This design comes from an exercise in tuning for small area on the open sky130 flow, not from production work.
At most, simulation tests tie the RTL to the original design; equivalence was not proved.
The series may have gaps, and a smaller design here may also do less where the tests do not look.
The RTL of runs 3 to 6 was laid out without a check of its function. The flow treats the clock pin as an ideal source, which a real chip does not have.

==> design.v <==
`timescale 1ns / 1ps
`default_nettype none
module cic_filter# (
parameter INPUT_DATA_WIDTH = 16,
parameter DECIMATION_RATIO_R = 2048,
parameter NUMBER_OF_STAGES_N = 5,
parameter OUTPUT_DATA_WIDTH = 32
)(
    input wire i_clk,
    input wire i_resetn,
    input wire signed [INPUT_DATA_WIDTH - 1 : 0] i_data,
    output wire o_clk,
    output reg signed [OUTPUT_DATA_WIDTH - 1 : 0] o_data
);
localparam DATA_WIDTH = INPUT_DATA_WIDTH + NUMBER_OF_STAGES_N * $clog2(DECIMATION_RATIO_R);
localparam COUNTER_WIDTH = $clog2(DECIMATION_RATIO_R);
reg signed [DATA_WIDTH - 1 : 0] r_integratorData [NUMBER_OF_STAGES_N : 0];
reg signed [DATA_WIDTH - 1: 0] r_combData [NUMBER_OF_STAGES_N : 0];
reg signed [DATA_WIDTH - 1: 0] r_oldCombData [NUMBER_OF_STAGES_N - 1 : 0];
always @(posedge i_clk or negedge i_resetn) begin
    if(~i_resetn) begin
        r_integratorData[0] <= 0;
    end else begin
        r_integratorData[0] <= i_data;
    end
end
genvar i;
generate
    for(i = 0; i < NUMBER_OF_STAGES_N; i = i + 1) begin
        always @(posedge i_clk or negedge i_resetn) begin
            if(~i_resetn) begin
                r_integratorData[i+1] <= 0;
            end else begin
                r_integratorData[i+1] <= r_integratorData[i+1] + r_integratorData[i];
            end
        end
    end
endgenerate
reg [COUNTER_WIDTH - 1 : 0] r_clockCounter;
wire w_slowClock;
assign w_slowClock = r_clockCounter[COUNTER_WIDTH - 1];
always @(posedge i_clk or negedge i_resetn) begin
    if(~i_resetn) begin
        r_clockCounter <= 0;
    end else begin
        r_clockCounter <= r_clockCounter + 1;
    end
end
wire w_slowRise = (r_clockCounter == {1'b0, {(COUNTER_WIDTH - 1){1'b1}}});
wire w_slowFall = (r_clockCounter == {COUNTER_WIDTH{1'b1}});
always @(posedge i_clk or negedge i_resetn) begin
    if(~i_resetn) begin 
        r_combData[0] <= 0;
    end else if (w_slowRise) begin
        r_combData[0] <= r_integratorData[NUMBER_OF_STAGES_N];
    end
end
genvar j;
generate
    for(j = 0; j < NUMBER_OF_STAGES_N; j = j + 1) begin
        always @(posedge i_clk or negedge i_resetn) begin
            if (~i_resetn) begin
                r_combData[j+1] <= 0;
                r_oldCombData[j] <= 0;
            end else if (w_slowRise) begin
                r_combData[j+1] <= r_combData[j] - r_oldCombData[j];
                r_oldCombData[j] <= r_combData[j];
            end
        end
    end
endgenerate
always @(posedge i_clk or negedge i_resetn) begin
    if(~i_resetn) begin
        o_data <= 0;
    end else if (w_slowFall) begin
        o_data <= r_combData[NUMBER_OF_STAGES_N][(DATA_WIDTH - 1) -: OUTPUT_DATA_WIDTH];
    end
end
assign o_clk = w_slowClock;
endmodule
==> run.sh <==
#!/bin/bash
# synth_recipe.tcl (not shown) runs the flow's synth.tcl, then flattens the netlist and writes it again
# the make line also repeats each setting of config.mk as NAME=value (left out here)
make -C /OpenROAD-flow-scripts/flow DESIGN_CONFIG=/design/flow/config.mk WORK_HOME=/design/flow/orfs CLKGATE_MAP_FILE= SYNTH_SCRIPT=/design/flow/synth_recipe.tcl finish
==> config.mk <==
export PLATFORM = sky130hd
export DESIGN_NAME = cic_filter
export DESIGN_NICKNAME = cic_filter
export VERILOG_FILES = /design/flow/design.v
export SDC_FILE = /design/flow/constraint.sdc
export NUM_CORES = 4
export LEC_CHECK = 0
export CAP_MARGIN = 20
export CORE_MARGIN = 2
export CORE_UTILIZATION = 40
export SLEW_MARGIN = 20
==> constraint.sdc <==
create_clock -name core_clock -period 6.0 [get_ports {i_clk}]
set_input_delay 1.2000 -clock core_clock [delete_from_list [all_inputs] [get_ports {i_clk}]]
set_output_delay 1.2000 -clock core_clock [all_outputs]
set_load 0.01 [all_outputs]
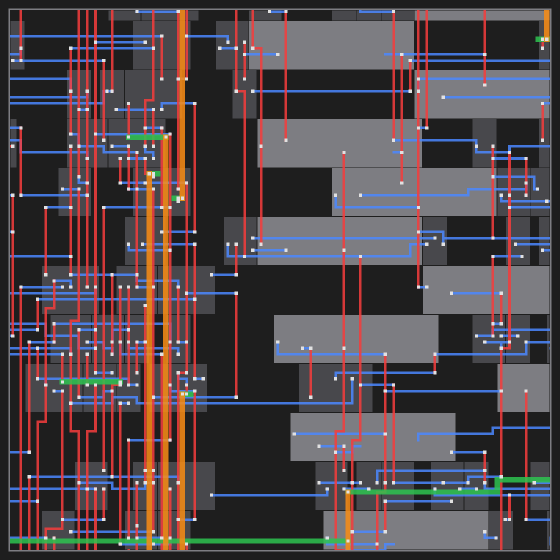
(run_1/detail.png)
Window x 208 to 238, y 297 to 327 microns. Cells in gray, sequential cells in the stronger gray; small squares are vias.
Key: red = metal 2; orange = metal 4; blue = metal 1; green = metal 3
Most frequent: nand2_1 (9), dfrtp_1 (9), o21ai_0 (8). Sequential cells in the window: 9. Netlist names of flops here include r_combData (5), r_oldCombData (4). 52 logic cells have their middle in the window.

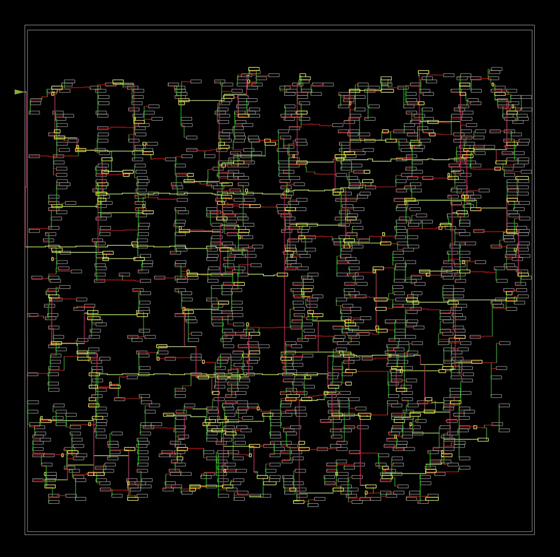
(run_1/clocks.png)
worst-skew pair later-pin latency: 770 ps

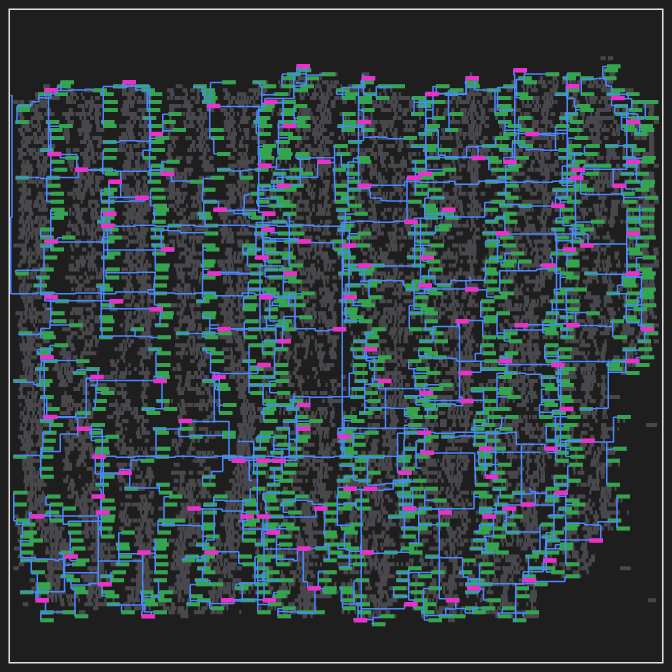
(run_1/clk_routes.png)
Key: magenta = clock drivers [count 136]; green = flip-flops [count 1156]; blue = clock wires [length 16700 microns]
There are 137 routed clock nets.
worst clock skew: 24.9 ps

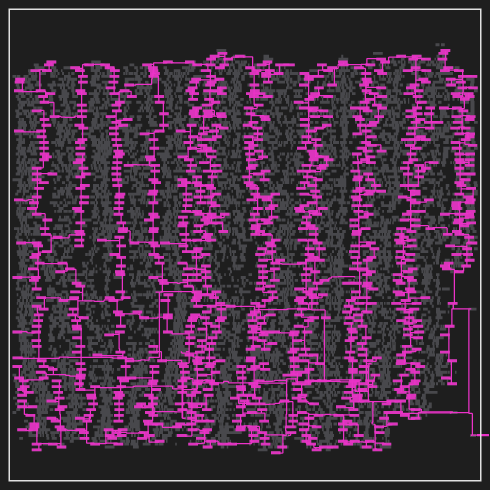
(run_1/io_fan.png)
Key: magenta = i_resetn [bits 1, direction input, edge right, end cells 1156, buffers 19, wire 9660 microns]
count of port buffers added during placement: 50
top-level I/O count: 51

==> impl_summary.txt, run 1 <==
----------------------------------------------------
[Status]
  Result of the run ... finished clean

[STA]
  PnR worst setup slack ... 1690 ps
  Final Hold Violating Endpoints ... 0
  Setup repair after global routing missed its margin ... no
  Achievable Freq ... 232 MHz
  Tightest slew margin relative to the limit ... 28.9%
  # setup viols final ... 0
  Actual slew at the worst max-slew pin ... 1050 ps

[Floorplanning]
  Height of the chip ... 445 microns
  Area of the core ... 193000 sq um
  Die area ... 198000 sq um

[Global routing]
  Initial antenna violation count ... 0
  GRT Residual Overflow ... 0
  Via count of the first global-routing pass ... 62000
  Global-route usage over all layers ... 18.3%

[Worst hold path]
  Min-Delay Path Class ... register to register

[Clocking]
  Hold buffer count at cts ... 0
  Cell at the root of the clock tree ... sky130_fd_sc_hd__clkbuf_16
  Sinks on the clock net ... 1156
  Clock tree from TritonCTS ... built
  Number of gates given a new drive strength after cts ... 0

[Synth]
  Total nets after synthesis ... 9888
  Count of state elements after synthesis ... 1156
  Largest area contributor in the synthesized netlist ... sky130_fd_sc_hd__dfrtp_1
  Most frequent cell after synthesis ... sky130_fd_sc_hd__nand2_1
  Total number of yosys warnings ... 4
  Number of standard cells after synthesis ... 9161

[Route]
  DR pass1 iterations ... 5
  Average wire length per cell after detail routing ... 15.7 microns
  Overall via count from detail_route ... 62100

[Setup path]
  Required time worst endpoint ... 6680 ps
  Startpoint-to-endpoint class of the critical path ... register to register
  End point of the critical path ... r_integratorData[1][64]$_DFF_PN0_
  Type of element launching the critical path ... register
  Critical path's top delay family ... compound AO/OA/AOI/OAI gates

[Layout]
  Share of layout cells above drive strength 1 ... 4.13%
  Layout net count ... 9691

[Placed design]
  Post-placement setup slack ... 1720 ps

[Run]
  Max Cap Violations ... 0

----------------------------------------------------
[run 1: sequential cells by signal, indices dropped and copies added, names as in the netlist]
register,flops
r_combData,387
r_oldCombData,355
o_data,32
r_integratorData,371
r_clockCounter,11
[run 1: cell type report]
type                       count  area (sq um)
clock buffer                 192          3950
clock inverter                53           642
fill                       18900        108000
inverter                     529          1990
multi-input combinational   7050         45300
sequential                  1156         28900
tap                         2526          3160
timing repair buffer          91           988
[run 1: stage by stage]
| step | instances | hold slack [ps] | util (%) | area (sq um) |
|---|---|---|---|---|
| 2_1_floorplan | 9161 | 433 | - | 77800 |
| 3_3_place_gp | 11400 | 452 | 41.6 | 80300 |
| 3_5_place_dp | 11400 | 459 | 41.6 | 80300 |
| 4_1_cts | 11600 | 473 | 44.0 | 84900 |
| 5_1_grt | 11600 | 494 | 44.0 | 84900 |
| 6_report | 11600 | 467 | 44.0 | 84900 |
[run 1: routing by layer]
layer	routed length (microns)	GRT usage [%]
met5	0	0
met4	7460	7.44
met3	4950	2.25
met2	82600	30.3
met1	87100	24.2
[run 1: how the worst min path moves through the flow]
| stage | from | to | slack [ps] | depth (start not counted) |
|---|---|---|---|---|
| detailed placement | r_clockCounter[9]$_DFF_PN0_ | r_clockCounter[9]$_DFF_PN0_ | 460 | 1 |
| global placement | r_clockCounter[9]$_DFF_PN0_ | r_clockCounter[9]$_DFF_PN0_ | 450 | 1 |
| global route | r_combData[5][69]$_DFFE_PN0N_ | r_combData[5][69]$_DFFE_PN0N_ | 490 | 2 |
| finish | r_clockCounter[9]$_DFF_PN0_ | r_clockCounter[9]$_DFF_PN0_ | 470 | 1 |
| CTS | r_clockCounter[9]$_DFF_PN0_ | r_clockCounter[9]$_DFF_PN0_ | 470 | 1 |
| floorplan | r_combData[5][39]$_DFFE_PN0N_ | r_combData[5][39]$_DFFE_PN0N_ | 430 | 2 |
[run 1: cells by family (layout without fill, tap and decap cells)]
family,after synthesis,count (layout),share of synthesized area [%]
buf+inv,955,865,4.64
compound gates,3029,3029,23.8
fa+ha+maj,709,709,11.5
simple gates,2640,2640,15.2
xor+xnor,628,628,7.07
flops,1156,1156,37.2
mux,44,44,0.630
[run 1: placed cells by master (no fill, tap or decap), types with 40 or more instances in the layout]
cell type and n:
sky130_fd_sc_hd__nand2_1 1401, sky130_fd_sc_hd__nor2_1 398, sky130_fd_sc_hd__o31ai_1 53, sky130_fd_sc_hd__and2_1 44
sky130_fd_sc_hd__dfrtp_1 1155, sky130_fd_sc_hd__xnor2_1 384, sky130_fd_sc_hd__and3_1 60, sky130_fd_sc_hd__nand3_1 149
sky130_fd_sc_hd__a31oi_1 70, sky130_fd_sc_hd__o21ai_0 1006, sky130_fd_sc_hd__xor2_1 244, sky130_fd_sc_hd__nand4_1 208
sky130_fd_sc_hd__inv_1 529, sky130_fd_sc_hd__ha_1 700, sky130_fd_sc_hd__nand2b_1 86, sky130_fd_sc_hd__mux2_2 40
sky130_fd_sc_hd__a21o_1 431, sky130_fd_sc_hd__clkdlybuf4s50_1 49, sky130_fd_sc_hd__o21ai_1 46, sky130_fd_sc_hd__clkbuf_16 137
sky130_fd_sc_hd__nor2b_1 62, sky130_fd_sc_hd__o211ai_1 50, sky130_fd_sc_hd__nor3_1 102, sky130_fd_sc_hd__o21a_1 63
sky130_fd_sc_hd__a211oi_1 59, sky130_fd_sc_hd__a21oi_1 816, sky130_fd_sc_hd__o21bai_1 129
--- run 2 (diff from run 1) ---
==> design.v (replaced) <==
`timescale 1ns / 1ps
`default_nettype none
module cic_filter# (
parameter INPUT_DATA_WIDTH = 16,
parameter DECIMATION_RATIO_R = 2048,
parameter NUMBER_OF_STAGES_N = 5,
parameter OUTPUT_DATA_WIDTH = 32
)(
    input wire i_clk,
    input wire i_resetn,
    input wire signed [INPUT_DATA_WIDTH - 1 : 0] i_data,
    output wire o_clk,
    output reg signed [OUTPUT_DATA_WIDTH - 1 : 0] o_data
);
localparam W  = 71;      
localparam SW = 12;      
localparam NS = 6;       
localparam QL = 208;     
reg [10:0] r_cnt;
always @(posedge i_clk or negedge i_resetn) begin
    if (~i_resetn) r_cnt <= 11'd0;
    else           r_cnt <= r_cnt + 11'd1;
end
assign o_clk = r_cnt[10];
reg r_ready;
always @(posedge i_clk or negedge i_resetn) begin
    if (~i_resetn) r_ready <= 1'b0;
    else           r_ready <= r_ready | r_cnt[9];
end
wire [NS-1:0] w_dump;
genvar gs;
generate
    for (gs = 0; gs < NS; gs = gs + 1) begin : DUMP
        assign w_dump[gs] = (r_cnt == 11'd1022 + gs);
    end
endgenerate
reg [3:0]    r_xd1;           
reg [NS-1:2] r_sgn;           
always @(posedge i_clk or negedge i_resetn) begin
    if (~i_resetn) begin
        r_xd1 <= 4'd0;
        r_sgn <= 0;
    end else begin
        r_xd1 <= i_data[15:12];
        r_sgn <= {r_sgn[NS-2:2], r_xd1[3]};
    end
end
reg  [5*W-1:0] r_int;
reg  [5*NS-1:0] r_cy;         
wire [5*W-1:0] w_sum;
wire [5*W-1:0] w_co;
genvar gi, gb;
generate
    for (gi = 0; gi < 5; gi = gi + 1) begin : INT
        for (gb = 0; gb < W; gb = gb + 1) begin : BIT
            wire a, b, ci;
            if (gi == 4)
                assign a = r_int[W*gi + gb] & ~w_dump[gb / SW];
            else
                assign a = r_int[W*gi + gb];
            if (gi == 0) begin
                if (gb < SW)        assign b = i_data[gb];
                else if (gb < 16)   assign b = r_xd1[gb - 12];
                else if (gb < 2*SW) assign b = r_xd1[3];
                else                assign b = r_sgn[gb / SW];
            end else begin
                assign b = r_int[W*(gi-1) + gb];
            end
            if (gb == 0)
                assign ci = 1'b0;
            else if (gb % SW == 0)
                assign ci = r_cy[NS*gi + gb / SW];
            else
                assign ci = w_co[W*gi + gb - 1];
            assign w_sum[W*gi + gb] = a ^ b ^ ci;
            assign w_co[W*gi + gb]  = (a & b) | (a & ci) | (b & ci);
        end
    end
endgenerate
integer ii, ss;
always @(posedge i_clk or negedge i_resetn) begin
    if (~i_resetn) begin
        r_int <= 0;
        r_cy  <= 0;
    end else begin
        r_int <= w_sum;
        for (ii = 0; ii < 5; ii = ii + 1)
            for (ss = 1; ss < NS; ss = ss + 1)
                r_cy[NS*ii + ss] <= w_co[W*ii + SW*ss - 1];
    end
end
localparam CL = W - NS + 1;   
reg  [CL-1:0] r_cap;
reg  [CL-1:0] w_cap_nxt;
integer pp, s2;
always @* begin
    for (pp = 0; pp < CL; pp = pp + 1) begin
        w_cap_nxt[pp] = (pp < CL-1) ? r_cap[(pp < CL-1) ? pp+1 : pp] : 1'b0;
        for (s2 = 0; s2 < NS; s2 = s2 + 1)
            if (((pp + s2) / SW == s2) && (pp + s2 < W) && w_dump[s2])
                w_cap_nxt[pp] = r_int[W*4 + pp + s2];
    end
end
always @(posedge i_clk) r_cap <= w_cap_nxt;
wire w_first = (r_cnt == 11'd1023);
wire w_lo    = (r_cnt >= 11'd1023) && (r_cnt <= 11'd1086);
wire w_hi    = (r_cnt >= 11'd1087) && (r_cnt <= 11'd1093);
wire w_qwr   = (r_cnt >= 11'd1062) && (r_cnt <= 11'd1093);
reg [63:0] r_la [0:3];
reg [7:0]  r_lb [0:3];
reg [3:0]  r_br;              
wire [4:0] w_n;               
wire [3:0] w_s;
wire [3:0] w_bo;
assign w_n[0] = r_cap[0];
genvar gj;
generate
    for (gj = 0; gj < 4; gj = gj + 1) begin : COMB
        assign w_s[gj] = w_hi ? r_lb[gj][0] : r_la[gj][0];
        wire nb = ~w_s[gj];
        wire ci = w_first | r_br[gj];
        assign w_n[gj+1] = w_n[gj] ^ nb ^ ci;
        assign w_bo[gj]  = (w_n[gj] & nb) | (w_n[gj] & ci) | (nb & ci);
        always @(posedge i_clk) begin
            r_br[gj]  <= w_bo[gj];
            r_la[gj]  <= {w_lo ? w_n[gj] : (r_ready & r_la[gj][0]), r_la[gj][63:1]};
            r_lb[gj]  <= {w_hi ? w_n[gj] : (r_ready & r_lb[gj][0]), r_lb[gj][7:1]};
        end
    end
endgenerate
reg [QL-1:0] r_q;
always @(posedge i_clk)
    r_q <= {w_qwr ? w_n[4] : (r_ready & r_q[0]), r_q[QL-1:1]};
always @(posedge i_clk or negedge i_resetn) begin
    if (~i_resetn)
        o_data <= 0;
    else if (r_cnt == 11'd2047)
        o_data <= r_q[38:7];
end
endmodule
==> run 2 against run 1 <==
  * Worst hold slack worse by 160 ps
  * Global-route usage down 7.3 points
  * Maximum frequency down 27%
  * Count of clock-buffer cells in the layout down 53
  * Synthesized cell count down 80%
  * Core utilization up 3.1 points
  * Critical path type unchanged
==> impl_summary.txt, run 2 <==
----------------------------------------------------
[Floorplanning]
  Chip width ... 288 microns
  Top-level I/O count ... 51 (unchanged)
  Area of the core ... 80300 sq um (-58%)
  Height of the chip ... 288 microns (-35%)
  Die area ... 83000 sq um (-58%)

[Route]
  DRC violation count after routing ... 0
  DR pass1 iterations ... 4 (-1)
  Post-DRT Antenna Nets ... 0
  First-iteration detailed-routing DRC count ... 509
  Average wire length per cell after detail routing ... 13.0 microns (-17%)
  Final Routed Wirelength ... 40.7 mm
  Overall via count from detail_route ... 12900 (-79%)

[Placed design]
  Instance area at placement ... 34300 sq um (-57%)
  Count of port buffers added during placement ... 50 (unchanged)
  Post-placement setup slack ... -363 ps (-2080 ps)
  Placed cell count ... 2954 (-74%)

[Layout]
  Largest registers ... r_int: 355 flops, r_la: 256 flops, r_q: 208 flops
  Footprint of the multi-input gates ... 9470 sq um (-79%)
  Layout net count ... 2379 (-75%)
  Combined flip-flop and latch cell area ... 22200 sq um (-23%)
  Post-Layout Cell Count ... 3142 (-73%)
  Area growth syn-to-layout ... 17.2%
  Largest register by flop count ... r_int
  Most frequent cells in the layout ... 566 x sky130_fd_sc_hd__dfxtp_1, 425 x sky130_fd_sc_hd__dfrtp_1, 311 x sky130_fd_sc_hd__fa_1, 193 x sky130_fd_sc_hd__inv_1, 100 x sky130_fd_sc_hd__clkbuf_16
  Final instance area ... 37900 sq um (-55%)
  Largest register FFs ... 355 (-8.3%)
  Commonest non-fill, non-tap cell in the layout ... sky130_fd_sc_hd__dfxtp_1
  Number of filler cells placed in the layout ... 6698 (-65%)
  Share of layout cells above drive strength 1 ... 16.9% (+13 points)
  Core Util, Final ... 47.1% (+3.1 points)

[Synth]
  Number of standard cells after synthesis ... 1840 (-80%)
  Post-synth cell types ... 40
  Post-synthesis async set-or-reset flop share ... 43.3%
  Syn avg cell area ... 17.5 sq um
  Count of state elements after synthesis ... 998 (-14%)
  Total nets after synthesis ... 2216 (-78%)
  Area of the mapped netlist ... 32300 sq um
  Count of flip-flops with a built-in enable after synthesis ... 0
  Largest area contributor in the synthesized netlist ... sky130_fd_sc_hd__dfxtp_1
  Most frequent cell after synthesis ... sky130_fd_sc_hd__dfxtp_1
  Total number of yosys warnings ... 3 (-1)

[Global routing]
  Via count of the first global-routing pass ... 15100 (-76%)
  GRT Residual Overflow ... 0 (unchanged)
  Global-route usage over all layers ... 11.0% (-7.3 points)
  Initial antenna violation count ... 0 (unchanged)

[STA]
  Achievable Freq ... 170 MHz (-27%)
  Actual slew at the worst max-slew pin ... 772 ps (-280 ps)
  # setup viols final ... 0 (unchanged)
  Tightest slew margin relative to the limit ... 48.5% (+20 points)
  Hold Worst Slack ... 303 ps (-165 ps)
  Final Hold Violating Endpoints ... 0 (unchanged)
  PnR worst setup slack ... 134 ps (-1560 ps)

[Setup path]
  Critical Path Sink Type ... register
  Crit path DAT ... 6460 ps
  Type of element launching the critical path ... register
  Critical register-to-register path startpoint ... r_cnt[6]$_DFF_PN0_
  Required time worst endpoint ... 6590 ps (-90 ps)
  Startpoint-to-endpoint class of the critical path ... register to register

[Status]
  Result of the run ... finished clean

[Worst hold path]
  Min-Delay Path Class ... register to register
  Launch instance of the worst min-delay path ... r_la[2][33]$_DFF_P_

[Clocking]
  Clock tree from TritonCTS ... built
  Clock buffer depth ... 3
  Reg clk slew, reported paths ... 60 ps
  Cell at the root of the clock tree ... sky130_fd_sc_hd__clkbuf_16

[Run]
  Max Cap Violations ... 0 (unchanged)

----------------------------------------------------
[run 2: changes by cell type in the layout (fill, tap and decap cells not counted), moves of 147 or more]
cell                      delta
sky130_fd_sc_hd__nand4_1   -202
sky130_fd_sc_hd__a21oi_1   -813
sky130_fd_sc_hd__fa_1      +302
sky130_fd_sc_hd__inv_1     -336
sky130_fd_sc_hd__dfrtp_1   -730
sky130_fd_sc_hd__nor2_1    -387
sky130_fd_sc_hd__xor2_1    -240
sky130_fd_sc_hd__nand2_1  -1379
sky130_fd_sc_hd__a21o_1    -431
sky130_fd_sc_hd__o21ai_0  -1001
sky130_fd_sc_hd__dfxtp_1   +566
sky130_fd_sc_hd__ha_1      -692
sky130_fd_sc_hd__xnor2_1   -369
sky130_fd_sc_hd__nand3_1   -147
[run 2: final timing paths]
check                                            end  slack (ps)  depth (start not counted)
min in group asynchronous         r_int[1]$_DFF_PN0_         580                          1
worst max register to register  r_int[343]$_DFF_PN0_         130                         19
worst max-delay path            r_int[343]$_DFF_PN0_         130                         19
worst min-delay path             r_la[2][32]$_DFF_P_         300                          0
max in group asynchronous       r_int[184]$_DFF_PN0_        4180                          2
worst min register to register   r_la[2][32]$_DFF_P_         300                          0
[run 2: metrics by stage]
stage	TNS (ps)
final	0
after global routing	-55.6
after CTS	0
after detailed placement	-534
after global placement	-425
after floorplan	-30.5
[run 2: critical path: stages, from the launching register on]
cell and delay (ps):
sky130_fd_sc_hd__dfrtp_2 430, sky130_fd_sc_hd__buf_12 140, sky130_fd_sc_hd__nor4_4 340, sky130_fd_sc_hd__and3_4 300
sky130_fd_sc_hd__nand2_2 70, sky130_fd_sc_hd__and2_1 170, sky130_fd_sc_hd__fa_2 350, sky130_fd_sc_hd__fa_2 350
sky130_fd_sc_hd__fa_2 350, sky130_fd_sc_hd__fa_2 350, sky130_fd_sc_hd__fa_2 340, sky130_fd_sc_hd__fa_2 350
sky130_fd_sc_hd__fa_2 350, sky130_fd_sc_hd__fa_2 350, sky130_fd_sc_hd__fa_2 340, sky130_fd_sc_hd__fa_2 350
sky130_fd_sc_hd__fa_2 350, sky130_fd_sc_hd__inv_2 60, sky130_fd_sc_hd__fa_1 410, sky130_fd_sc_hd__inv_1 60
[run 2: cells by family (layout without fill, tap and decap cells)]
group / Yosys count / count (layout) / share of synthesized area (%)
AO/OA/AOI/OAI: 18 / 18 / 0.480
adder cells (fa/ha/maj): 358 / 358 / 22.0
multiplexers: 105 / 105 / 3.63
flip-flops: 998 / 998 / 68.6
buffers and inverters: 216 / 458 / 2.55
XOR/XNOR: 19 / 19 / 0.515
AND/OR/NAND/NOR: 126 / 126 / 2.27
[run 2: layout make-up]
class / instances / share of cell area, %
clock buffers: 139 / 7.45
clock inverters: 37 / 1.44
inverters: 196 / 1.94
multi-input cells: 626 / 25.0
flip-flops and latches: 998 / 58.5
well taps: 1060 / 3.50
repair buffers: 86 / 2.15
[run 2: what timing repair did]
action                     in CTS  in global routing
resized for setup               2                 25
pin swaps                       2                  8
setup endpoints to repair       4                  6
buffers inserted                1                 11
gates cloned                    0                  0
hold buffers                    0                  0
[run 2: per-layer routing]
layer  global-route usage, %  routed length (microns)  share of wire (%)  vias to the layer above
met4                    4.02                      918                2.3                        0
met3                    2.50                     1760                4.3                       78
met2                    17.1                    19200                 47                      167
li1                        -                        -                  -                     5964
met5                       0                        0                  0                        -
met1                    15.2                    18900                 46                     6739
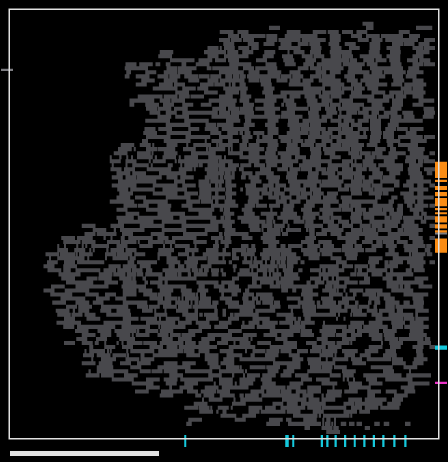
(run_2/io_placement.png)
Bar = 100 microns. Pins as bars across the die edge, other pins in gray.
Key: orange = o_data [pins 32, direction output, edge right]; magenta = i_resetn [pins 1, direction input, edge right]; cyan = i_data [pins 16, direction input, edge 14 bottom, 2 right]
All pins by edge: 36 right, 14 bottom, 1 left.

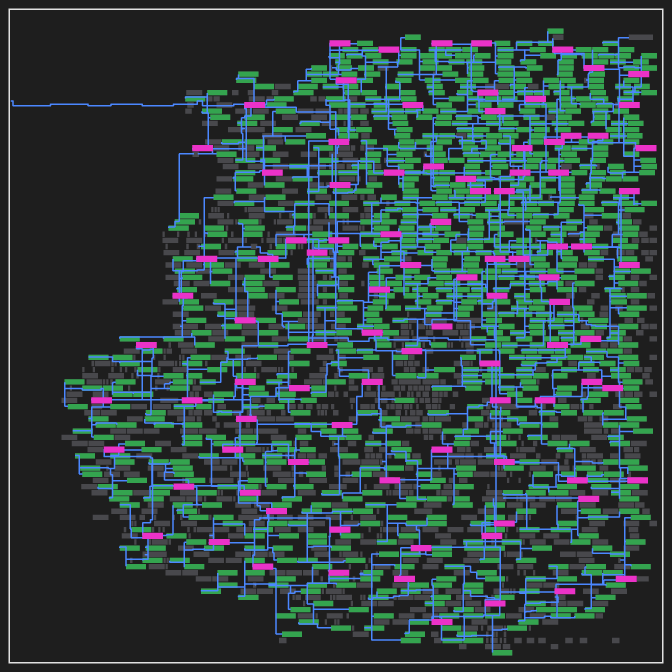
(run_2/clk_routes.png)
Key: blue = clock wires [length 10700 microns]; green = flip-flops [count 998]; magenta = clock drivers [count 95]
There are 96 routed clock nets.

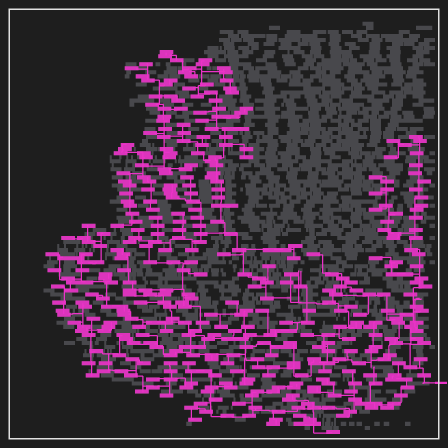
(run_2/io_fan.png)

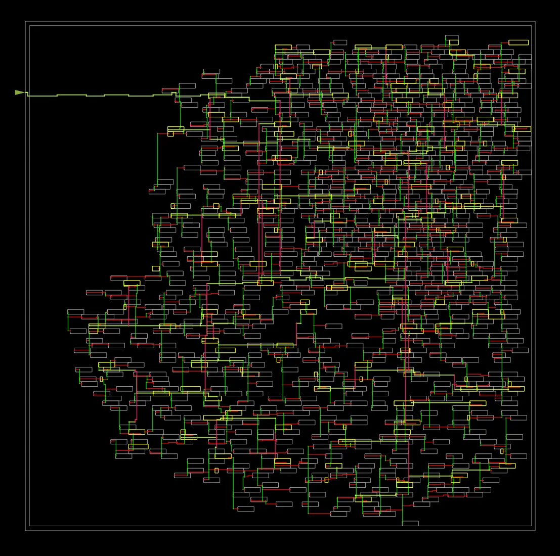
(run_2/clocks.png)
worst clock skew: 39.4 ps
worst-skew pair later-pin latency: 650 ps
sinks on the clock net: 998
total CTS buffers: 95
clkbuf count: 139

--- run 3 (diff from run 2) ---
--- a/design.v
+++ b/design.v
@@ -69,7 +69,7 @@
             if (gb == 0)
                 assign ci = 1'b0;
             else if (gb % SW == 0)
-                assign ci = r_cy[NS*gi + gb / SW];
+                assign ci = ~r_cy[NS*gi + gb / SW];
             else
                 assign ci = w_co[W*gi + gb - 1];
             assign w_sum[W*gi + gb] = a ^ b ^ ci;
@@ -81,12 +81,12 @@
 always @(posedge i_clk or negedge i_resetn) begin
     if (~i_resetn) begin
         r_int <= 0;
-        r_cy  <= 0;
+        r_cy  <= {5*NS{1'b1}};
     end else begin
         r_int <= w_sum;
         for (ii = 0; ii < 5; ii = ii + 1)
             for (ss = 1; ss < NS; ss = ss + 1)
-                r_cy[NS*ii + ss] <= w_co[W*ii + SW*ss - 1];
+                r_cy[NS*ii + ss] <= ~w_co[W*ii + SW*ss - 1];
     end
 end
 localparam CL = W - NS + 1;   
--- a/config.mk
+++ b/config.mk
@@ -8,4 +8,7 @@
 export CAP_MARGIN = 20
 export CORE_MARGIN = 2
 export CORE_UTILIZATION = 40
+export CTS_BUF_LIST = sky130_fd_sc_hd__clkbuf_16
+export CTS_CLUSTER_DIAMETER = 60
+export CTS_CLUSTER_SIZE = 25
 export SLEW_MARGIN = 20
==> run 3 against run 2 <==
  * Still clean on timing, DRC and antenna
  * Via count fell by 5.5%
  * Worst hold slack gained 10 ps
  * Final area is 3.7% lower
  * Synthesized cell count decreased by 6.8%
  * Die area decreased by 0.97%
  * Flip-flop and latch count unchanged
  * Critical path type unchanged
  * Largest cell class unchanged
==> impl_summary.txt, run 3 <==
----------------------------------------------------
[Floorplanning]
  Die area ... 82200 sq um (-0.97%)
  Top-level I/O count ... 51 (unchanged)
  Area of the core ... 79000 sq um (-1.6%)
  Number of placement rows ... 103
  Initial core utilization ... 40.5%

[Setup path]
  Required time worst endpoint ... 6500 ps (-90 ps)
  Depth of the worst register-to-register path ... 18 (-1)
  Crit path largest cell delay ... 430 ps (about the same)
  Buffering stage count on the worst path with inverters included ... 2 (-1)
  Critical path's top delay family ... adder cells
  Cells along the critical path ... nor4b_4, and3_1, buf_4, nand2_4, nand2_1, fa_1, inv_1, fa_1, fa_1, fa_1, fa_1, fa_1, fa_1, fa_1, fa_2, fa_2, fa_1, fa_1
  End point of the critical path ... r_int[331]$_DFF_PN0_
  Critical register-to-register path startpoint ... r_cnt[9]$_DFF_PN0_
  Critical Path Sink Type ... register
  R2r setup slk ... 210 ps (+80 ps)
  Startpoint-to-endpoint class of the critical path ... register to register
  Type of element launching the critical path ... register
  Top cell by count, worst path ... sky130_fd_sc_hd__fa_1
  Crit path DAT ... 6300 ps (-160 ps)
  Levels on crit path ... 18 (-1)
  Slowest cell on the critical path ... sky130_fd_sc_hd__fa_1
  Endpoint of the most critical register-to-register path ... r_int[331]$_DFF_PN0_

[Synth]
  Sequential element share of the synthesized area ... 69.3%
  Count of flip-flops with a built-in enable after synthesis ... 0 (unchanged)
  Total nets after synthesis ... 2090 (-5.7%)
  Portion of netlist area occupied by mux cells ... 3.92% (+0.29 points)
  Syn avg cell area ... 18.7 sq um (+6.3%)
  Total number of yosys warnings ... 3 (unchanged)
  Number of standard cells after synthesis ... 1714 (-6.8%)
  Synth top area cells ... sky130_fd_sc_hd__dfxtp_1 35%, sky130_fd_sc_hd__dfrtp_1 32%, sky130_fd_sc_hd__fa_1 22%
  Xor-xnor portion of the synthesized cell area ... 0.520% (+0.0051 points)
  Most frequent cell after synthesis ... sky130_fd_sc_hd__dfxtp_1
  Adder-cell share of the synthesized area ... 22.2% (+0.22 points)
  Count of state elements after synthesis ... 998 (unchanged)
  Most frequently used flop master after synthesis ... sky130_fd_sc_hd__dfxtp_1
  Post-synth cell types ... 41 (+2.5%)
  Top-area cell type share of the netlist area ... 35.4%
  Post-synthesis async set-or-reset flop share ... 43.3% (unchanged)
  Fraction of the mapped netlist area in simple logic gates ... 2.48% (+0.20 points)
  Area of the mapped netlist ... 32000 sq um (-0.98%)
  Largest family of logic cells by synthesized area ... adder cells
  Compound-gate portion of the synthesized area ... 0.317% (-0.16 points)
  Largest area contributor in the synthesized netlist ... sky130_fd_sc_hd__dfxtp_1
  Commonest cells in the synthesized netlist ... 566 x sky130_fd_sc_hd__dfxtp_1, 407 x sky130_fd_sc_hd__dfrtp_1, 349 x sky130_fd_sc_hd__fa_1

[Layout]
  Commonest non-fill, non-tap cell in the layout ... sky130_fd_sc_hd__dfxtp_1
  Most frequent cells in the layout ... 566 x sky130_fd_sc_hd__dfxtp_1, 407 x sky130_fd_sc_hd__dfrtp_1, 329 x sky130_fd_sc_hd__fa_1, 80 x sky130_fd_sc_hd__mux2_2, 76 x sky130_fd_sc_hd__inv_1
  Area growth syn-to-layout ... 14.0%
  Largest registers ... r_int: 355 flops, r_la: 256 flops, r_q: 208 flops
  Footprint of the multi-input gates ... 9500 sq um (+0.33%)
  Largest register by flop count ... r_int
  Largest register FFs ... 355 (unchanged)
  Core Util, Final ... 46.1% (-1.0 points)
  Combined flip-flop and latch cell area ... 22200 sq um (+0.10%)
  Layout net count ... 2228 (-6.3%)
  Post-Layout Cell Count ... 2953 (-6.0%)
  Share of layout cells above drive strength 1 ... 16.1% (-0.72 points)
  Final instance area ... 36500 sq um (-3.7%)
  Number of filler cells placed in the layout ... 6609 (-1.3%)

[Route]
  First-iteration detailed-routing DRC count ... 463 (-9.0%)
  Overall via count from detail_route ... 12200 (-5.5%)
  DR pass1 iterations ... 4 (unchanged)
  Average wire length per cell after detail routing ... 13.4 microns (+3.3%)
  Final Routed Wirelength ... 39.6 mm (-2.9%)
  DRC violation count after routing ... 0 (unchanged)
  Post-DRT Antenna Nets ... 0 (unchanged)

[Clocking]
  Clock buffer depth ... 3 (unchanged)
  H-Tree Depth ... 3
  Clock tree from TritonCTS ... built
  Sinks on the clock net ... 998 (unchanged)
  Reg clk slew, reported paths ... 90 ps (+30 ps)
  Hold buffer count at cts ... 0 (unchanged)
  Cell at the root of the clock tree ... sky130_fd_sc_hd__clkbuf_16

[Worst hold path]
  Hold Path Cell Cnt ... 0 (unchanged)
  Min-Delay Path Class ... register to register

[Global routing]
  GRT Residual Overflow ... 0 (unchanged)
  Via count of the first global-routing pass ... 14100 (-6.5%)
  Largest net degree at the start of global routing ... 129
  Global-route usage over all layers ... 10.7% (-0.25 points)
  Initial antenna violation count ... 0 (unchanged)
  First-pass GRT wire length ... 72.1 mm

[STA]
  Achievable Freq ... 173 MHz (+1.3%)
  Post-layout min period ... 5790 ps
  # setup viols final ... 0 (unchanged)
  Portion of the clock cycle consumed by the worst path in the final layout ... 96.5%
  Final Hold Violating Endpoints ... 0 (unchanged)
  Tightest slew margin relative to the limit ... 40.2% (-8.4 points)
  Setup repair after global routing missed its margin ... no
  Final Max Tran Viols ... 0
  Actual slew at the worst max-slew pin ... 894 ps (+122 ps)

[Status]
  Result of the run ... finished clean

[Placed design]
  Count of port buffers added during placement ... 50 (unchanged)
  Placed cell count ... 2826 (-4.3%)
  GPL Wtd Cong ... 0.702
  Instance area at placement ... 34000 sq um (-1.0%)

[Run]
  Max Cap Violations ... 0 (unchanged)

----------------------------------------------------
[run 3: cell types whose count changed after synthesis, moves of 3 or more]
| cell | delta |
|---|---|
| sky130_fd_sc_hd__nor2_1 | -4 |
| sky130_fd_sc_hd__nand2_1 | -4 |
| sky130_fd_sc_hd__nand3_1 | +3 |
| sky130_fd_sc_hd__clkbuf_1 | -4 |
| sky130_fd_sc_hd__mux2_4 | +16 |
| sky130_fd_sc_hd__buf_6 | +4 |
| sky130_fd_sc_hd__dfrtp_1 | -25 |
| sky130_fd_sc_hd__inv_1 | -127 |
| sky130_fd_sc_hd__dfstp_2 | +25 |
| sky130_fd_sc_hd__mux2_2 | -16 |
| sky130_fd_sc_hd__nor2b_1 | +11 |
| sky130_fd_sc_hd__and2_1 | -10 |
[run 3: kinds of logic (layout without fill, tap and decap cells)]
logic type	after synthesis	count (layout)
simple gates	126	126
other cells	0	1
flops	998	998
xor+xnor	19	19
fa+ha+maj	358	358
mux	107	107
buf+inv	91	279
compound gates	15	15
[run 3: metrics by stage]
step                TNS (ps)  hold slack, ps  setup WS [ps]
floorplan              -2.67             310          -2.67
finish                     0             313            209
global placement        -379             310           -215
CTS                        0             317           17.2
global route               0             321           4.48
detailed placement      -522             312           -293
[run 3: routing by layer]
metal | vias to the layer above | routed length, microns | GRT usage, %
met5 | - | 0 | 0
met1 | 6399 | 18500 | 15.1
met2 | 128 | 18500 | 16.4
met4 | 0 | 1080 | 3.59
met3 | 75 | 1490 | 2.57
li1 | 5639 | - | -
[run 3: worst register-to-register path: cells and delay by family (launching register included)]
family / cells / cell delay [ps]
simple gates: 4 / 670
fa+ha+maj: 12 / 4380
buf+inv: 2 / 210
flops: 1 / 420
[run 3: cell type report]
| cell class | count | share of cell area, % |
|---|---|---|
| sequential | 998 | 60.8 |
| clock buffer | 71 | 4.87 |
| timing repair buffer | 90 | 2.28 |
| inverter | 69 | 0.710 |
| multi-input combinational | 625 | 26.1 |
| antenna | 1 | 0.00686 |
| clock inverter | 49 | 1.66 |
| tap | 1050 | 3.60 |
[run 3: what timing repair did]
item	in CTS	in global routing
buffers inserted	1	5
pin swaps	1	7
gates resized for setup	1	15
hold endpoints to repair	0	0
setup endpoints to repair	2	9
[run 3: worst min path at each step]
stage	startpoint	end	slack (ps)
5_1_grt	r_lb[2][6]$_DFF_P_	r_lb[2][5]$_DFF_P_	320
3_3_place_gp	r_q[74]$_DFF_P_	r_q[73]$_DFF_P_	310
2_1_floorplan	r_la[0][1]$_DFF_P_	r_la[0][0]$_DFF_P_	310
6_report	r_lb[2][6]$_DFF_P_	r_lb[2][5]$_DFF_P_	310
4_1_cts	r_lb[2][6]$_DFF_P_	r_lb[2][5]$_DFF_P_	320
3_5_place_dp	r_la[1][34]$_DFF_P_	r_la[1][33]$_DFF_P_	310
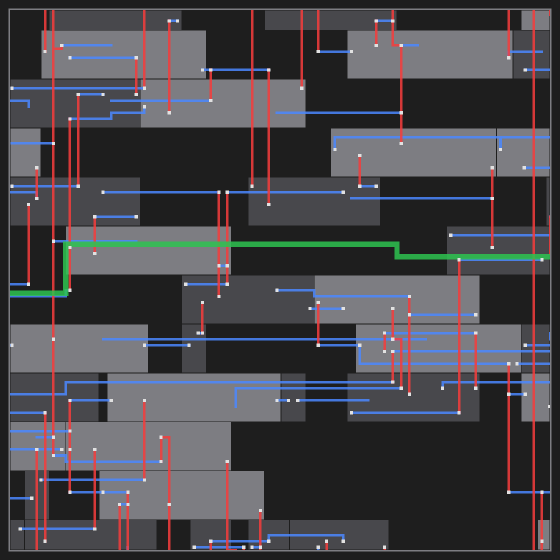
(run_3/detail.png)
Window x 128 to 158, y 186 to 216 microns. Cells in gray, sequential cells in the stronger gray; small squares are vias.
Key: red = metal 2; green = metal 3; blue = metal 1
Most frequent: dfrtp_1 (9), fa_1 (7), inv_1 (3). Sequential cells in the window: 11. Netlist names of flops here include r_int (9), r_cy (2). 26 logic cells have their middle in the window.

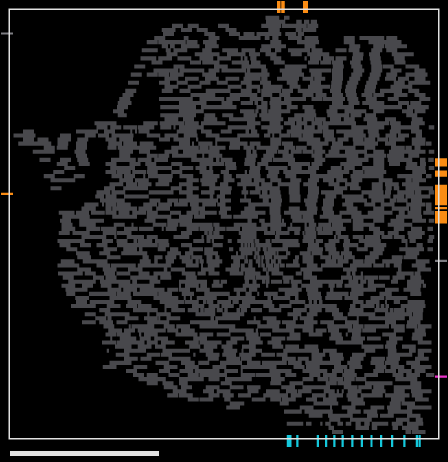
(run_3/io_placement.png)
Bar = 100 microns. Pins as bars across the die edge, other pins in gray.
chip width: 287 microns
height of the chip: 287 microns

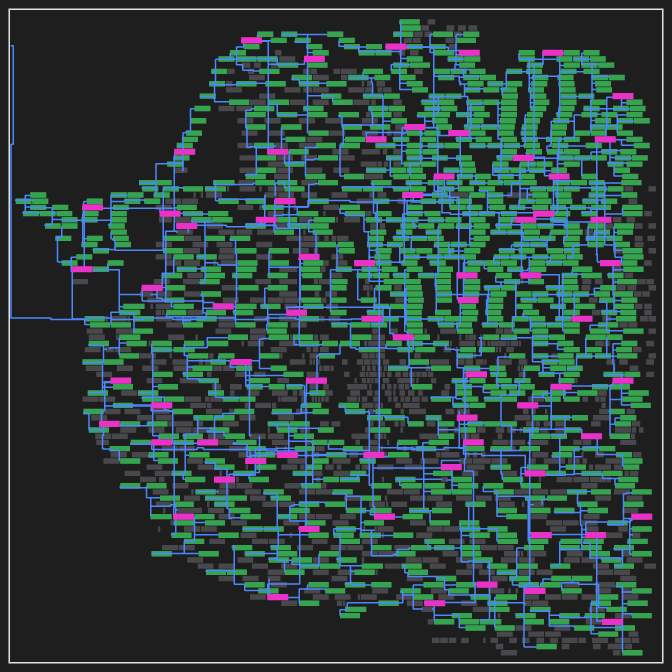
(run_3/clk_routes.png)
worst clock skew: 39.9 ps
worst-skew pair later-pin latency: 630 ps

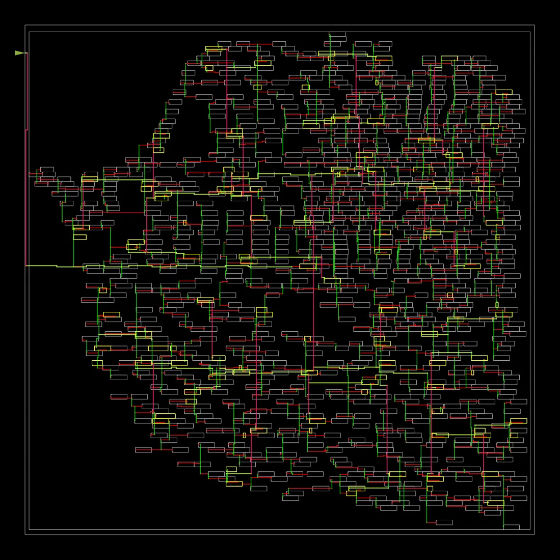
(run_3/clocks.png)
clkbuf count: 71
number of sequential cells: 998
total CTS buffers: 68

--- run 4 (diff from run 3) ---
--- a/config.mk
+++ b/config.mk
@@ -8,7 +8,7 @@
 export CAP_MARGIN = 20
 export CORE_MARGIN = 2
 export CORE_UTILIZATION = 40
-export CTS_BUF_LIST = sky130_fd_sc_hd__clkbuf_16
-export CTS_CLUSTER_DIAMETER = 60
-export CTS_CLUSTER_SIZE = 25
+export CTS_BUF_LIST = sky130_fd_sc_hd__clkbuf_8
+export CTS_CLUSTER_DIAMETER = 40
+export CTS_CLUSTER_SIZE = 12
 export SLEW_MARGIN = 20
==> run 4 against run 3 <==
  * Worst setup slack got worse by 8.3 ps
  * Non-clock buffer count decreased by 3
  * Flip-flop and latch count unchanged
  * Routed wire length increased by 2.1%
  * Still clean
  * Maximum frequency decreased by 0.14%
  * Worst hold slack got worse by 12 ps
  * Register-to-register slack about the same
==> impl_summary.txt, run 4 <==
----------------------------------------------------
[Layout]
  Share of layout cells above drive strength 1 ... 19.4% (+3.2 points)
  Final instance area ... 36800 sq um (+0.84%)
  Post-Layout Cell Count ... 3039 (+2.9%)
  Largest registers ... r_int: 355 flops, r_la: 256 flops, r_q: 208 flops
  Area growth syn-to-layout ... 15.0%
  Commonest non-fill, non-tap cell in the layout ... sky130_fd_sc_hd__dfxtp_1
  Most frequent cells in the layout ... 566 x sky130_fd_sc_hd__dfxtp_1, 407 x sky130_fd_sc_hd__dfrtp_1, 332 x sky130_fd_sc_hd__fa_1, 134 x sky130_fd_sc_hd__clkbuf_8, 84 x sky130_fd_sc_hd__inv_1
  Largest register by flop count ... r_int
  Largest register FFs ... 355 (unchanged)

[Global routing]
  Largest net degree at the start of global routing ... 129 (unchanged)
  First-pass GRT wire length ... 73.6 mm (+2.1%)
  Via count of the first global-routing pass ... 14600 (+3.5%)
  Initial antenna violation count ... 1 (+1)
  Global-route usage over all layers ... 10.9% (+0.19 points)

[Synth]
  Total number of yosys warnings ... 3 (unchanged)
  Count of state elements after synthesis ... 998 (unchanged)
  Most frequent cell after synthesis ... sky130_fd_sc_hd__dfxtp_1
  Count of flip-flops with a built-in enable after synthesis ... 0 (unchanged)
  Top-area cell type share of the netlist area ... 35.4% (unchanged)
  Commonest cells in the synthesized netlist ... 566 x sky130_fd_sc_hd__dfxtp_1, 407 x sky130_fd_sc_hd__dfrtp_1, 349 x sky130_fd_sc_hd__fa_1
  Syn avg cell area ... 18.7 sq um (unchanged)
  Total nets after synthesis ... 2090 (unchanged)
  Largest area contributor in the synthesized netlist ... sky130_fd_sc_hd__dfxtp_1
  Post-synth cell types ... 41 (unchanged)
  Most frequently used flop master after synthesis ... sky130_fd_sc_hd__dfxtp_1
  Area of the mapped netlist ... 32000 sq um (unchanged)
  Post-synthesis async set-or-reset flop share ... 43.3% (unchanged)

[STA]
  Portion of the clock cycle consumed by the worst path in the final layout ... 96.6% (+0.14 points)
  Setup repair after global routing missed its margin ... no
  Achievable Freq ... 172 MHz (-0.14%)
  Tightest slew margin relative to the limit ... 40.0% (-0.19 points)
  Final Hold Violating Endpoints ... 0 (unchanged)
  Final Max Tran Viols ... 0 (unchanged)
  PnR worst setup slack ... 201 ps (-8.35 ps)
  Post-layout min period ... 5800 ps (+8.35 ps)
  # setup viols final ... 0 (unchanged)
  Actual slew at the worst max-slew pin ... 897 ps (+2.91 ps)

[Setup path]
  Critical register-to-register path startpoint ... r_cnt[7]$_DFF_PN0_
  Critical Path Sink Type ... register
  Endpoint of the most critical register-to-register path ... r_int[331]$_DFF_PN0_
  Type of element launching the critical path ... register
  Startpoint-to-endpoint class of the critical path ... register to register
  Crit path DAT ... 6380 ps (+80 ps)
  Depth of the worst register-to-register path ... 18 (unchanged)
  Required time worst endpoint ... 6580 ps (+80 ps)
  R2r setup slk ... 200 ps (about the same)

[Route]
  Overall via count from detail_route ... 12600 (+2.6%)
  DRC violation count after routing ... 0 (unchanged)
  First-iteration detailed-routing DRC count ... 464 (+0.22%)
  Post-DRT Antenna Nets ... 0 (unchanged)
  Average wire length per cell after detail routing ... 13.3 microns (-0.80%)

[Floorplanning]
  Top-level I/O count ... 51 (unchanged)
  Height of the chip ... 287 microns (unchanged)
  Chip width ... 287 microns (unchanged)
  Die area ... 82200 sq um (unchanged)
  Number of placement rows ... 103 (unchanged)
  Area of the core ... 79000 sq um (unchanged)
  Initial core utilization ... 40.5% (unchanged)

[Worst hold path]
  Min-Delay Path Class ... register to register
  Hold Crit Endpoint ... r_q[78]$_DFF_P_

[Placed design]
  Post-placement setup slack ... -293 ps (unchanged)
  Placed cell count ... 2826 (unchanged)
  Instance area at placement ... 34000 sq um (unchanged)

[Clocking]
  H-Tree Depth ... 3 (unchanged)
  Hold buffer count at cts ... 0 (unchanged)
  Cell at the root of the clock tree ... sky130_fd_sc_hd__clkbuf_8
  Clock tree from TritonCTS ... built
  Clock buffer depth ... 3 (unchanged)

[Run]
  Max Cap Violations ... 0 (unchanged)

[Status]
  Result of the run ... finished clean

----------------------------------------------------
## run 4: worst max-delay path by stage
stage                           endpoint  slack (ps)  cells after the start                from
CTS                 r_int[319]$_DFF_PN0_           5                     17  r_cnt[9]$_DFF_PN0_
global route        r_int[295]$_DFF_PN0_           1                     17  r_cnt[8]$_DFF_PN0_
floorplan           r_int[307]$_DFF_PN0_          -3                     19  r_cnt[0]$_DFF_PN0_
global placement     r_int[11]$_DFF_PN0_        -220                     13           i_data[0]
finish              r_int[331]$_DFF_PN0_         200                     18  r_cnt[7]$_DFF_PN0_
detailed placement   r_int[11]$_DFF_PN0_        -290                     13           i_data[0]
## run 4: worst max-delay path, stage by stage (launching register included)
cell and delay [ps]:
sky130_fd_sc_hd__dfrtp_1 410, sky130_fd_sc_hd__nor4b_4 340, sky130_fd_sc_hd__and3_1 220, sky130_fd_sc_hd__buf_4 160, sky130_fd_sc_hd__nand2_4 60, sky130_fd_sc_hd__nand2_1 90
sky130_fd_sc_hd__fa_1 160, sky130_fd_sc_hd__inv_1 50, sky130_fd_sc_hd__fa_1 370, sky130_fd_sc_hd__fa_1 390, sky130_fd_sc_hd__fa_1 390, sky130_fd_sc_hd__fa_1 390
sky130_fd_sc_hd__fa_1 390, sky130_fd_sc_hd__fa_1 390, sky130_fd_sc_hd__fa_2 350, sky130_fd_sc_hd__fa_2 350, sky130_fd_sc_hd__fa_2 340, sky130_fd_sc_hd__fa_1 390
sky130_fd_sc_hd__fa_1 430
## run 4: kinds of logic after synthesis
family / count (synthesis) / share of synthesized area, %
DFF: 998 / 69.3
adders and majority gates: 358 / 22.2
and+or+nand+nor: 126 / 2.48
muxes: 107 / 3.92
buffers and inverters: 91 / 1.22
xor gates and xnor gates: 19 / 0.520
AOI/OAI and AO/OA: 15 / 0.317
## run 4: layer usage
| metal | vias up | wire length [microns] | share of wire [%] | track usage (%) |
|---|---|---|---|---|
| li1 | 5761 | - | - | - |
| met1 | 6533 | 18800 | 46 | 15.2 |
| met2 | 168 | 18600 | 46 | 16.4 |
| met3 | 96 | 1980 | 4.9 | 3.25 |
| met4 | 0 | 1070 | 2.6 | 3.68 |
| met5 | - | 0 | 0 | 0 |
## run 4: layout make-up
| cell class | instances | area (sq um) |
|---|---|---|
| Fill cell | 6592 | 42200 |
| Sequential cell | 998 | 22200 |
| Multi-Input combinational cell | 625 | 9490 |
| Clock buffer | 134 | 1840 |
| Tap cell | 1050 | 1310 |
| Clock inverter | 75 | 875 |
| Timing Repair Buffer | 87 | 808 |
| Inverter | 69 | 259 |
| Antenna cell | 1 | 2.50 |
## run 4: repair_timing
item,4_1_cts,5_1_grt
setup endpoints to repair,0,7
buffers inserted,0,3
resized for setup,0,12
## run 4: through the flow
step	setup TNS, ps	util [%]
after global placement	-379	43.0
after CTS	0	46.5
after floorplan	-2.67	-
after global routing	0	46.5
final	0	46.5
after detailed placement	-522	43.0
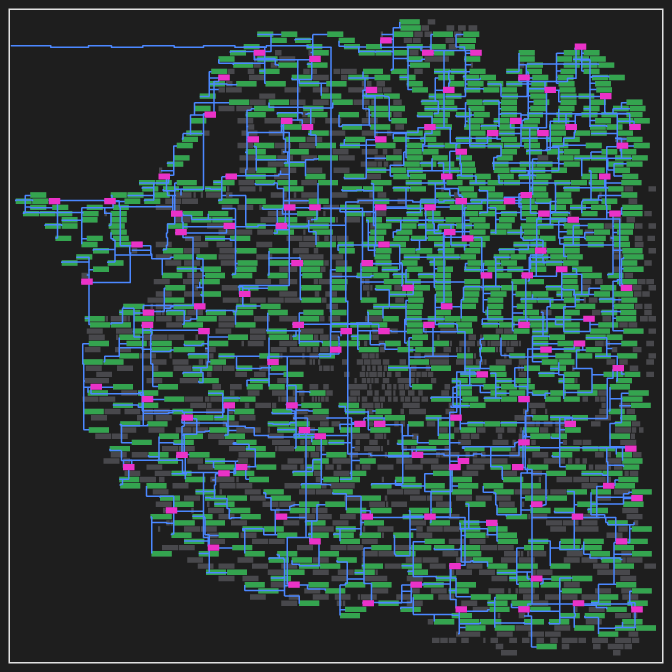
(run_4/clk_routes.png)
Key: blue = clock wires [length 11100 microns]; green = flip-flops [count 998]; magenta = clock drivers [count 119]
Position of the flops: spread over the die. There are 120 routed clock nets.

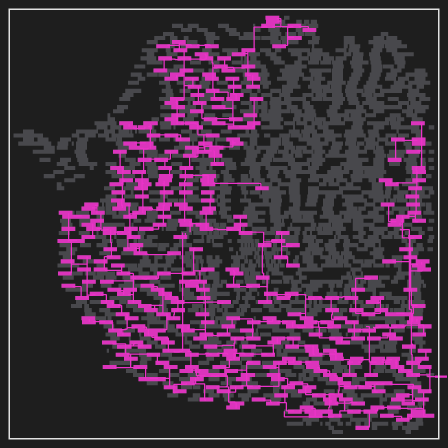
(run_4/io_fan.png)
Key: magenta = i_resetn [bits 1, direction input, edge right, end cells 432, buffers 5, wire 3510 microns]

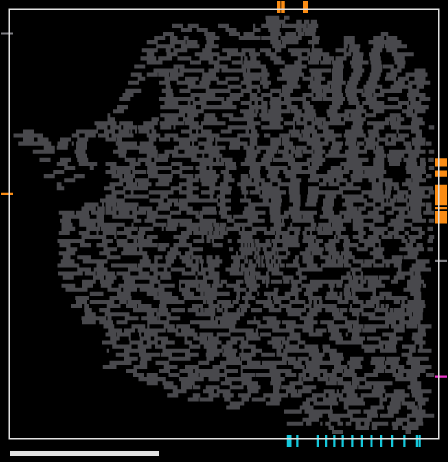
(run_4/io_placement.png)
Bar = 100 microns. Pins as bars across the die edge, other pins in gray.
Key: cyan = i_data [pins 16, direction input, edge bottom]; magenta = i_resetn [pins 1, direction input, edge right]; orange = o_data [pins 32, direction output, edge 24 right, 7 top, 1 left]
All pins by edge: 26 right, 16 bottom, 7 top, 2 left.

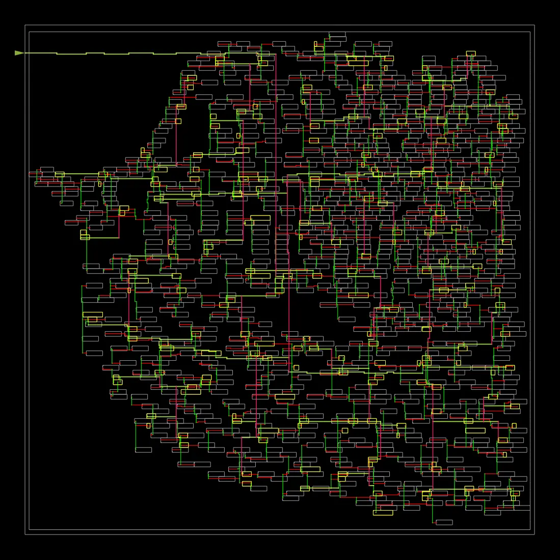
(run_4/clocks.png)
total CTS buffers: 119
worst clock skew: 60.0 ps
clkbuf count: 134
worst-skew pair later-pin latency: 750 ps

--- run 5 (diff from run 4) ---
==> flow/run.sh (new file) <==
#!/bin/bash
# Own layout flow: the standard ORFS flow (standard synthesis unchanged) with
#  - a clock tree of clkbuf_16 sink buffers on larger clusters and no dummy loads,
#  - the port buffers made with buf_1 instead of the default cell.
set -euo pipefail
cd "$(dirname "$0")/.."
CTS="-sink_clustering_enable -repair_clock_nets -buf_list sky130_fd_sc_hd__clkbuf_16"
CTS="$CTS -sink_clustering_size ${CTS_SIZE:-25} -sink_clustering_max_diameter ${CTS_DIAM:-60} -dont_use_dummy_load"
bash standard.sh "CTS_ARGS=$CTS" "BUFFER_PORTS_ARGS=-buffer_cell sky130_fd_sc_hd__buf_1" finish > standard_flow.log 2>&1
test -f out/final.def
==> standard.sh (new file) <==
#!/bin/bash
# synth_recipe.tcl (not shown) runs the flow's synth.tcl, then flattens the netlist and writes it again
# the make line also repeats each setting of config.mk as NAME=value (left out here)
make -C /OpenROAD-flow-scripts/flow DESIGN_CONFIG=/design/flow/config.mk WORK_HOME=/design/flow/orfs CLKGATE_MAP_FILE= SYNTH_SCRIPT=/design/flow/synth_recipe.tcl "${@:-finish}"
--- a/config.mk
+++ b/config.mk
@@ -8,7 +8,4 @@
 export CAP_MARGIN = 20
 export CORE_MARGIN = 2
 export CORE_UTILIZATION = 40
-export CTS_BUF_LIST = sky130_fd_sc_hd__clkbuf_8
-export CTS_CLUSTER_DIAMETER = 40
-export CTS_CLUSTER_SIZE = 12
 export SLEW_MARGIN = 20
removed: run.sh
==> run 5 against run 4 <==
  * Still clean on timing, DRC and antenna
  * Register-to-register slack about the same
  * Maximum frequency decreased by 0.21%
  * Clock skew increased by 26 ps
  * Die area unchanged
  * Synthesized cell count unchanged
  * Sequential share of layout area increased by 2.2 points
==> impl_summary.txt, run 5 <==
----------------------------------------------------
[Status]
  Result of the run ... finished clean

[STA]
  Final Max Tran Viols ... 0 (unchanged)
  Setup Total Neg Slack ... 0 ps (unchanged)
  Actual slew at the worst max-slew pin ... 902 ps (+4.84 ps)
  Tightest slew margin relative to the limit ... 39.6% (-0.32 points)
  Final Hold Violating Endpoints ... 0 (unchanged)
  # setup viols final ... 0 (unchanged)
  Achievable Freq ... 172 MHz (-0.21%)
  Portion of the clock cycle consumed by the worst path in the final layout ... 96.8% (+0.20 points)
  Post-layout min period ... 5810 ps (+12.0 ps)

[Setup path]
  Slowest cell on the critical path ... sky130_fd_sc_hd__fa_1
  Buffering stage count on the worst path with inverters included ... 2 (unchanged)
  Critical path's top delay family ... adder cells
  Top cell by count, worst path ... sky130_fd_sc_hd__fa_1
  Type of element launching the critical path ... register
  Required time worst endpoint ... 6430 ps (-150 ps)
  Cells along the critical path ... nor4b_4, and3_1, buf_6, nand2_4, nand2_1, fa_1, inv_1, fa_2, fa_2, fa_2, fa_1, fa_2, fa_1, fa_2, fa_1, fa_1, fa_1, fa_1
  Levels on crit path ... 18 (unchanged)
  Critical Path Sink Type ... register
  CP max FO ... 5
  Crit path DAT ... 6240 ps (-140 ps)
  Crit path largest cell delay ... 430 ps (about the same)
  Startpoint-to-endpoint class of the critical path ... register to register
  Depth of the worst register-to-register path ... 18 (unchanged)

[Clocking]
  Hold buffer count at cts ... 0 (unchanged)
  H-Tree Depth ... 3 (unchanged)
  Reg clk slew, reported paths ... 90 ps
  Cell at the root of the clock tree ... sky130_fd_sc_hd__clkbuf_16
  Clock tree from TritonCTS ... built
  Clock buffer depth ... 3 (unchanged)
  Sinks on the clock net ... 998

[Floorplanning]
  Top-level I/O count ... 51 (unchanged)
  Area of the core ... 79000 sq um (unchanged)
  Number of placement rows ... 103 (unchanged)
  Height of the chip ... 287 microns (unchanged)
  Initial core utilization ... 40.5% (unchanged)
  Chip width ... 287 microns (unchanged)
  Die area ... 82200 sq um (unchanged)

[Synth]
  Syn avg cell area ... 18.7 sq um (unchanged)
  Number of standard cells after synthesis ... 1714
  Most frequently used flop master after synthesis ... sky130_fd_sc_hd__dfxtp_1
  Top-area cell type share of the netlist area ... 35.4% (unchanged)
  Total number of yosys warnings ... 3 (unchanged)
  Post-synth cell types ... 41 (unchanged)
  Synth top area cells ... sky130_fd_sc_hd__dfxtp_1 35%, sky130_fd_sc_hd__dfrtp_1 32%, sky130_fd_sc_hd__fa_1 22%
  Count of flip-flops with a built-in enable after synthesis ... 0 (unchanged)
  Sequential element share of the synthesized area ... 69.3%
  Count of state elements after synthesis ... 998 (unchanged)
  Most frequent cell after synthesis ... sky130_fd_sc_hd__dfxtp_1
  Area of the mapped netlist ... 32000 sq um (unchanged)
  Total nets after synthesis ... 2090 (unchanged)
  Post-synthesis async set-or-reset flop share ... 43.3% (unchanged)
  Commonest cells in the synthesized netlist ... 566 x sky130_fd_sc_hd__dfxtp_1, 407 x sky130_fd_sc_hd__dfrtp_1, 349 x sky130_fd_sc_hd__fa_1
  Largest area contributor in the synthesized netlist ... sky130_fd_sc_hd__dfxtp_1

[Worst hold path]
  Hold Path Cell Cnt ... 0
  Min-Delay Path Class ... register to register

[Layout]
  Most frequent cells in the layout ... 566 x sky130_fd_sc_hd__dfxtp_1, 407 x sky130_fd_sc_hd__dfrtp_1, 328 x sky130_fd_sc_hd__fa_1, 80 x sky130_fd_sc_hd__mux2_2, 68 x sky130_fd_sc_hd__clkbuf_16
  Core Util, Final ... 44.9% (-1.6 points)
  Area growth syn-to-layout ... 11.0%
  Share of layout cells above drive strength 1 ... 14.4% (-4.9 points)
  Final instance area ... 35500 sq um (-3.5%)
  Largest register FFs ... 355 (unchanged)
  Commonest non-fill, non-tap cell in the layout ... sky130_fd_sc_hd__dfxtp_1
  Diode insertion count for antenna repair ... 0 (-1)
  Largest registers ... r_int: 355 flops, r_la: 256 flops, r_q: 208 flops
  Largest register by flop count ... r_int
  Layout net count ... 2226

[Route]
  DRC violation count after routing ... 0 (unchanged)
  DR pass1 iterations ... 6
  Vias per cell ... 4.21
  First-iteration detailed-routing DRC count ... 525 (+13%)
  Final Routed Wirelength ... 39.0 mm
  Average wire length per cell after detail routing ... 13.5 microns (+1.3%)
  Overall via count from detail_route ... 12200 (-2.7%)
  Post-DRT Antenna Nets ... 0 (unchanged)

[Run]
  Max Cap Violations ... 0 (unchanged)

[Global routing]
  First-pass GRT wire length ... 71.8 mm (-2.4%)
  Global-route usage over all layers ... 10.6% (-0.27 points)
  Largest net degree at the start of global routing ... 171 (+33%)
  GRT Residual Overflow ... 0
  Initial antenna violation count ... 0 (-1)
  Via count of the first global-routing pass ... 14200 (-2.8%)

[Placed design]
  Count of port buffers added during placement ... 50
  Detailed Place HPWL ... 25.7 mm
  GPL Wtd Cong ... 0.732
  Instance area at placement ... 33700 sq um (-0.93%)

----------------------------------------------------
==> run 5: cell counts after synthesis <==
Identical to the previous run, type by type.
==> run 5: stage by stage <==
| step | std cells | setup slack [ps] | hold WS [ps] |
|---|---|---|---|
| 2_1_floorplan | 1714 | -2.67 | 310 |
| 3_3_place_gp | 2824 | 139 | 310 |
| 3_5_place_dp | 2824 | 58.0 | 312 |
| 4_1_cts | 2894 | 23.7 | 286 |
| 5_1_grt | 2898 | -20.3 | 289 |
| 6_report | 2898 | 189 | 283 |
==> run 5: cell type report <==
type | instances | area, sq um
tap | 1050 | 1310
sequential | 998 | 22200
inverter | 69 | 259
fill | 6766 | 43500
multi-input combinational | 625 | 9490
timing repair buffer | 88 | 538
clock buffer | 68 | 1700
==> run 5: worst paths after layout <==
| kind | startpoint | to | slack [ps] |
|---|---|---|---|
| min reg2reg | r_lb[2][5]$_DFF_P_ | r_lb[2][4]$_DFF_P_ | 280 |
| max in group asynchronous | i_resetn | r_int[132]$_DFF_PN0_ | 4360 |
| max reg2reg | r_cnt[7]$_DFF_PN0_ | r_int[343]$_DFF_PN0_ | 190 |
| min | r_lb[2][5]$_DFF_P_ | r_lb[2][4]$_DFF_P_ | 280 |
| min in group asynchronous | i_resetn | o_data[25]$_DFFE_PN0N_ | 640 |
| max | r_cnt[7]$_DFF_PN0_ | r_int[343]$_DFF_PN0_ | 190 |
==> run 5: what timing repair did <==
| action | in CTS | in global routing |
|---|---|---|
| resized for setup | 1 | 16 |
| hold endpoints to repair | 0 | 0 |
| buffers inserted | 2 | 3 |
| endpoints found under the setup margin | 3 | 9 |
| pin swaps | 2 | 6 |
==> run 5: worst register-to-register path: cells and delay by family, from the launching register on <==
kind	cells	cell delay (ps)
flip-flops	1	410
AND/OR/NAND/NOR	4	730
adder cells (fa/ha/maj)	12	4270
buffers and inverters	2	190
==> run 5: metal layers <==
| metal | global-route usage [%] | wire length, microns | up-vias |
|---|---|---|---|
| met5 | 0 | 0 | - |
| met4 | 3.62 | 1110 | 0 |
| met3 | 2.59 | 1530 | 80 |
| met2 | 16.3 | 18200 | 124 |
| met1 | 15.0 | 18200 | 6437 |
| li1 | - | - | 5573 |
==> run 5: cell families after synthesis <==
family | Yosys count | share of synthesized area (%)
fa+ha+maj | 358 | 22.2
xor+xnor | 19 | 0.520
compound gates | 15 | 0.317
buf+inv | 91 | 1.22
flops | 998 | 69.3
simple gates | 126 | 2.48
mux | 107 | 3.92
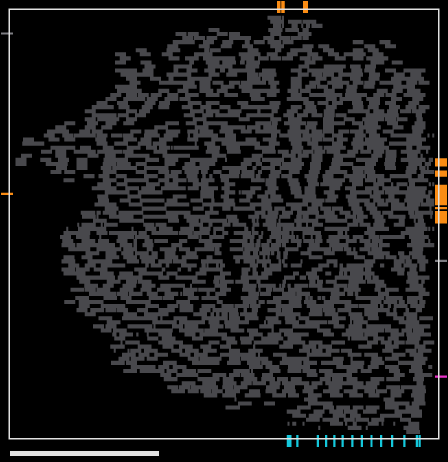
(run_5/io_placement.png)
Bar = 100 microns. Pins as bars across the die edge, other pins in gray.
Key: orange = o_data [pins 32, direction output, edge 24 right, 7 top, 1 left]; magenta = i_resetn [pins 1, direction input, edge right]; cyan = i_data [pins 16, direction input, edge bottom]
All pins by edge: 26 right, 16 bottom, 7 top, 2 left.

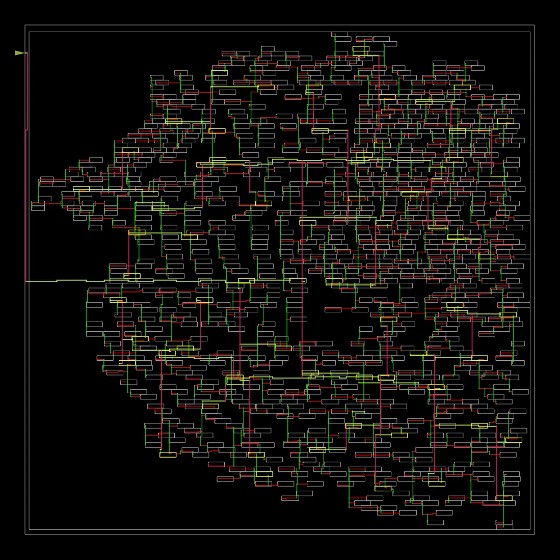
(run_5/clocks.png)
clkbuf count: 68
worst clock skew: 85.6 ps
total CTS buffers: 68

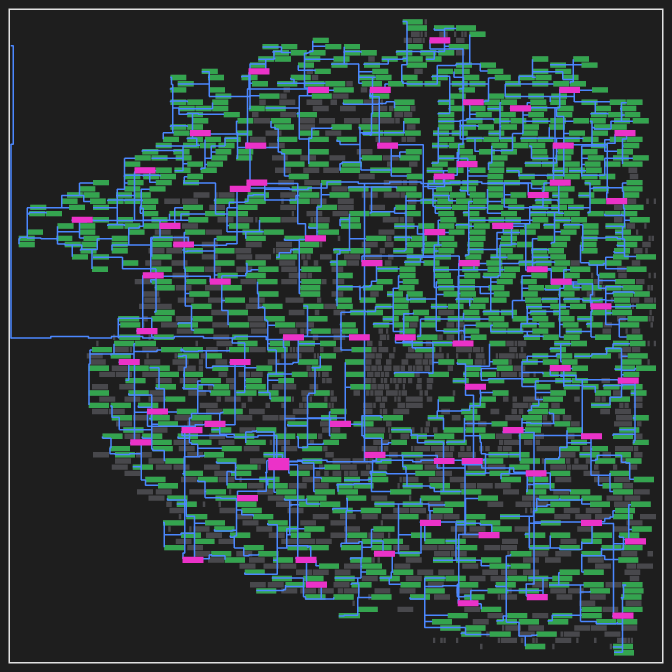
(run_5/clk_routes.png)
Key: magenta = clock drivers [count 68]; blue = clock wires [length 10000 microns]; green = flip-flops [count 998]
Position of the flops: spread over the die.
worst-skew pair later-pin latency: 640 ps

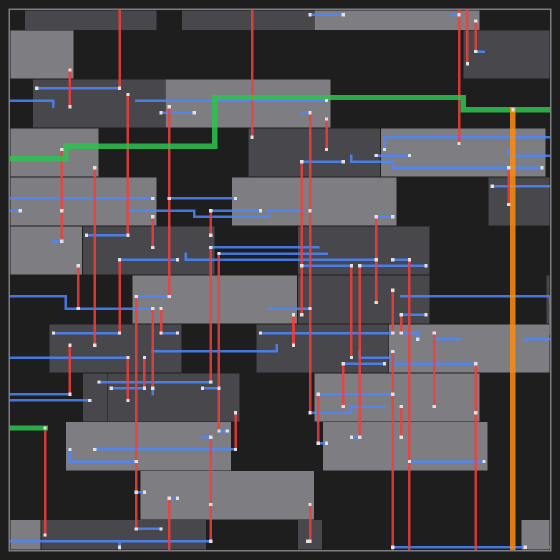
(run_5/detail.png)
Window x 128 to 158, y 186 to 216 microns. Cells in gray, sequential cells in the stronger gray; small squares are vias.

--- run 6 (diff from run 5) ---
--- a/flow/run.sh
+++ b/flow/run.sh
@@ -5,6 +5,6 @@
 set -euo pipefail
 cd "$(dirname "$0")/.."
 CTS="-sink_clustering_enable -repair_clock_nets -buf_list sky130_fd_sc_hd__clkbuf_16"
-CTS="$CTS -sink_clustering_size ${CTS_SIZE:-25} -sink_clustering_max_diameter ${CTS_DIAM:-60} -dont_use_dummy_load"
+CTS="$CTS -sink_clustering_size ${CTS_SIZE:-32} -sink_clustering_max_diameter ${CTS_DIAM:-120} -dont_use_dummy_load"
 bash standard.sh "CTS_ARGS=$CTS" "BUFFER_PORTS_ARGS=-buffer_cell sky130_fd_sc_hd__buf_1" finish > standard_flow.log 2>&1
 test -f out/final.def
==> run 6 against run 5 <==
  * Count of clock-buffer cells in the layout fell by 31
  * Core utilization fell by 1.0 points
  * Synthesized cell count did not move
  * Still clean on timing, DRC and antenna
  * Critical endpoint is now r_int[354]$_DFF_PN0_
  * Final cell count fell by 1.2%
  * Area after synthesis did not move
==> impl_summary.txt, run 6 <==
----------------------------------------------------
[Synth]
  Sequential element share of the synthesized area ... 69.3% (unchanged)
  Count of flip-flops with a built-in enable after synthesis ... 0 (unchanged)
  Top-area cell type share of the netlist area ... 35.4% (unchanged)
  Most frequently used flop master after synthesis ... sky130_fd_sc_hd__dfxtp_1
  Number of standard cells after synthesis ... 1714 (unchanged)
  Area of the mapped netlist ... 32000 sq um (unchanged)
  Count of state elements after synthesis ... 998 (unchanged)
  Syn avg cell area ... 18.7 sq um (unchanged)
  Total number of yosys warnings ... 3 (unchanged)
  Post-synthesis async set-or-reset flop share ... 43.3% (unchanged)
  Most frequent cell after synthesis ... sky130_fd_sc_hd__dfxtp_1
  Total nets after synthesis ... 2090 (unchanged)

[Clocking]
  Reg clk slew, reported paths ... 110 ps (+20 ps)
  Sinks on the clock net ... 998 (unchanged)
  Clock buffer depth ... 3 (unchanged)
  Hold buffer count at cts ... 0 (unchanged)
  Clock tree from TritonCTS ... built

[Setup path]
  Type of element launching the critical path ... register
  Top cell by count, worst path ... sky130_fd_sc_hd__fa_1
  Critical path's top delay family ... adder cells
  CP max FO ... 4 (-1)
  Cells along the critical path ... nor4b_4, buf_4, buf_4, nand4_1, and2_1, fa_1, fa_1, fa_1, fa_1, fa_1, fa_1, fa_1, fa_1, fa_1, fa_1, xor2_1, xnor2_1
  Crit path largest cell delay ... 430 ps (about the same)

[Layout]
  Core Util, Final ... 43.9% (-1.0 points)
  Final instance area ... 34700 sq um (-2.3%)
  Commonest non-fill, non-tap cell in the layout ... sky130_fd_sc_hd__dfxtp_1
  Share of layout cells above drive strength 1 ... 12.7% (-1.7 points)
  Largest register FFs ... 355 (unchanged)
  Layout net count ... 2192 (-1.5%)

[Status]
  Result of the run ... finished clean

[Floorplanning]
  Chip width ... 287 microns (unchanged)
  Die area ... 82200 sq um (unchanged)
  Height of the chip ... 287 microns (unchanged)

[Route]
  DRC violation count after routing ... 0 (unchanged)
  Average wire length per cell after detail routing ... 13.3 microns (-0.98%)
  DR pass1 iterations ... 4 (-2)

[STA]
  Final Hold Violating Endpoints ... 0 (unchanged)
  Achievable Freq ... 171 MHz (-0.36%)
  # setup viols final ... 0 (unchanged)
  Hold Worst Slack ... 302 ps (+19.1 ps)
  Portion of the clock cycle consumed by the worst path in the final layout ... 97.2% (+0.34 points)

[Global routing]
  Via count of the first global-routing pass ... 13900 (-2.4%)
  Initial antenna violation count ... 1 (+1)
  GRT Residual Overflow ... 0 (unchanged)

[Placed design]
  Instance area at placement ... 33700 sq um (unchanged)

----------------------------------------------------
run 6: cell type report:
class                   instances  area (sq um)
well taps                    1050          1310
fillers                      6828         44300
multi-input cells             625          9490
clock buffers                  37           926
inverters                      69           259
repair buffers                 85           515
flip-flops and latches        998         22200
run 6: worst reg2reg max path, stage by stage, from the launching register on:
cell                      delay, ps
sky130_fd_sc_hd__dfrtp_1        430
sky130_fd_sc_hd__nor4b_4        360
sky130_fd_sc_hd__buf_4          190
sky130_fd_sc_hd__buf_4          110
sky130_fd_sc_hd__nand4_1        170
sky130_fd_sc_hd__and2_1         230
sky130_fd_sc_hd__fa_1           400
sky130_fd_sc_hd__fa_1           400
sky130_fd_sc_hd__fa_1           400
sky130_fd_sc_hd__fa_1           400
sky130_fd_sc_hd__fa_1           400
sky130_fd_sc_hd__fa_1           390
sky130_fd_sc_hd__fa_1           400
sky130_fd_sc_hd__fa_1           390
sky130_fd_sc_hd__fa_1           390
sky130_fd_sc_hd__fa_1           380
sky130_fd_sc_hd__xor2_1         160
sky130_fd_sc_hd__xnor2_1        120
run 6: cells by family (layout without fill, tap and decap cells):
kind of cell             after synthesis  in the layout  share of synthesized area [%]
multiplexers                         107            107                           3.92
buffers and inverters                 91            191                           1.22
AO/OA/AOI/OAI                         15             15                          0.317
XOR/XNOR                              19             19                          0.520
flip-flops                           998            998                           69.3
adder cells (fa/ha/maj)              358            358                           22.2
AND/OR/NAND/NOR                      126            126                           2.48
run 6: final timing paths:
path / startpoint / endpoint / slack (ps) / cells after the start
min: r_la[3][2]$_DFF_P_ / r_la[3][1]$_DFF_P_ / 300 / 0
max reg2reg: r_cnt[7]$_DFF_PN0_ / r_int[354]$_DFF_PN0_ / 170 / 17
min in group asynchronous: i_resetn / o_data[3]$_DFFE_PN0N_ / 650 / 2
min reg2reg: r_la[3][2]$_DFF_P_ / r_la[3][1]$_DFF_P_ / 300 / 0
max: r_cnt[7]$_DFF_PN0_ / r_int[354]$_DFF_PN0_ / 170 / 17
max in group asynchronous: i_resetn / r_int[352]$_DFF_PN0_ / 4380 / 3
run 6: timing repair:
| action | in CTS | in global routing |
|---|---|---|
| hold endpoints to repair | 0 | 0 |
| resized for setup | 0 | 15 |
| setup buffers | 0 | 2 |
| endpoints found under the setup margin | 0 | 8 |
run 6: metrics by stage:
stage	setup slack, ps	std cells
floorplan	-2.67	1714
global placement	139	2824
detailed placement	58.0	2824
CTS	20.7	2861
global route	-36.9	2864
finish	168	2864
run 6: layer usage:
layer / up-vias / routed length (microns) / global-route usage [%]
li1: 5495 / - / -
met3: 57 / 1400 / 2.10
met5: - / 0 / 0
met2: 90 / 17800 / 16.0
met1: 6338 / 18200 / 14.9
met4: 0 / 818 / 2.60
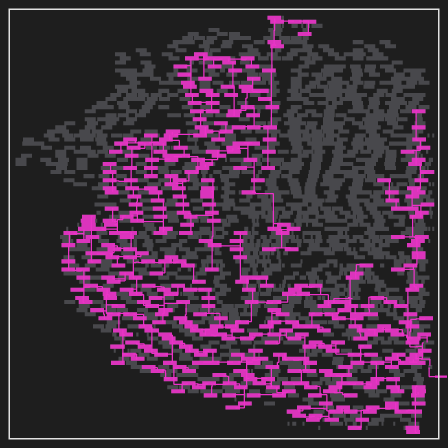
(run_6/io_fan.png)
Key: magenta = i_resetn [bits 1, direction input, edge right, end cells 432, buffers 5, wire 3140 microns]

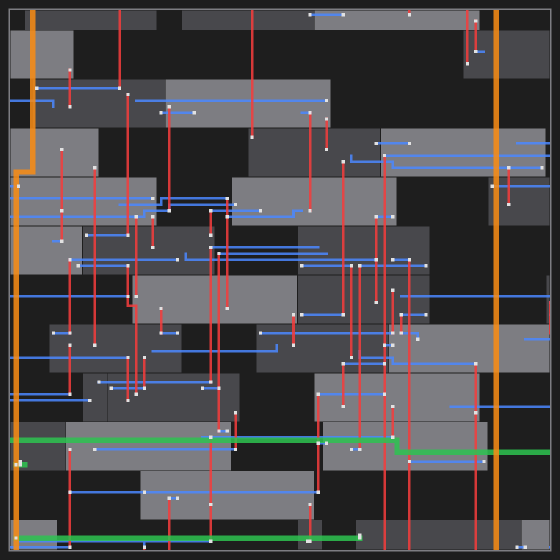
(run_6/detail.png)
Window x 128 to 158, y 186 to 216 microns. Cells in gray, sequential cells in the stronger gray; small squares are vias.
Key: orange = metal 4; red = metal 2; green = metal 3; blue = metal 1
Most frequent: dfrtp_1 (10), fa_1 (9), inv_1 (2). 23 logic cells have their middle in the window. Netlist names of flops here include r_int (10), r_cy (1). Sequential cells in the window: 11.

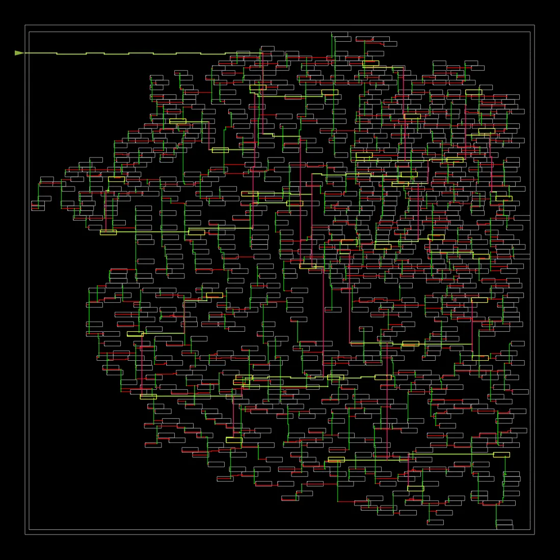
(run_6/clocks.png)
worst-skew pair later-pin latency: 580 ps
clkbuf count: 37
worst clock skew: 81.7 ps
total CTS buffers: 37

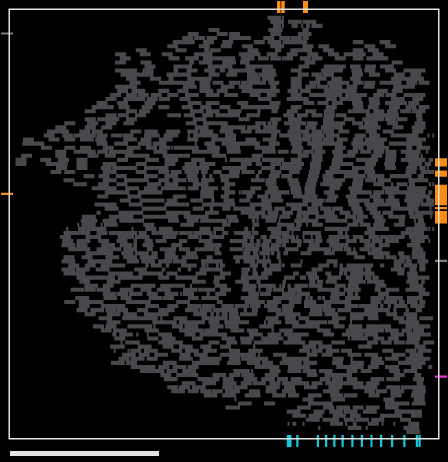
(run_6/io_placement.png)
Bar = 100 microns. Pins as bars across the die edge, other pins in gray.

--- run 7 (diff from run 6) ---
--- a/design.v
+++ b/design.v
@@ -15,7 +15,7 @@
 localparam W  = 71;      
 localparam SW = 12;      
 localparam NS = 6;       
-localparam QL = 208;     
+localparam QL = 260;     
 reg [10:0] r_cnt;
 always @(posedge i_clk or negedge i_resetn) begin
     if (~i_resetn) r_cnt <= 11'd0;
@@ -90,18 +90,20 @@
     end
 end
 localparam CL = W - NS + 1;   
-reg  [CL-1:0] r_cap;
+reg  [QL-1:0] r_q;
 reg  [CL-1:0] w_cap_nxt;
+wire w_qin;
 integer pp, s2;
 always @* begin
     for (pp = 0; pp < CL; pp = pp + 1) begin
-        w_cap_nxt[pp] = (pp < CL-1) ? r_cap[(pp < CL-1) ? pp+1 : pp] : 1'b0;
+        w_cap_nxt[pp] = r_q[pp+1];
         for (s2 = 0; s2 < NS; s2 = s2 + 1)
-            if (((pp + s2) / SW == s2) && (pp + s2 < W) && w_dump[s2])
-                w_cap_nxt[pp] = r_int[W*4 + pp + s2];
+            if (((pp + s2) / SW == s2) && (pp + s2 < W))
+                w_cap_nxt[pp] = w_cap_nxt[pp] | (w_dump[s2] & r_int[W*4 + pp + s2]);
     end
 end
-always @(posedge i_clk) r_cap <= w_cap_nxt;
+always @(posedge i_clk)
+    r_q <= {w_qin, r_q[QL-1:CL+1], w_cap_nxt};
 wire w_first = (r_cnt == 11'd1023);
 wire w_lo    = (r_cnt >= 11'd1023) && (r_cnt <= 11'd1086);
 wire w_hi    = (r_cnt >= 11'd1087) && (r_cnt <= 11'd1093);
@@ -112,7 +114,7 @@
 wire [4:0] w_n;               
 wire [3:0] w_s;
 wire [3:0] w_bo;
-assign w_n[0] = r_cap[0];
+assign w_n[0] = r_q[0];
 genvar gj;
 generate
     for (gj = 0; gj < 4; gj = gj + 1) begin : COMB
@@ -128,13 +130,14 @@
         end
     end
 endgenerate
-reg [QL-1:0] r_q;
-always @(posedge i_clk)
-    r_q <= {w_qwr ? w_n[4] : (r_ready & r_q[0]), r_q[QL-1:1]};
+wire w_qclr = ~r_ready
+            | ((r_cnt >= 11'd1023) && (r_cnt <= 11'd1061))    
+            | ((r_cnt >= 11'd215)  && (r_cnt <= 11'd246));    
+assign w_qin = w_qwr ? w_n[4] : (~w_qclr & r_q[0]);
 always @(posedge i_clk or negedge i_resetn) begin
     if (~i_resetn)
         o_data <= 0;
     else if (r_cnt == 11'd2047)
-        o_data <= r_q[38:7];
+        o_data <= r_q[246:215];
 end
 endmodule
==> run 7 against run 6 <==
  * First-iteration DRC count increased by 34%
  * Sequential share of layout area increased by 0.27 points
  * Routed wire length decreased by 0.34%
  * Critical path depth increased by 1
  * Via count decreased by 0.18%
  * Critical path type unchanged
  * Critical endpoint is now r_int[331]$_DFF_PN0_
  * Largest cell class unchanged
==> impl_summary.txt, run 7 <==
----------------------------------------------------
[Placed design]
  GPL Wtd Cong ... 0.769
  Detailed Place HPWL ... 25.6 mm
  Placed cell count ... 2796 (-0.99%)
  Count of port buffers added during placement ... 50

[STA]
  Final Max Tran Viols ... 0
  # setup viols final ... 0 (unchanged)
  Setup repair after global routing missed its margin ... yes
  Hold Worst Slack ... 284 ps (-18.0 ps)
  Achievable Freq ... 172 MHz (about the same)
  Portion of the clock cycle consumed by the worst path in the final layout ... 97.2% (about the same)
  Actual slew at the worst max-slew pin ... 981 ps
  Tightest slew margin relative to the limit ... 34.6%
  Final Hold Violating Endpoints ... 0 (unchanged)
  Post-layout min period ... 5830 ps

[Route]
  Post-DRT Antenna Nets ... 0
  Average wire length per cell after detail routing ... 13.4 microns (+0.65%)
  First-iteration detailed-routing DRC count ... 722
  DR pass1 iterations ... 5 (+1)
  DRC violation count after routing ... 0 (unchanged)
  Vias per cell ... 4.22
  Final Routed Wirelength ... 38.1 mm
  Overall via count from detail_route ... 12000

[Synth]
  Xor-xnor portion of the synthesized cell area ... 0.530% (+0.0094 points)
  Post-synth cell types ... 47
  Sequential element share of the synthesized area ... 69.7% (+0.36 points)
  Count of state elements after synthesis ... 984 (-1.4%)
  Syn avg cell area ... 18.4 sq um (-1.2%)
  Synth top area cells ... sky130_fd_sc_hd__dfxtp_1 35%, sky130_fd_sc_hd__dfrtp_1 32%, sky130_fd_sc_hd__fa_1 22%
  Compound-gate portion of the synthesized area ... 2.02% (+1.7 points)
  Area of the mapped netlist ... 31400 sq um (-1.8%)
  Total nets after synthesis ... 2080 (-0.48%)
  Post-synthesis async set-or-reset flop share ... 43.9% (+0.62 points)
  Fraction of the mapped netlist area in simple logic gates ... 2.38% (-0.099 points)
  Adder-cell share of the synthesized area ... 22.6% (+0.40 points)
  Commonest cells in the synthesized netlist ... 552 x sky130_fd_sc_hd__dfxtp_1, 407 x sky130_fd_sc_hd__dfrtp_1, 349 x sky130_fd_sc_hd__fa_1
  Most frequent cell after synthesis ... sky130_fd_sc_hd__dfxtp_1
  Portion of netlist area occupied by mux cells ... 1.55% (-2.4 points)
  Top-area cell type share of the netlist area ... 35.2% (-0.25 points)
  Count of flip-flops with a built-in enable after synthesis ... 0 (unchanged)
  Largest area contributor in the synthesized netlist ... sky130_fd_sc_hd__dfxtp_1
  Most frequently used flop master after synthesis ... sky130_fd_sc_hd__dfxtp_1
  Largest family of logic cells by synthesized area ... adder cells
  Number of standard cells after synthesis ... 1704 (-0.58%)
  Total number of yosys warnings ... 3 (unchanged)

[Layout]
  Largest registers ... r_int: 355 flops, r_q: 260 flops, r_la: 256 flops
  Share of layout cells above drive strength 1 ... 9.35% (-3.4 points)
  Largest register FFs ... 355 (unchanged)
  Area growth syn-to-layout ... 8.55%
  Largest register by flop count ... r_int
  Core Util, Final ... 43.9% (+0.050 points)
  Layout net count ... 2174 (-0.82%)
  Diode insertion count for antenna repair ... 0
  Post-Layout Cell Count ... 2836 (-0.98%)
  Commonest non-fill, non-tap cell in the layout ... sky130_fd_sc_hd__dfxtp_1
  Most frequent cells in the layout ... 552 x sky130_fd_sc_hd__dfxtp_1, 405 x sky130_fd_sc_hd__dfrtp_1, 325 x sky130_fd_sc_hd__fa_1, 67 x sky130_fd_sc_hd__inv_1, 62 x sky130_fd_sc_hd__a21o_1

[Floorplanning]
  Chip width ... 284 microns (-0.88%)
  Top-level I/O count ... 51
  Number of placement rows ... 102
  Height of the chip ... 284 microns (-0.88%)
  Die area ... 80800 sq um (-1.7%)
  Area of the core ... 77600 sq um
  Initial core utilization ... 40.5%

[Global routing]
  Largest net degree at the start of global routing ... 165
  GRT Residual Overflow ... 0 (unchanged)
  First-pass GRT wire length ... 70.0 mm
  Global-route usage over all layers ... 10.4%
  Initial antenna violation count ... 0 (-1)
  Via count of the first global-routing pass ... 13600 (-1.9%)

[Clocking]
  Total CTS buffers ... 37 (unchanged)
  H-Tree Depth ... 2
  Reg clk slew, reported paths ... 120 ps (about the same)
  Cell at the root of the clock tree ... sky130_fd_sc_hd__clkbuf_16
  Hold buffer count at cts ... 0 (unchanged)
  Clock tree from TritonCTS ... built
  Clock buffer depth ... 3 (unchanged)

[Worst hold path]
  Min-Delay Path Class ... register to register
  Hold Path Cell Cnt ... 0 (unchanged)

[Setup path]
  CP max FO ... 7 (+3)
  Crit path DAT ... 6290 ps
  Required time worst endpoint ... 6460 ps
  Depth of the worst register-to-register path ... 18 (+1)
  Slowest cell on the critical path ... sky130_fd_sc_hd__or4b_4
  R2r setup slk ... 170 ps (about the same)
  Crit path largest cell delay ... 560 ps (+130 ps)
  Top cell by count, worst path ... sky130_fd_sc_hd__fa_2
  Type of element launching the critical path ... register
  Startpoint-to-endpoint class of the critical path ... register to register
  Cells along the critical path ... or4b_4, nor3b_4, buf_6, nand2_1, nand2_1, fa_1, inv_1, fa_1, fa_2, fa_1, fa_1, fa_2, fa_2, fa_2, fa_2, fa_2, fa_2, fa_1
  Critical Path Sink Type ... register

[Run]
  Max Cap Violations ... 0

[Status]
  Result of the run ... finished clean

----------------------------------------------------
[run 7: changes by cell type after synthesis, sizes merged, moves of 3 or more]
| cell | previous run | this run |
|---|---|---|
| nor2b | 23 | 11 |
| nand2 | 23 | 18 |
| dfxtp | 566 | 552 |
| a22o | 3 | 0 |
| mux2 | 98 | 36 |
| and2 | 43 | 59 |
| o21ai | 7 | 2 |
| a21o | 0 | 62 |
| a221o | 0 | 5 |
| nand4 | 6 | 2 |
[run 7: through the flow]
stage,setup TNS (ps),area [sq um],setup WS [ps]
global route,-81.5,34100,-37.5
floorplan,0,31500,5.51
detailed placement,-233,33100,-133
CTS,0,34000,13.1
finish,0,34100,169
global placement,0,33100,75.5
[run 7: what timing repair did]
action / 4_1_cts / 5_1_grt
buffers inserted: 0 / 2
gates resized for setup: 3 / 15
pin swaps: 1 / 3
cloned: 1 / 0
setup endpoints to repair: 2 / 11
[run 7: critical path, delay by kind of cell, from the launching register on]
kind,cells,cell delay (ps)
and+or+nand+nor,4,960
DFF,1,400
adders and majority gates,12,4140
buffers and inverters,2,190
[run 7: kinds of logic (layout without fill, tap and decap cells)]
kind of cell	count (synthesis)	after routing
adders and majority gates	358	358
xor gates and xnor gates	19	19
muxes	44	44
buffers and inverters	91	182
AOI/OAI and AO/OA	82	82
DFF	984	984
and+or+nand+nor	126	127
[run 7: per-layer routing]
layer / track usage (%) / vias to the layer above / routed length (microns) / part of all wire (%)
met1: 15.5 / 6314 / 18700 / 49
met4: 2.61 / 0 / 801 / 2.1
met3: 1.87 / 56 / 1200 / 3.1
met2: 15.8 / 109 / 17400 / 46
met5: 0 / - / 0 / 0
li1: - / 5480 / - / -
[run 7: final cells by class]
type	count	area, sq um
Fill cell	6825	43500
Tap cell	1040	1300
Clock buffer	37	926
Sequential cell	984	21900
Multi-Input combinational cell	630	9280
Timing Repair Buffer	78	443
Inverter	67	251
[run 7: path summary, 6_finish.rpt]
check,start,to
worst max-delay path,r_cnt[9]$_DFF_PN0_,r_int[331]$_DFF_PN0_
worst min register to register,r_la[1][63]$_DFF_P_,r_la[1][62]$_DFF_P_
worst max register to register,r_cnt[9]$_DFF_PN0_,r_int[331]$_DFF_PN0_
min in group asynchronous,i_resetn,r_int[5]$_DFF_PN0_
max in group asynchronous,i_resetn,r_int[269]$_DFF_PN0_
worst min-delay path,r_la[1][63]$_DFF_P_,r_la[1][62]$_DFF_P_
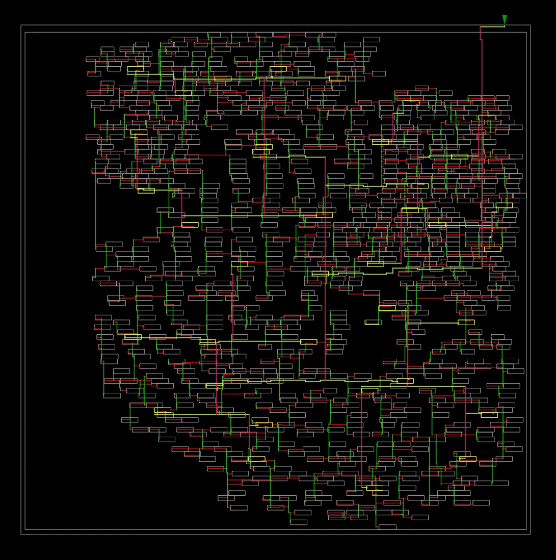
(run_7/clocks.png)
worst-skew pair later-pin latency: 610 ps
worst clock skew: 81.9 ps
number of sequential cells: 984
sinks on the clock net: 984

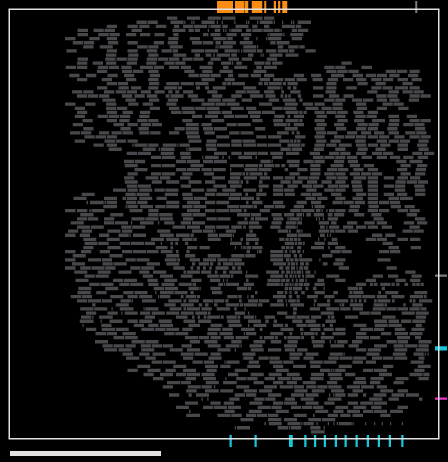
(run_7/io_placement.png)
Bar = 100 microns. Pins as bars across the die edge, other pins in gray.
Key: cyan = i_data [pins 16, direction input, edge 14 bottom, 2 right]; magenta = i_resetn [pins 1, direction input, edge right]; orange = o_data [pins 32, direction output, edge top]

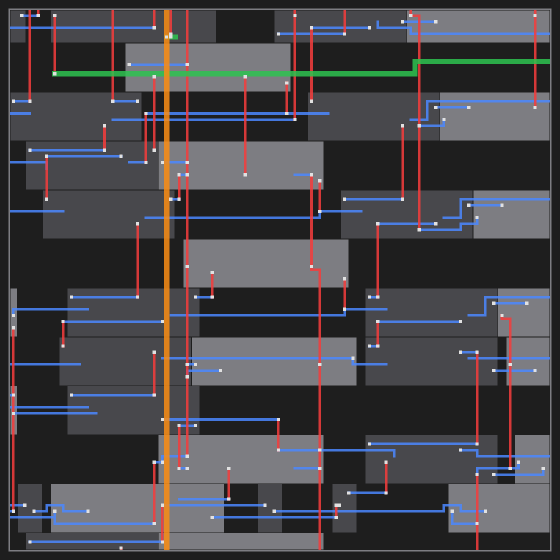
(run_7/detail.png)
Window x 127 to 157, y 184 to 214 microns. Cells in gray, sequential cells in the stronger gray; small squares are vias.
Key: blue = metal 1; orange = metal 4; green = metal 3; red = metal 2
25 logic cells have their middle in the window. Sequential cells in the window: 9. Netlist names of flops here include r_int (7), r_cy (2). Most frequent: fa_1 (12), dfrtp_1 (7), inv_1 (3).

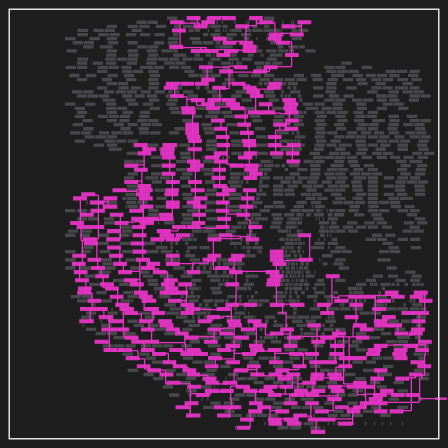
(run_7/io_fan.png)
Key: magenta = i_resetn [bits 1, direction input, edge right, end cells 432, buffers 5, wire 3250 microns]

--- run 8 (diff from run 7) ---
--- a/flow/run.sh
+++ b/flow/run.sh
@@ -5,6 +5,6 @@
 set -euo pipefail
 cd "$(dirname "$0")/.."
 CTS="-sink_clustering_enable -repair_clock_nets -buf_list sky130_fd_sc_hd__clkbuf_16"
-CTS="$CTS -sink_clustering_size ${CTS_SIZE:-32} -sink_clustering_max_diameter ${CTS_DIAM:-120} -dont_use_dummy_load"
+CTS="$CTS -sink_clustering_size ${CTS_SIZE:-28} -sink_clustering_max_diameter ${CTS_DIAM:-120} -dont_use_dummy_load"
 bash standard.sh "CTS_ARGS=$CTS" "BUFFER_PORTS_ARGS=-buffer_cell sky130_fd_sc_hd__buf_1" finish > standard_flow.log 2>&1
 test -f out/final.def
==> run 8 against run 7 <==
  * First-iteration DRC count down 8.3%
  * Non-clock buffer count is the same
  * Maximum frequency about the same
  * Sequential share of layout area down 0.19 points
  * Critical path depth unchanged
  * Largest cell class unchanged
  * Highest routed layer unchanged
==> impl_summary.txt, run 8 <==
----------------------------------------------------
[Status]
  Result of the run ... finished clean

[Synth]
  Post-synth cell types ... 47 (unchanged)
  Commonest cells in the synthesized netlist ... 552 x sky130_fd_sc_hd__dfxtp_1, 407 x sky130_fd_sc_hd__dfrtp_1, 349 x sky130_fd_sc_hd__fa_1
  Synth top area cells ... sky130_fd_sc_hd__dfxtp_1 35%, sky130_fd_sc_hd__dfrtp_1 32%, sky130_fd_sc_hd__fa_1 22%
  Area of the mapped netlist ... 31400 sq um (unchanged)
  Top-area cell type share of the netlist area ... 35.2% (unchanged)
  Post-synthesis async set-or-reset flop share ... 43.9% (unchanged)
  Number of standard cells after synthesis ... 1704 (unchanged)
  Count of state elements after synthesis ... 984 (unchanged)
  Syn avg cell area ... 18.4 sq um (unchanged)
  Most frequent cell after synthesis ... sky130_fd_sc_hd__dfxtp_1

[Layout]
  Diode insertion count for antenna repair ... 0 (unchanged)
  Area growth syn-to-layout ... 8.88%
  Most frequent cells in the layout ... 552 x sky130_fd_sc_hd__dfxtp_1, 405 x sky130_fd_sc_hd__dfrtp_1, 324 x sky130_fd_sc_hd__fa_1, 67 x sky130_fd_sc_hd__inv_1, 62 x sky130_fd_sc_hd__a21o_1
  Largest register FFs ... 355 (unchanged)
  Number of filler cells placed in the layout ... 6806 (-0.28%)
  Largest register by flop count ... r_int
  Post-Layout Cell Count ... 2840 (+0.14%)
  Share of layout cells above drive strength 1 ... 9.61% (+0.26 points)
  Largest registers ... r_int: 355 flops, r_q: 260 flops, r_la: 256 flops
  Layout net count ... 2178 (+0.18%)

[Clocking]
  Reg clk slew, reported paths ... 100 ps (-20 ps)
  Clock buffer depth ... 3 (unchanged)
  Cell at the root of the clock tree ... sky130_fd_sc_hd__clkbuf_16
  Clock tree from TritonCTS ... built
  H-Tree Depth ... 2 (unchanged)
  Worst-skew pair later-pin latency ... 590 ps (-20 ps)
  Sinks on the clock net ... 984 (unchanged)
  Total CTS buffers ... 41 (+11%)

[Setup path]
  Required time worst endpoint ... 6460 ps (about the same)
  Slowest cell on the critical path ... sky130_fd_sc_hd__or4b_4
  Cells along the critical path ... or4b_4, nor3b_4, buf_6, nand2_1, nand2_1, fa_1, inv_1, fa_1, fa_2, fa_1, fa_1, fa_2, fa_2, fa_2, fa_2, fa_2, fa_2, fa_1
  Buffering stage count on the worst path with inverters included ... 2 (unchanged)
  Crit path largest cell delay ... 560 ps (about the same)
  Crit path DAT ... 6290 ps (about the same)
  R2r setup slk ... 170 ps (about the same)
  Critical path's top delay family ... adder cells
  Top cell by count, worst path ... sky130_fd_sc_hd__fa_2
  CP max FO ... 7 (unchanged)
  Type of element launching the critical path ... register

[Global routing]
  GRT Residual Overflow ... 0 (unchanged)
  Via count of the first global-routing pass ... 13600 (+0.21%)
  First-pass GRT wire length ... 70.0 mm (about the same)
  Met3 GRT Util ... 1.95% (+0.080 points)
  Highest-utilization routing layer at the global route stage ... met2
  Largest net degree at the start of global routing ... 165 (unchanged)

[STA]
  Tightest slew margin relative to the limit ... 31.3% (-3.3 points)
  Final Max Tran Viols ... 0 (unchanged)
  Setup Total Neg Slack ... 0 ps (unchanged)
  Portion of the clock cycle consumed by the worst path in the final layout ... 97.2% (about the same)
  # setup viols final ... 0 (unchanged)
  Setup repair after global routing missed its margin ... yes
  Post-layout min period ... 5830 ps (+0.696 ps)

[Placed design]
  Detailed Place HPWL ... 25.6 mm (unchanged)
  Count of port buffers added during placement ... 50 (unchanged)
  GPL Wtd Cong ... 0.769 (unchanged)
  Placed cell count ... 2796 (unchanged)

[Floorplanning]
  Die area ... 80800 sq um (unchanged)
  Number of placement rows ... 102 (unchanged)
  Area of the core ... 77600 sq um (unchanged)
  Initial core utilization ... 40.5% (unchanged)

[Route]
  DRC violation count after routing ... 0 (unchanged)
  Post-DRT Antenna Nets ... 0 (unchanged)
  Average wire length per cell after detail routing ... 13.4 microns (-0.54%)

[Worst hold path]
  Min-Delay Path Class ... register to register

----------------------------------------------------
-- run 8: cell counts after synthesis --
No cell type changed its count.
-- run 8: worst reg2reg max path, cell delays in order, from the launching register on --
cell and delay (ps):
sky130_fd_sc_hd__dfrtp_1 400, sky130_fd_sc_hd__or4b_4 560, sky130_fd_sc_hd__nor3b_4 210, sky130_fd_sc_hd__buf_6 140, sky130_fd_sc_hd__nand2_1 80, sky130_fd_sc_hd__nand2_1 100, sky130_fd_sc_hd__fa_1 170, sky130_fd_sc_hd__inv_1 50
sky130_fd_sc_hd__fa_1 370, sky130_fd_sc_hd__fa_2 340, sky130_fd_sc_hd__fa_1 380, sky130_fd_sc_hd__fa_1 390, sky130_fd_sc_hd__fa_2 350, sky130_fd_sc_hd__fa_2 340, sky130_fd_sc_hd__fa_2 350, sky130_fd_sc_hd__fa_2 340
sky130_fd_sc_hd__fa_2 340, sky130_fd_sc_hd__fa_2 340, sky130_fd_sc_hd__fa_1 440
-- run 8: area by class of cell --
cell class | count | area share, %
clock buffers | 41 | 3.00
well taps | 1040 | 3.81
inverters | 67 | 0.735
repair buffers | 78 | 1.30
flip-flops and latches | 984 | 64.0
multi-input cells | 630 | 27.1
-- run 8: layer usage --
metal / part of all wire (%) / routed length (microns) / vias up
met5: 0 / 0 / -
met4: 2.3 / 872 / 0
met3: 3.0 / 1130 / 66
met2: 46 / 17300 / 93
met1: 49 / 18700 / 6292
li1: - / - / 5491
-- run 8: kinds of logic after synthesis --
group                    Yosys count  share of synthesized area, %
AO/OA/AOI/OAI                     82                          2.02
multiplexers                      44                          1.55
flip-flops                       984                          69.7
adder cells (fa/ha/maj)          358                          22.6
XOR/XNOR                          19                         0.530
AND/OR/NAND/NOR                  126                          2.38
buffers and inverters             91                          1.22
-- run 8: worst paths after layout --
check,end,cells past startpoint
hold / removal,r_lb[3][6]$_DFF_P_,0
hold reg to reg,r_lb[3][6]$_DFF_P_,0
min in group asynchronous,r_int[20]$_DFF_PN0_,1
setup reg to reg,r_int[331]$_DFF_PN0_,18
setup / recovery,r_int[331]$_DFF_PN0_,18
max in group asynchronous,o_data[5]$_DFFE_PN0N_,2
-- run 8: timing repair --
item	CTS	global route
pin swaps	1	3
cloned	1	0
gates resized for setup	3	16
hold buffers	0	0
setup endpoints to repair	2	11
setup buffers	0	2
-- run 8: stage by stage --
step	hold WS [ps]	area, sq um	setup slack (ps)
finish	304	34200	168
global route	320	34200	-34.0
CTS	304	34100	9.69
detailed placement	312	33100	-133
global placement	311	33100	75.5
floorplan	310	31500	5.51
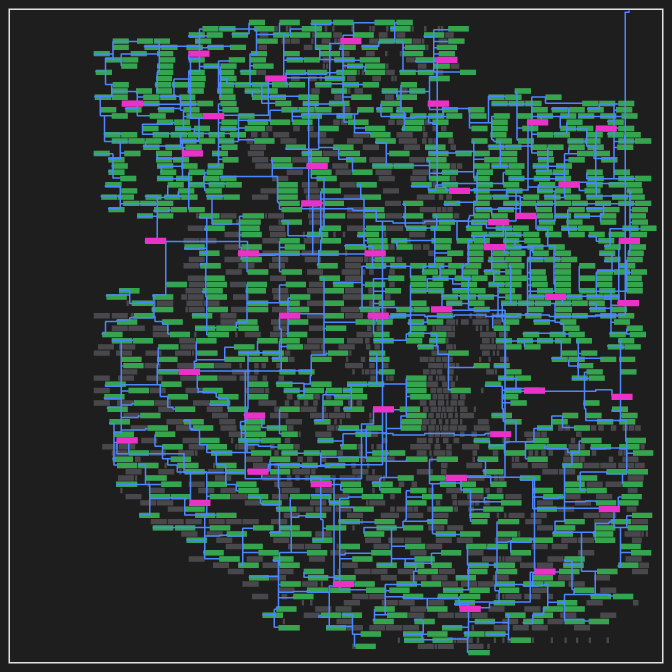
(run_8/clk_routes.png)
Key: blue = clock wires [length 9380 microns]; green = flip-flops [count 984]; magenta = clock drivers [count 41]
There are 42 routed clock nets.

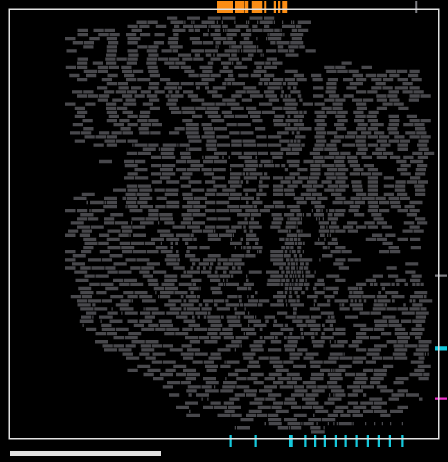
(run_8/io_placement.png)
Bar = 100 microns. Pins as bars across the die edge, other pins in gray.
Key: magenta = i_resetn [pins 1, direction input, edge right]; orange = o_data [pins 32, direction output, edge top]; cyan = i_data [pins 16, direction input, edge 14 bottom, 2 right]
All pins by edge: 33 top, 14 bottom, 4 right.
chip width: 284 microns
height of the chip: 284 microns

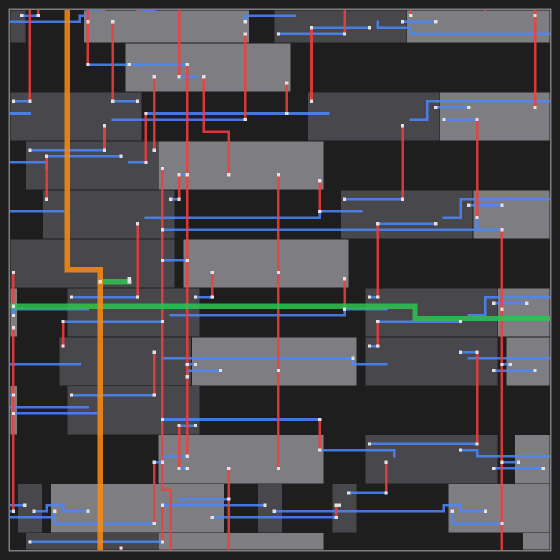
(run_8/detail.png)
Window x 127 to 157, y 184 to 214 microns. Cells in gray, sequential cells in the stronger gray; small squares are vias.

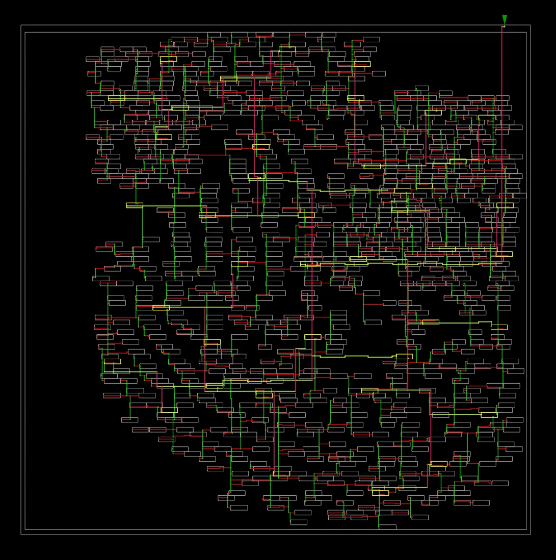
(run_8/clocks.png)
clkbuf count: 41

--- run 9: outline of the changes from run 8 ---
design.v: 143 -> 159 lines; modules unchanged: 0
  cic_filter: edited, 141 -> 157 lines
==> run 9 against run 8 <==
  * Critical path depth shrank 3
  * Largest cell class unchanged
  * Highest routed layer unchanged
==> impl_summary.txt, run 9 <==
----------------------------------------------------
[Status]
  Result of the run ... finished clean

[Floorplanning]
  Area of the core ... 77300 sq um (-0.33%)
  Chip width ... 283 microns (-0.36%)
  Number of placement rows ... 102 (unchanged)
  Die area ... 80200 sq um (-0.71%)
  Height of the chip ... 283 microns (-0.36%)

[Clocking]
  Clock buffer depth ... 3 (unchanged)
  Number of post-CTS setup repair buffers ... 0 (unchanged)
  Sinks on the clock net ... 992 (+0.81%)
  Cell at the root of the clock tree ... sky130_fd_sc_hd__clkbuf_16
  Clock tree from TritonCTS ... built
  Reg clk slew, reported paths ... 90 ps (about the same)
  Hold buffer count at cts ... 0 (unchanged)
  Worst-skew pair later-pin latency ... 610 ps (+20 ps)
  Number of gates given a new drive strength after cts ... 0 (-3)

[STA]
  Final Max Tran Viols ... 0 (unchanged)
  Portion of the clock cycle consumed by the worst path in the final layout ... 93.5% (-3.7 points)
  Tightest slew margin relative to the limit ... 44.8% (+14 points)
  # setup viols final ... 0 (unchanged)
  Setup Total Neg Slack ... 0 ps (unchanged)
  Setup repair after global routing missed its margin ... no

[Layout]
  Largest register by flop count ... r_int
  Largest registers ... r_int: 284 flops, r_q: 260 flops, r_la: 256 flops
  Share of layout cells above drive strength 1 ... 6.03% (-3.6 points)
  Most frequent cells in the layout ... 629 x sky130_fd_sc_hd__dfxtp_1, 349 x sky130_fd_sc_hd__fa_1, 338 x sky130_fd_sc_hd__dfrtp_1, 73 x sky130_fd_sc_hd__inv_1, 65 x sky130_fd_sc_hd__and2_1
  Diode insertion count for antenna repair ... 0 (unchanged)
  Area growth syn-to-layout ... 8.21%
  Layout net count ... 2169 (-0.41%)
  Post-Layout Cell Count ... 2832 (-0.28%)

[Setup path]
  Crit path largest cell delay ... 490 ps (-70 ps)
  Top cell by count, worst path ... sky130_fd_sc_hd__fa_1
  Cells along the critical path ... nor2b_1, nand2_1, fa_1, inv_1, fa_1, fa_1, fa_1, fa_1, fa_1, fa_1, fa_1, fa_1, fa_1, fa_1, fa_1
  CP max FO ... 12 (+5)
  Required time worst endpoint ... 6470 ps (about the same)
  Slowest cell on the critical path ... sky130_fd_sc_hd__dfrtp_1
  Critical path's top delay family ... adder cells
  Type of element launching the critical path ... register

[Global routing]
  GRT Residual Overflow ... 0 (unchanged)
  Initial antenna violation count ... 1
  Via count of the first global-routing pass ... 13500 (-0.91%)
  First-pass GRT wire length ... 69.4 mm (-0.83%)

[Route]
  Post-DRT Antenna Nets ... 0 (unchanged)
  DRC violation count after routing ... 0 (unchanged)
  Average wire length per cell after detail routing ... 13.1 microns (-1.7%)

[Synth]
  Most frequent cell after synthesis ... sky130_fd_sc_hd__dfxtp_1
  Count of state elements after synthesis ... 992 (+0.81%)
  Number of standard cells after synthesis ... 1707 (+0.18%)
  Post-synth cell types ... 45 (-4.3%)
  Area of the mapped netlist ... 31200 sq um (-0.72%)
  Commonest cells in the synthesized netlist ... 629 x sky130_fd_sc_hd__dfxtp_1, 349 x sky130_fd_sc_hd__fa_1, 338 x sky130_fd_sc_hd__dfrtp_1
  Post-synthesis async set-or-reset flop share ... 36.6% (-7.3 points)
  Synth top area cells ... sky130_fd_sc_hd__dfxtp_1 40%, sky130_fd_sc_hd__dfrtp_1 27%, sky130_fd_sc_hd__fa_1 22%

[Worst hold path]
  Min-Delay Path Class ... register to register

[Placed design]
  GPL Wtd Cong ... 0.726 (-5.6%)
  Detailed Place HPWL ... 24.8 mm (-2.9%)

----------------------------------------------------
## run 9: changes by cell type after synthesis, moves of 6 or more
cell / delta
sky130_fd_sc_hd__and2_1: +6
sky130_fd_sc_hd__dfxtp_1: +77
sky130_fd_sc_hd__dfrtp_1: -69
sky130_fd_sc_hd__mux2_1: +20
sky130_fd_sc_hd__inv_1: +6
sky130_fd_sc_hd__mux2_2: -24
## run 9: logic make-up (layout without fill, tap and decap cells)
group	count (synthesis)	count (layout)	share of synthesized area, %
flip-flops	992	992	69.6
adder cells (fa/ha/maj)	357	357	22.7
AND/OR/NAND/NOR	117	117	2.22
buffers and inverters	94	179	1.18
AO/OA/AOI/OAI	83	83	2.11
multiplexers	44	44	1.61
XOR/XNOR	19	19	0.534
other	1	1	0.0120
## run 9: final timing paths
| path | startpoint | to | slack [ps] | cells past startpoint |
|---|---|---|---|---|
| worst max-delay path | r_run$_DFF_PN0_ | r_b5[46]$_DFF_P_ | 390 | 15 |
| worst min-delay path | r_la[2][15]$_DFF_P_ | r_la[2][14]$_DFF_P_ | 280 | 0 |
| worst max register to register | r_run$_DFF_PN0_ | r_b5[46]$_DFF_P_ | 390 | 15 |
| worst min register to register | r_la[2][15]$_DFF_P_ | r_la[2][14]$_DFF_P_ | 280 | 0 |
| max in group asynchronous | i_resetn | o_data[22]$_DFFE_PN0N_ | 4220 | 3 |
| min in group asynchronous | i_resetn | r_int[42]$_DFF_PN0_ | 560 | 1 |
## run 9: area by class of cell
type,count,area [sq um]
multi-input cells,621,9110
repair buffers,65,329
well taps,1040,1300
clock buffers,41,1030
fillers,6811,43600
flip-flops and latches,992,21700
inverters,73,274
## run 9: routing by layer
metal,track usage (%),vias to the layer above,wire length (microns)
met5,0,-,0
met4,3.02,0,798
met3,1.88,62,1460
met2,15.1,127,16400
met1,15.7,6094,18500
li1,-,5445,-
## run 9: per-stage QoR
step	worst slack, ps	cell area, sq um	hold slack (ps)
2_1_floorplan	521	31200	310
3_3_place_gp	273	32700	311
3_5_place_dp	244	32700	312
4_1_cts	311	33700	265
5_1_grt	125	33700	276
6_report	391	33700	282
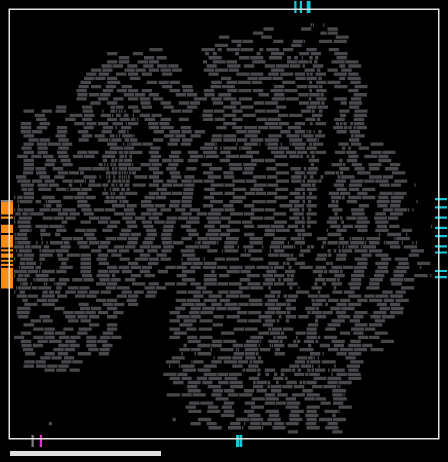
(run_9/io_placement.png)
Bar = 100 microns. Pins as bars across the die edge, other pins in gray.
Key: cyan = i_data [pins 16, direction input, edge 9 right, 4 top, 3 bottom]; orange = o_data [pins 32, direction output, edge left]; magenta = i_resetn [pins 1, direction input, edge bottom]

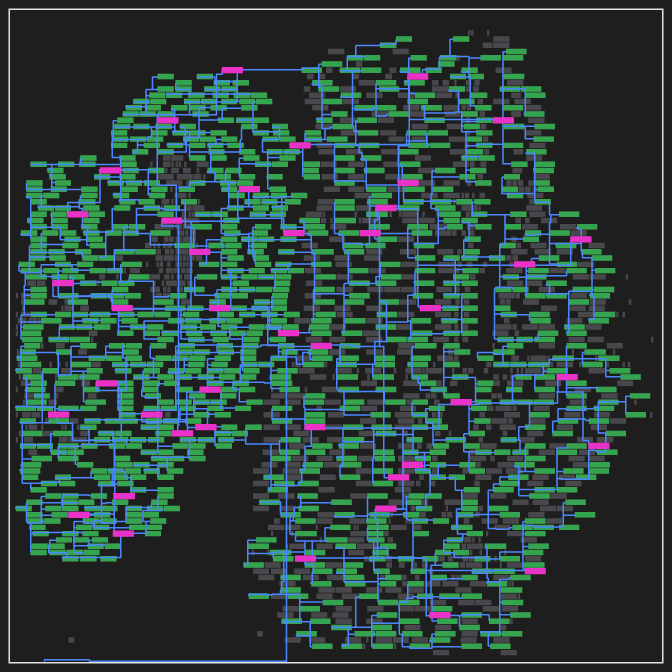
(run_9/clk_routes.png)

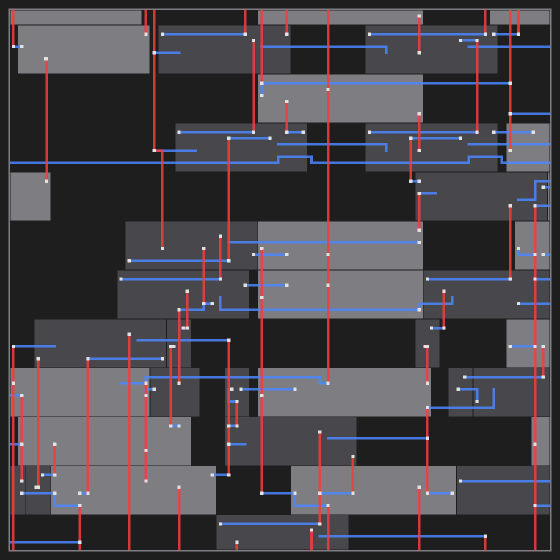
(run_9/detail.png)
Window x 127 to 157, y 183 to 213 microns. Cells in gray, sequential cells in the stronger gray; small squares are vias.
Key: red = metal 2; blue = metal 1
28 logic cells have their middle in the window. Sequential cells in the window: 9. Netlist names of flops here include r_int (5), r_cyn (2). Most frequent: fa_1 (12), dfrtp_1 (6), inv_1 (5).

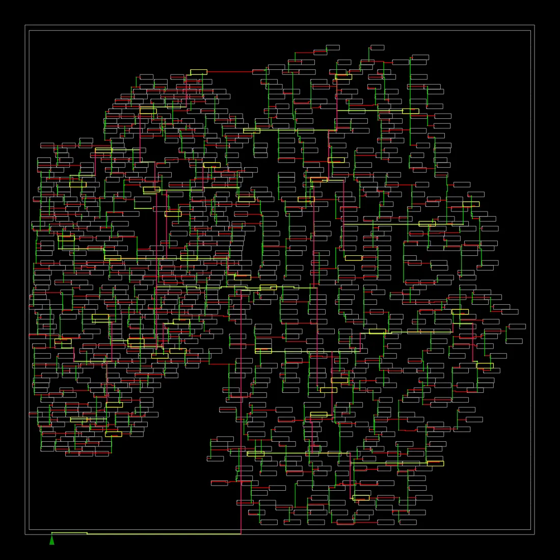
(run_9/clocks.png)
number of sequential cells: 992
total CTS buffers: 41


==> notes/layouts.md <==
Pictures saved along the way, in no particular order.

Nets reached from selected ports.
shot_01.png
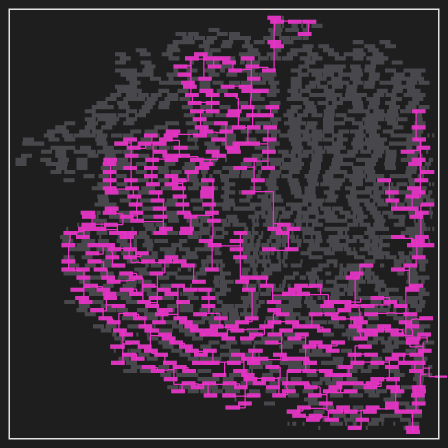
shot_02.png
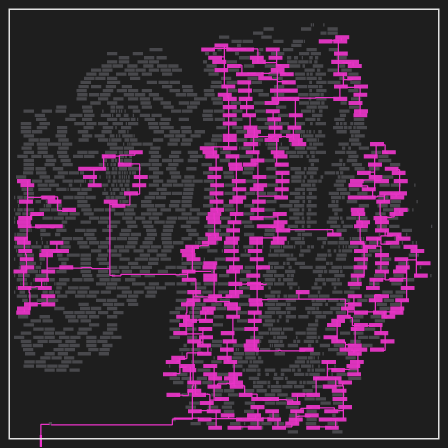
run 9 -> shot_02.png
run 5 -> shot_01.png

Key to shot_02.png:
Key: magenta = i_resetn [bits 1, direction input, edge bottom, end cells 363, buffers 6, wire 2900 microns]

what the ideal ports hide:
How much do the figures lean on ideal ports? The routed layouts below were timed once more, with nothing changed but the port constraints. Step 1, drivers: a clkbuf_16 drives i_clk and a buf_2 each remaining input, both assumed. Step 2 adds t to the input delays and takes it off the output delays; t is the mean of the earliest and latest rising clock arrival at the registers after step 1. Input paths then give back, and output paths get back, about the clock's delay inside the block. a / b / c = ideal / step 1 / step 2; a / b = the first two.
run	t (ns)	setup slack, ns	worst setup path at the end	worst register clock-pin slew, ns
run 1	0.843	1.691 / 1.691 / 1.691	register to register	0.06 / 0.06
run 2	0.703	0.134 / 0.134 / -0.307	input to register	0.07 / 0.07
run 3	0.667	0.209 / 0.209 / -0.263	input to register	0.09 / 0.09
run 4	0.780	0.201 / 0.201 / -0.246	input to register	0.08 / 0.08
run 5	0.644	0.189 / 0.189 / 0.071	input to register	0.09 / 0.09
run 6	0.614	0.168 / 0.168 / 0.104	input to register	0.12 / 0.12
run 7	0.625	0.169 / 0.169 / 0.040	input to register	0.12 / 0.12
run 8	0.618	0.168 / 0.168 / 0.048	input to register	0.11 / 0.11
run 9	0.619	0.391 / 0.391 / 0.296	input to register	0.11 / 0.11
Met with ideal ports but missed after step 2: setup timing in run 2, run 3 and run 4. The setup slack of run 3, which loses most, moves by 0.000 ns with the drivers and by -0.472 ns with both steps.
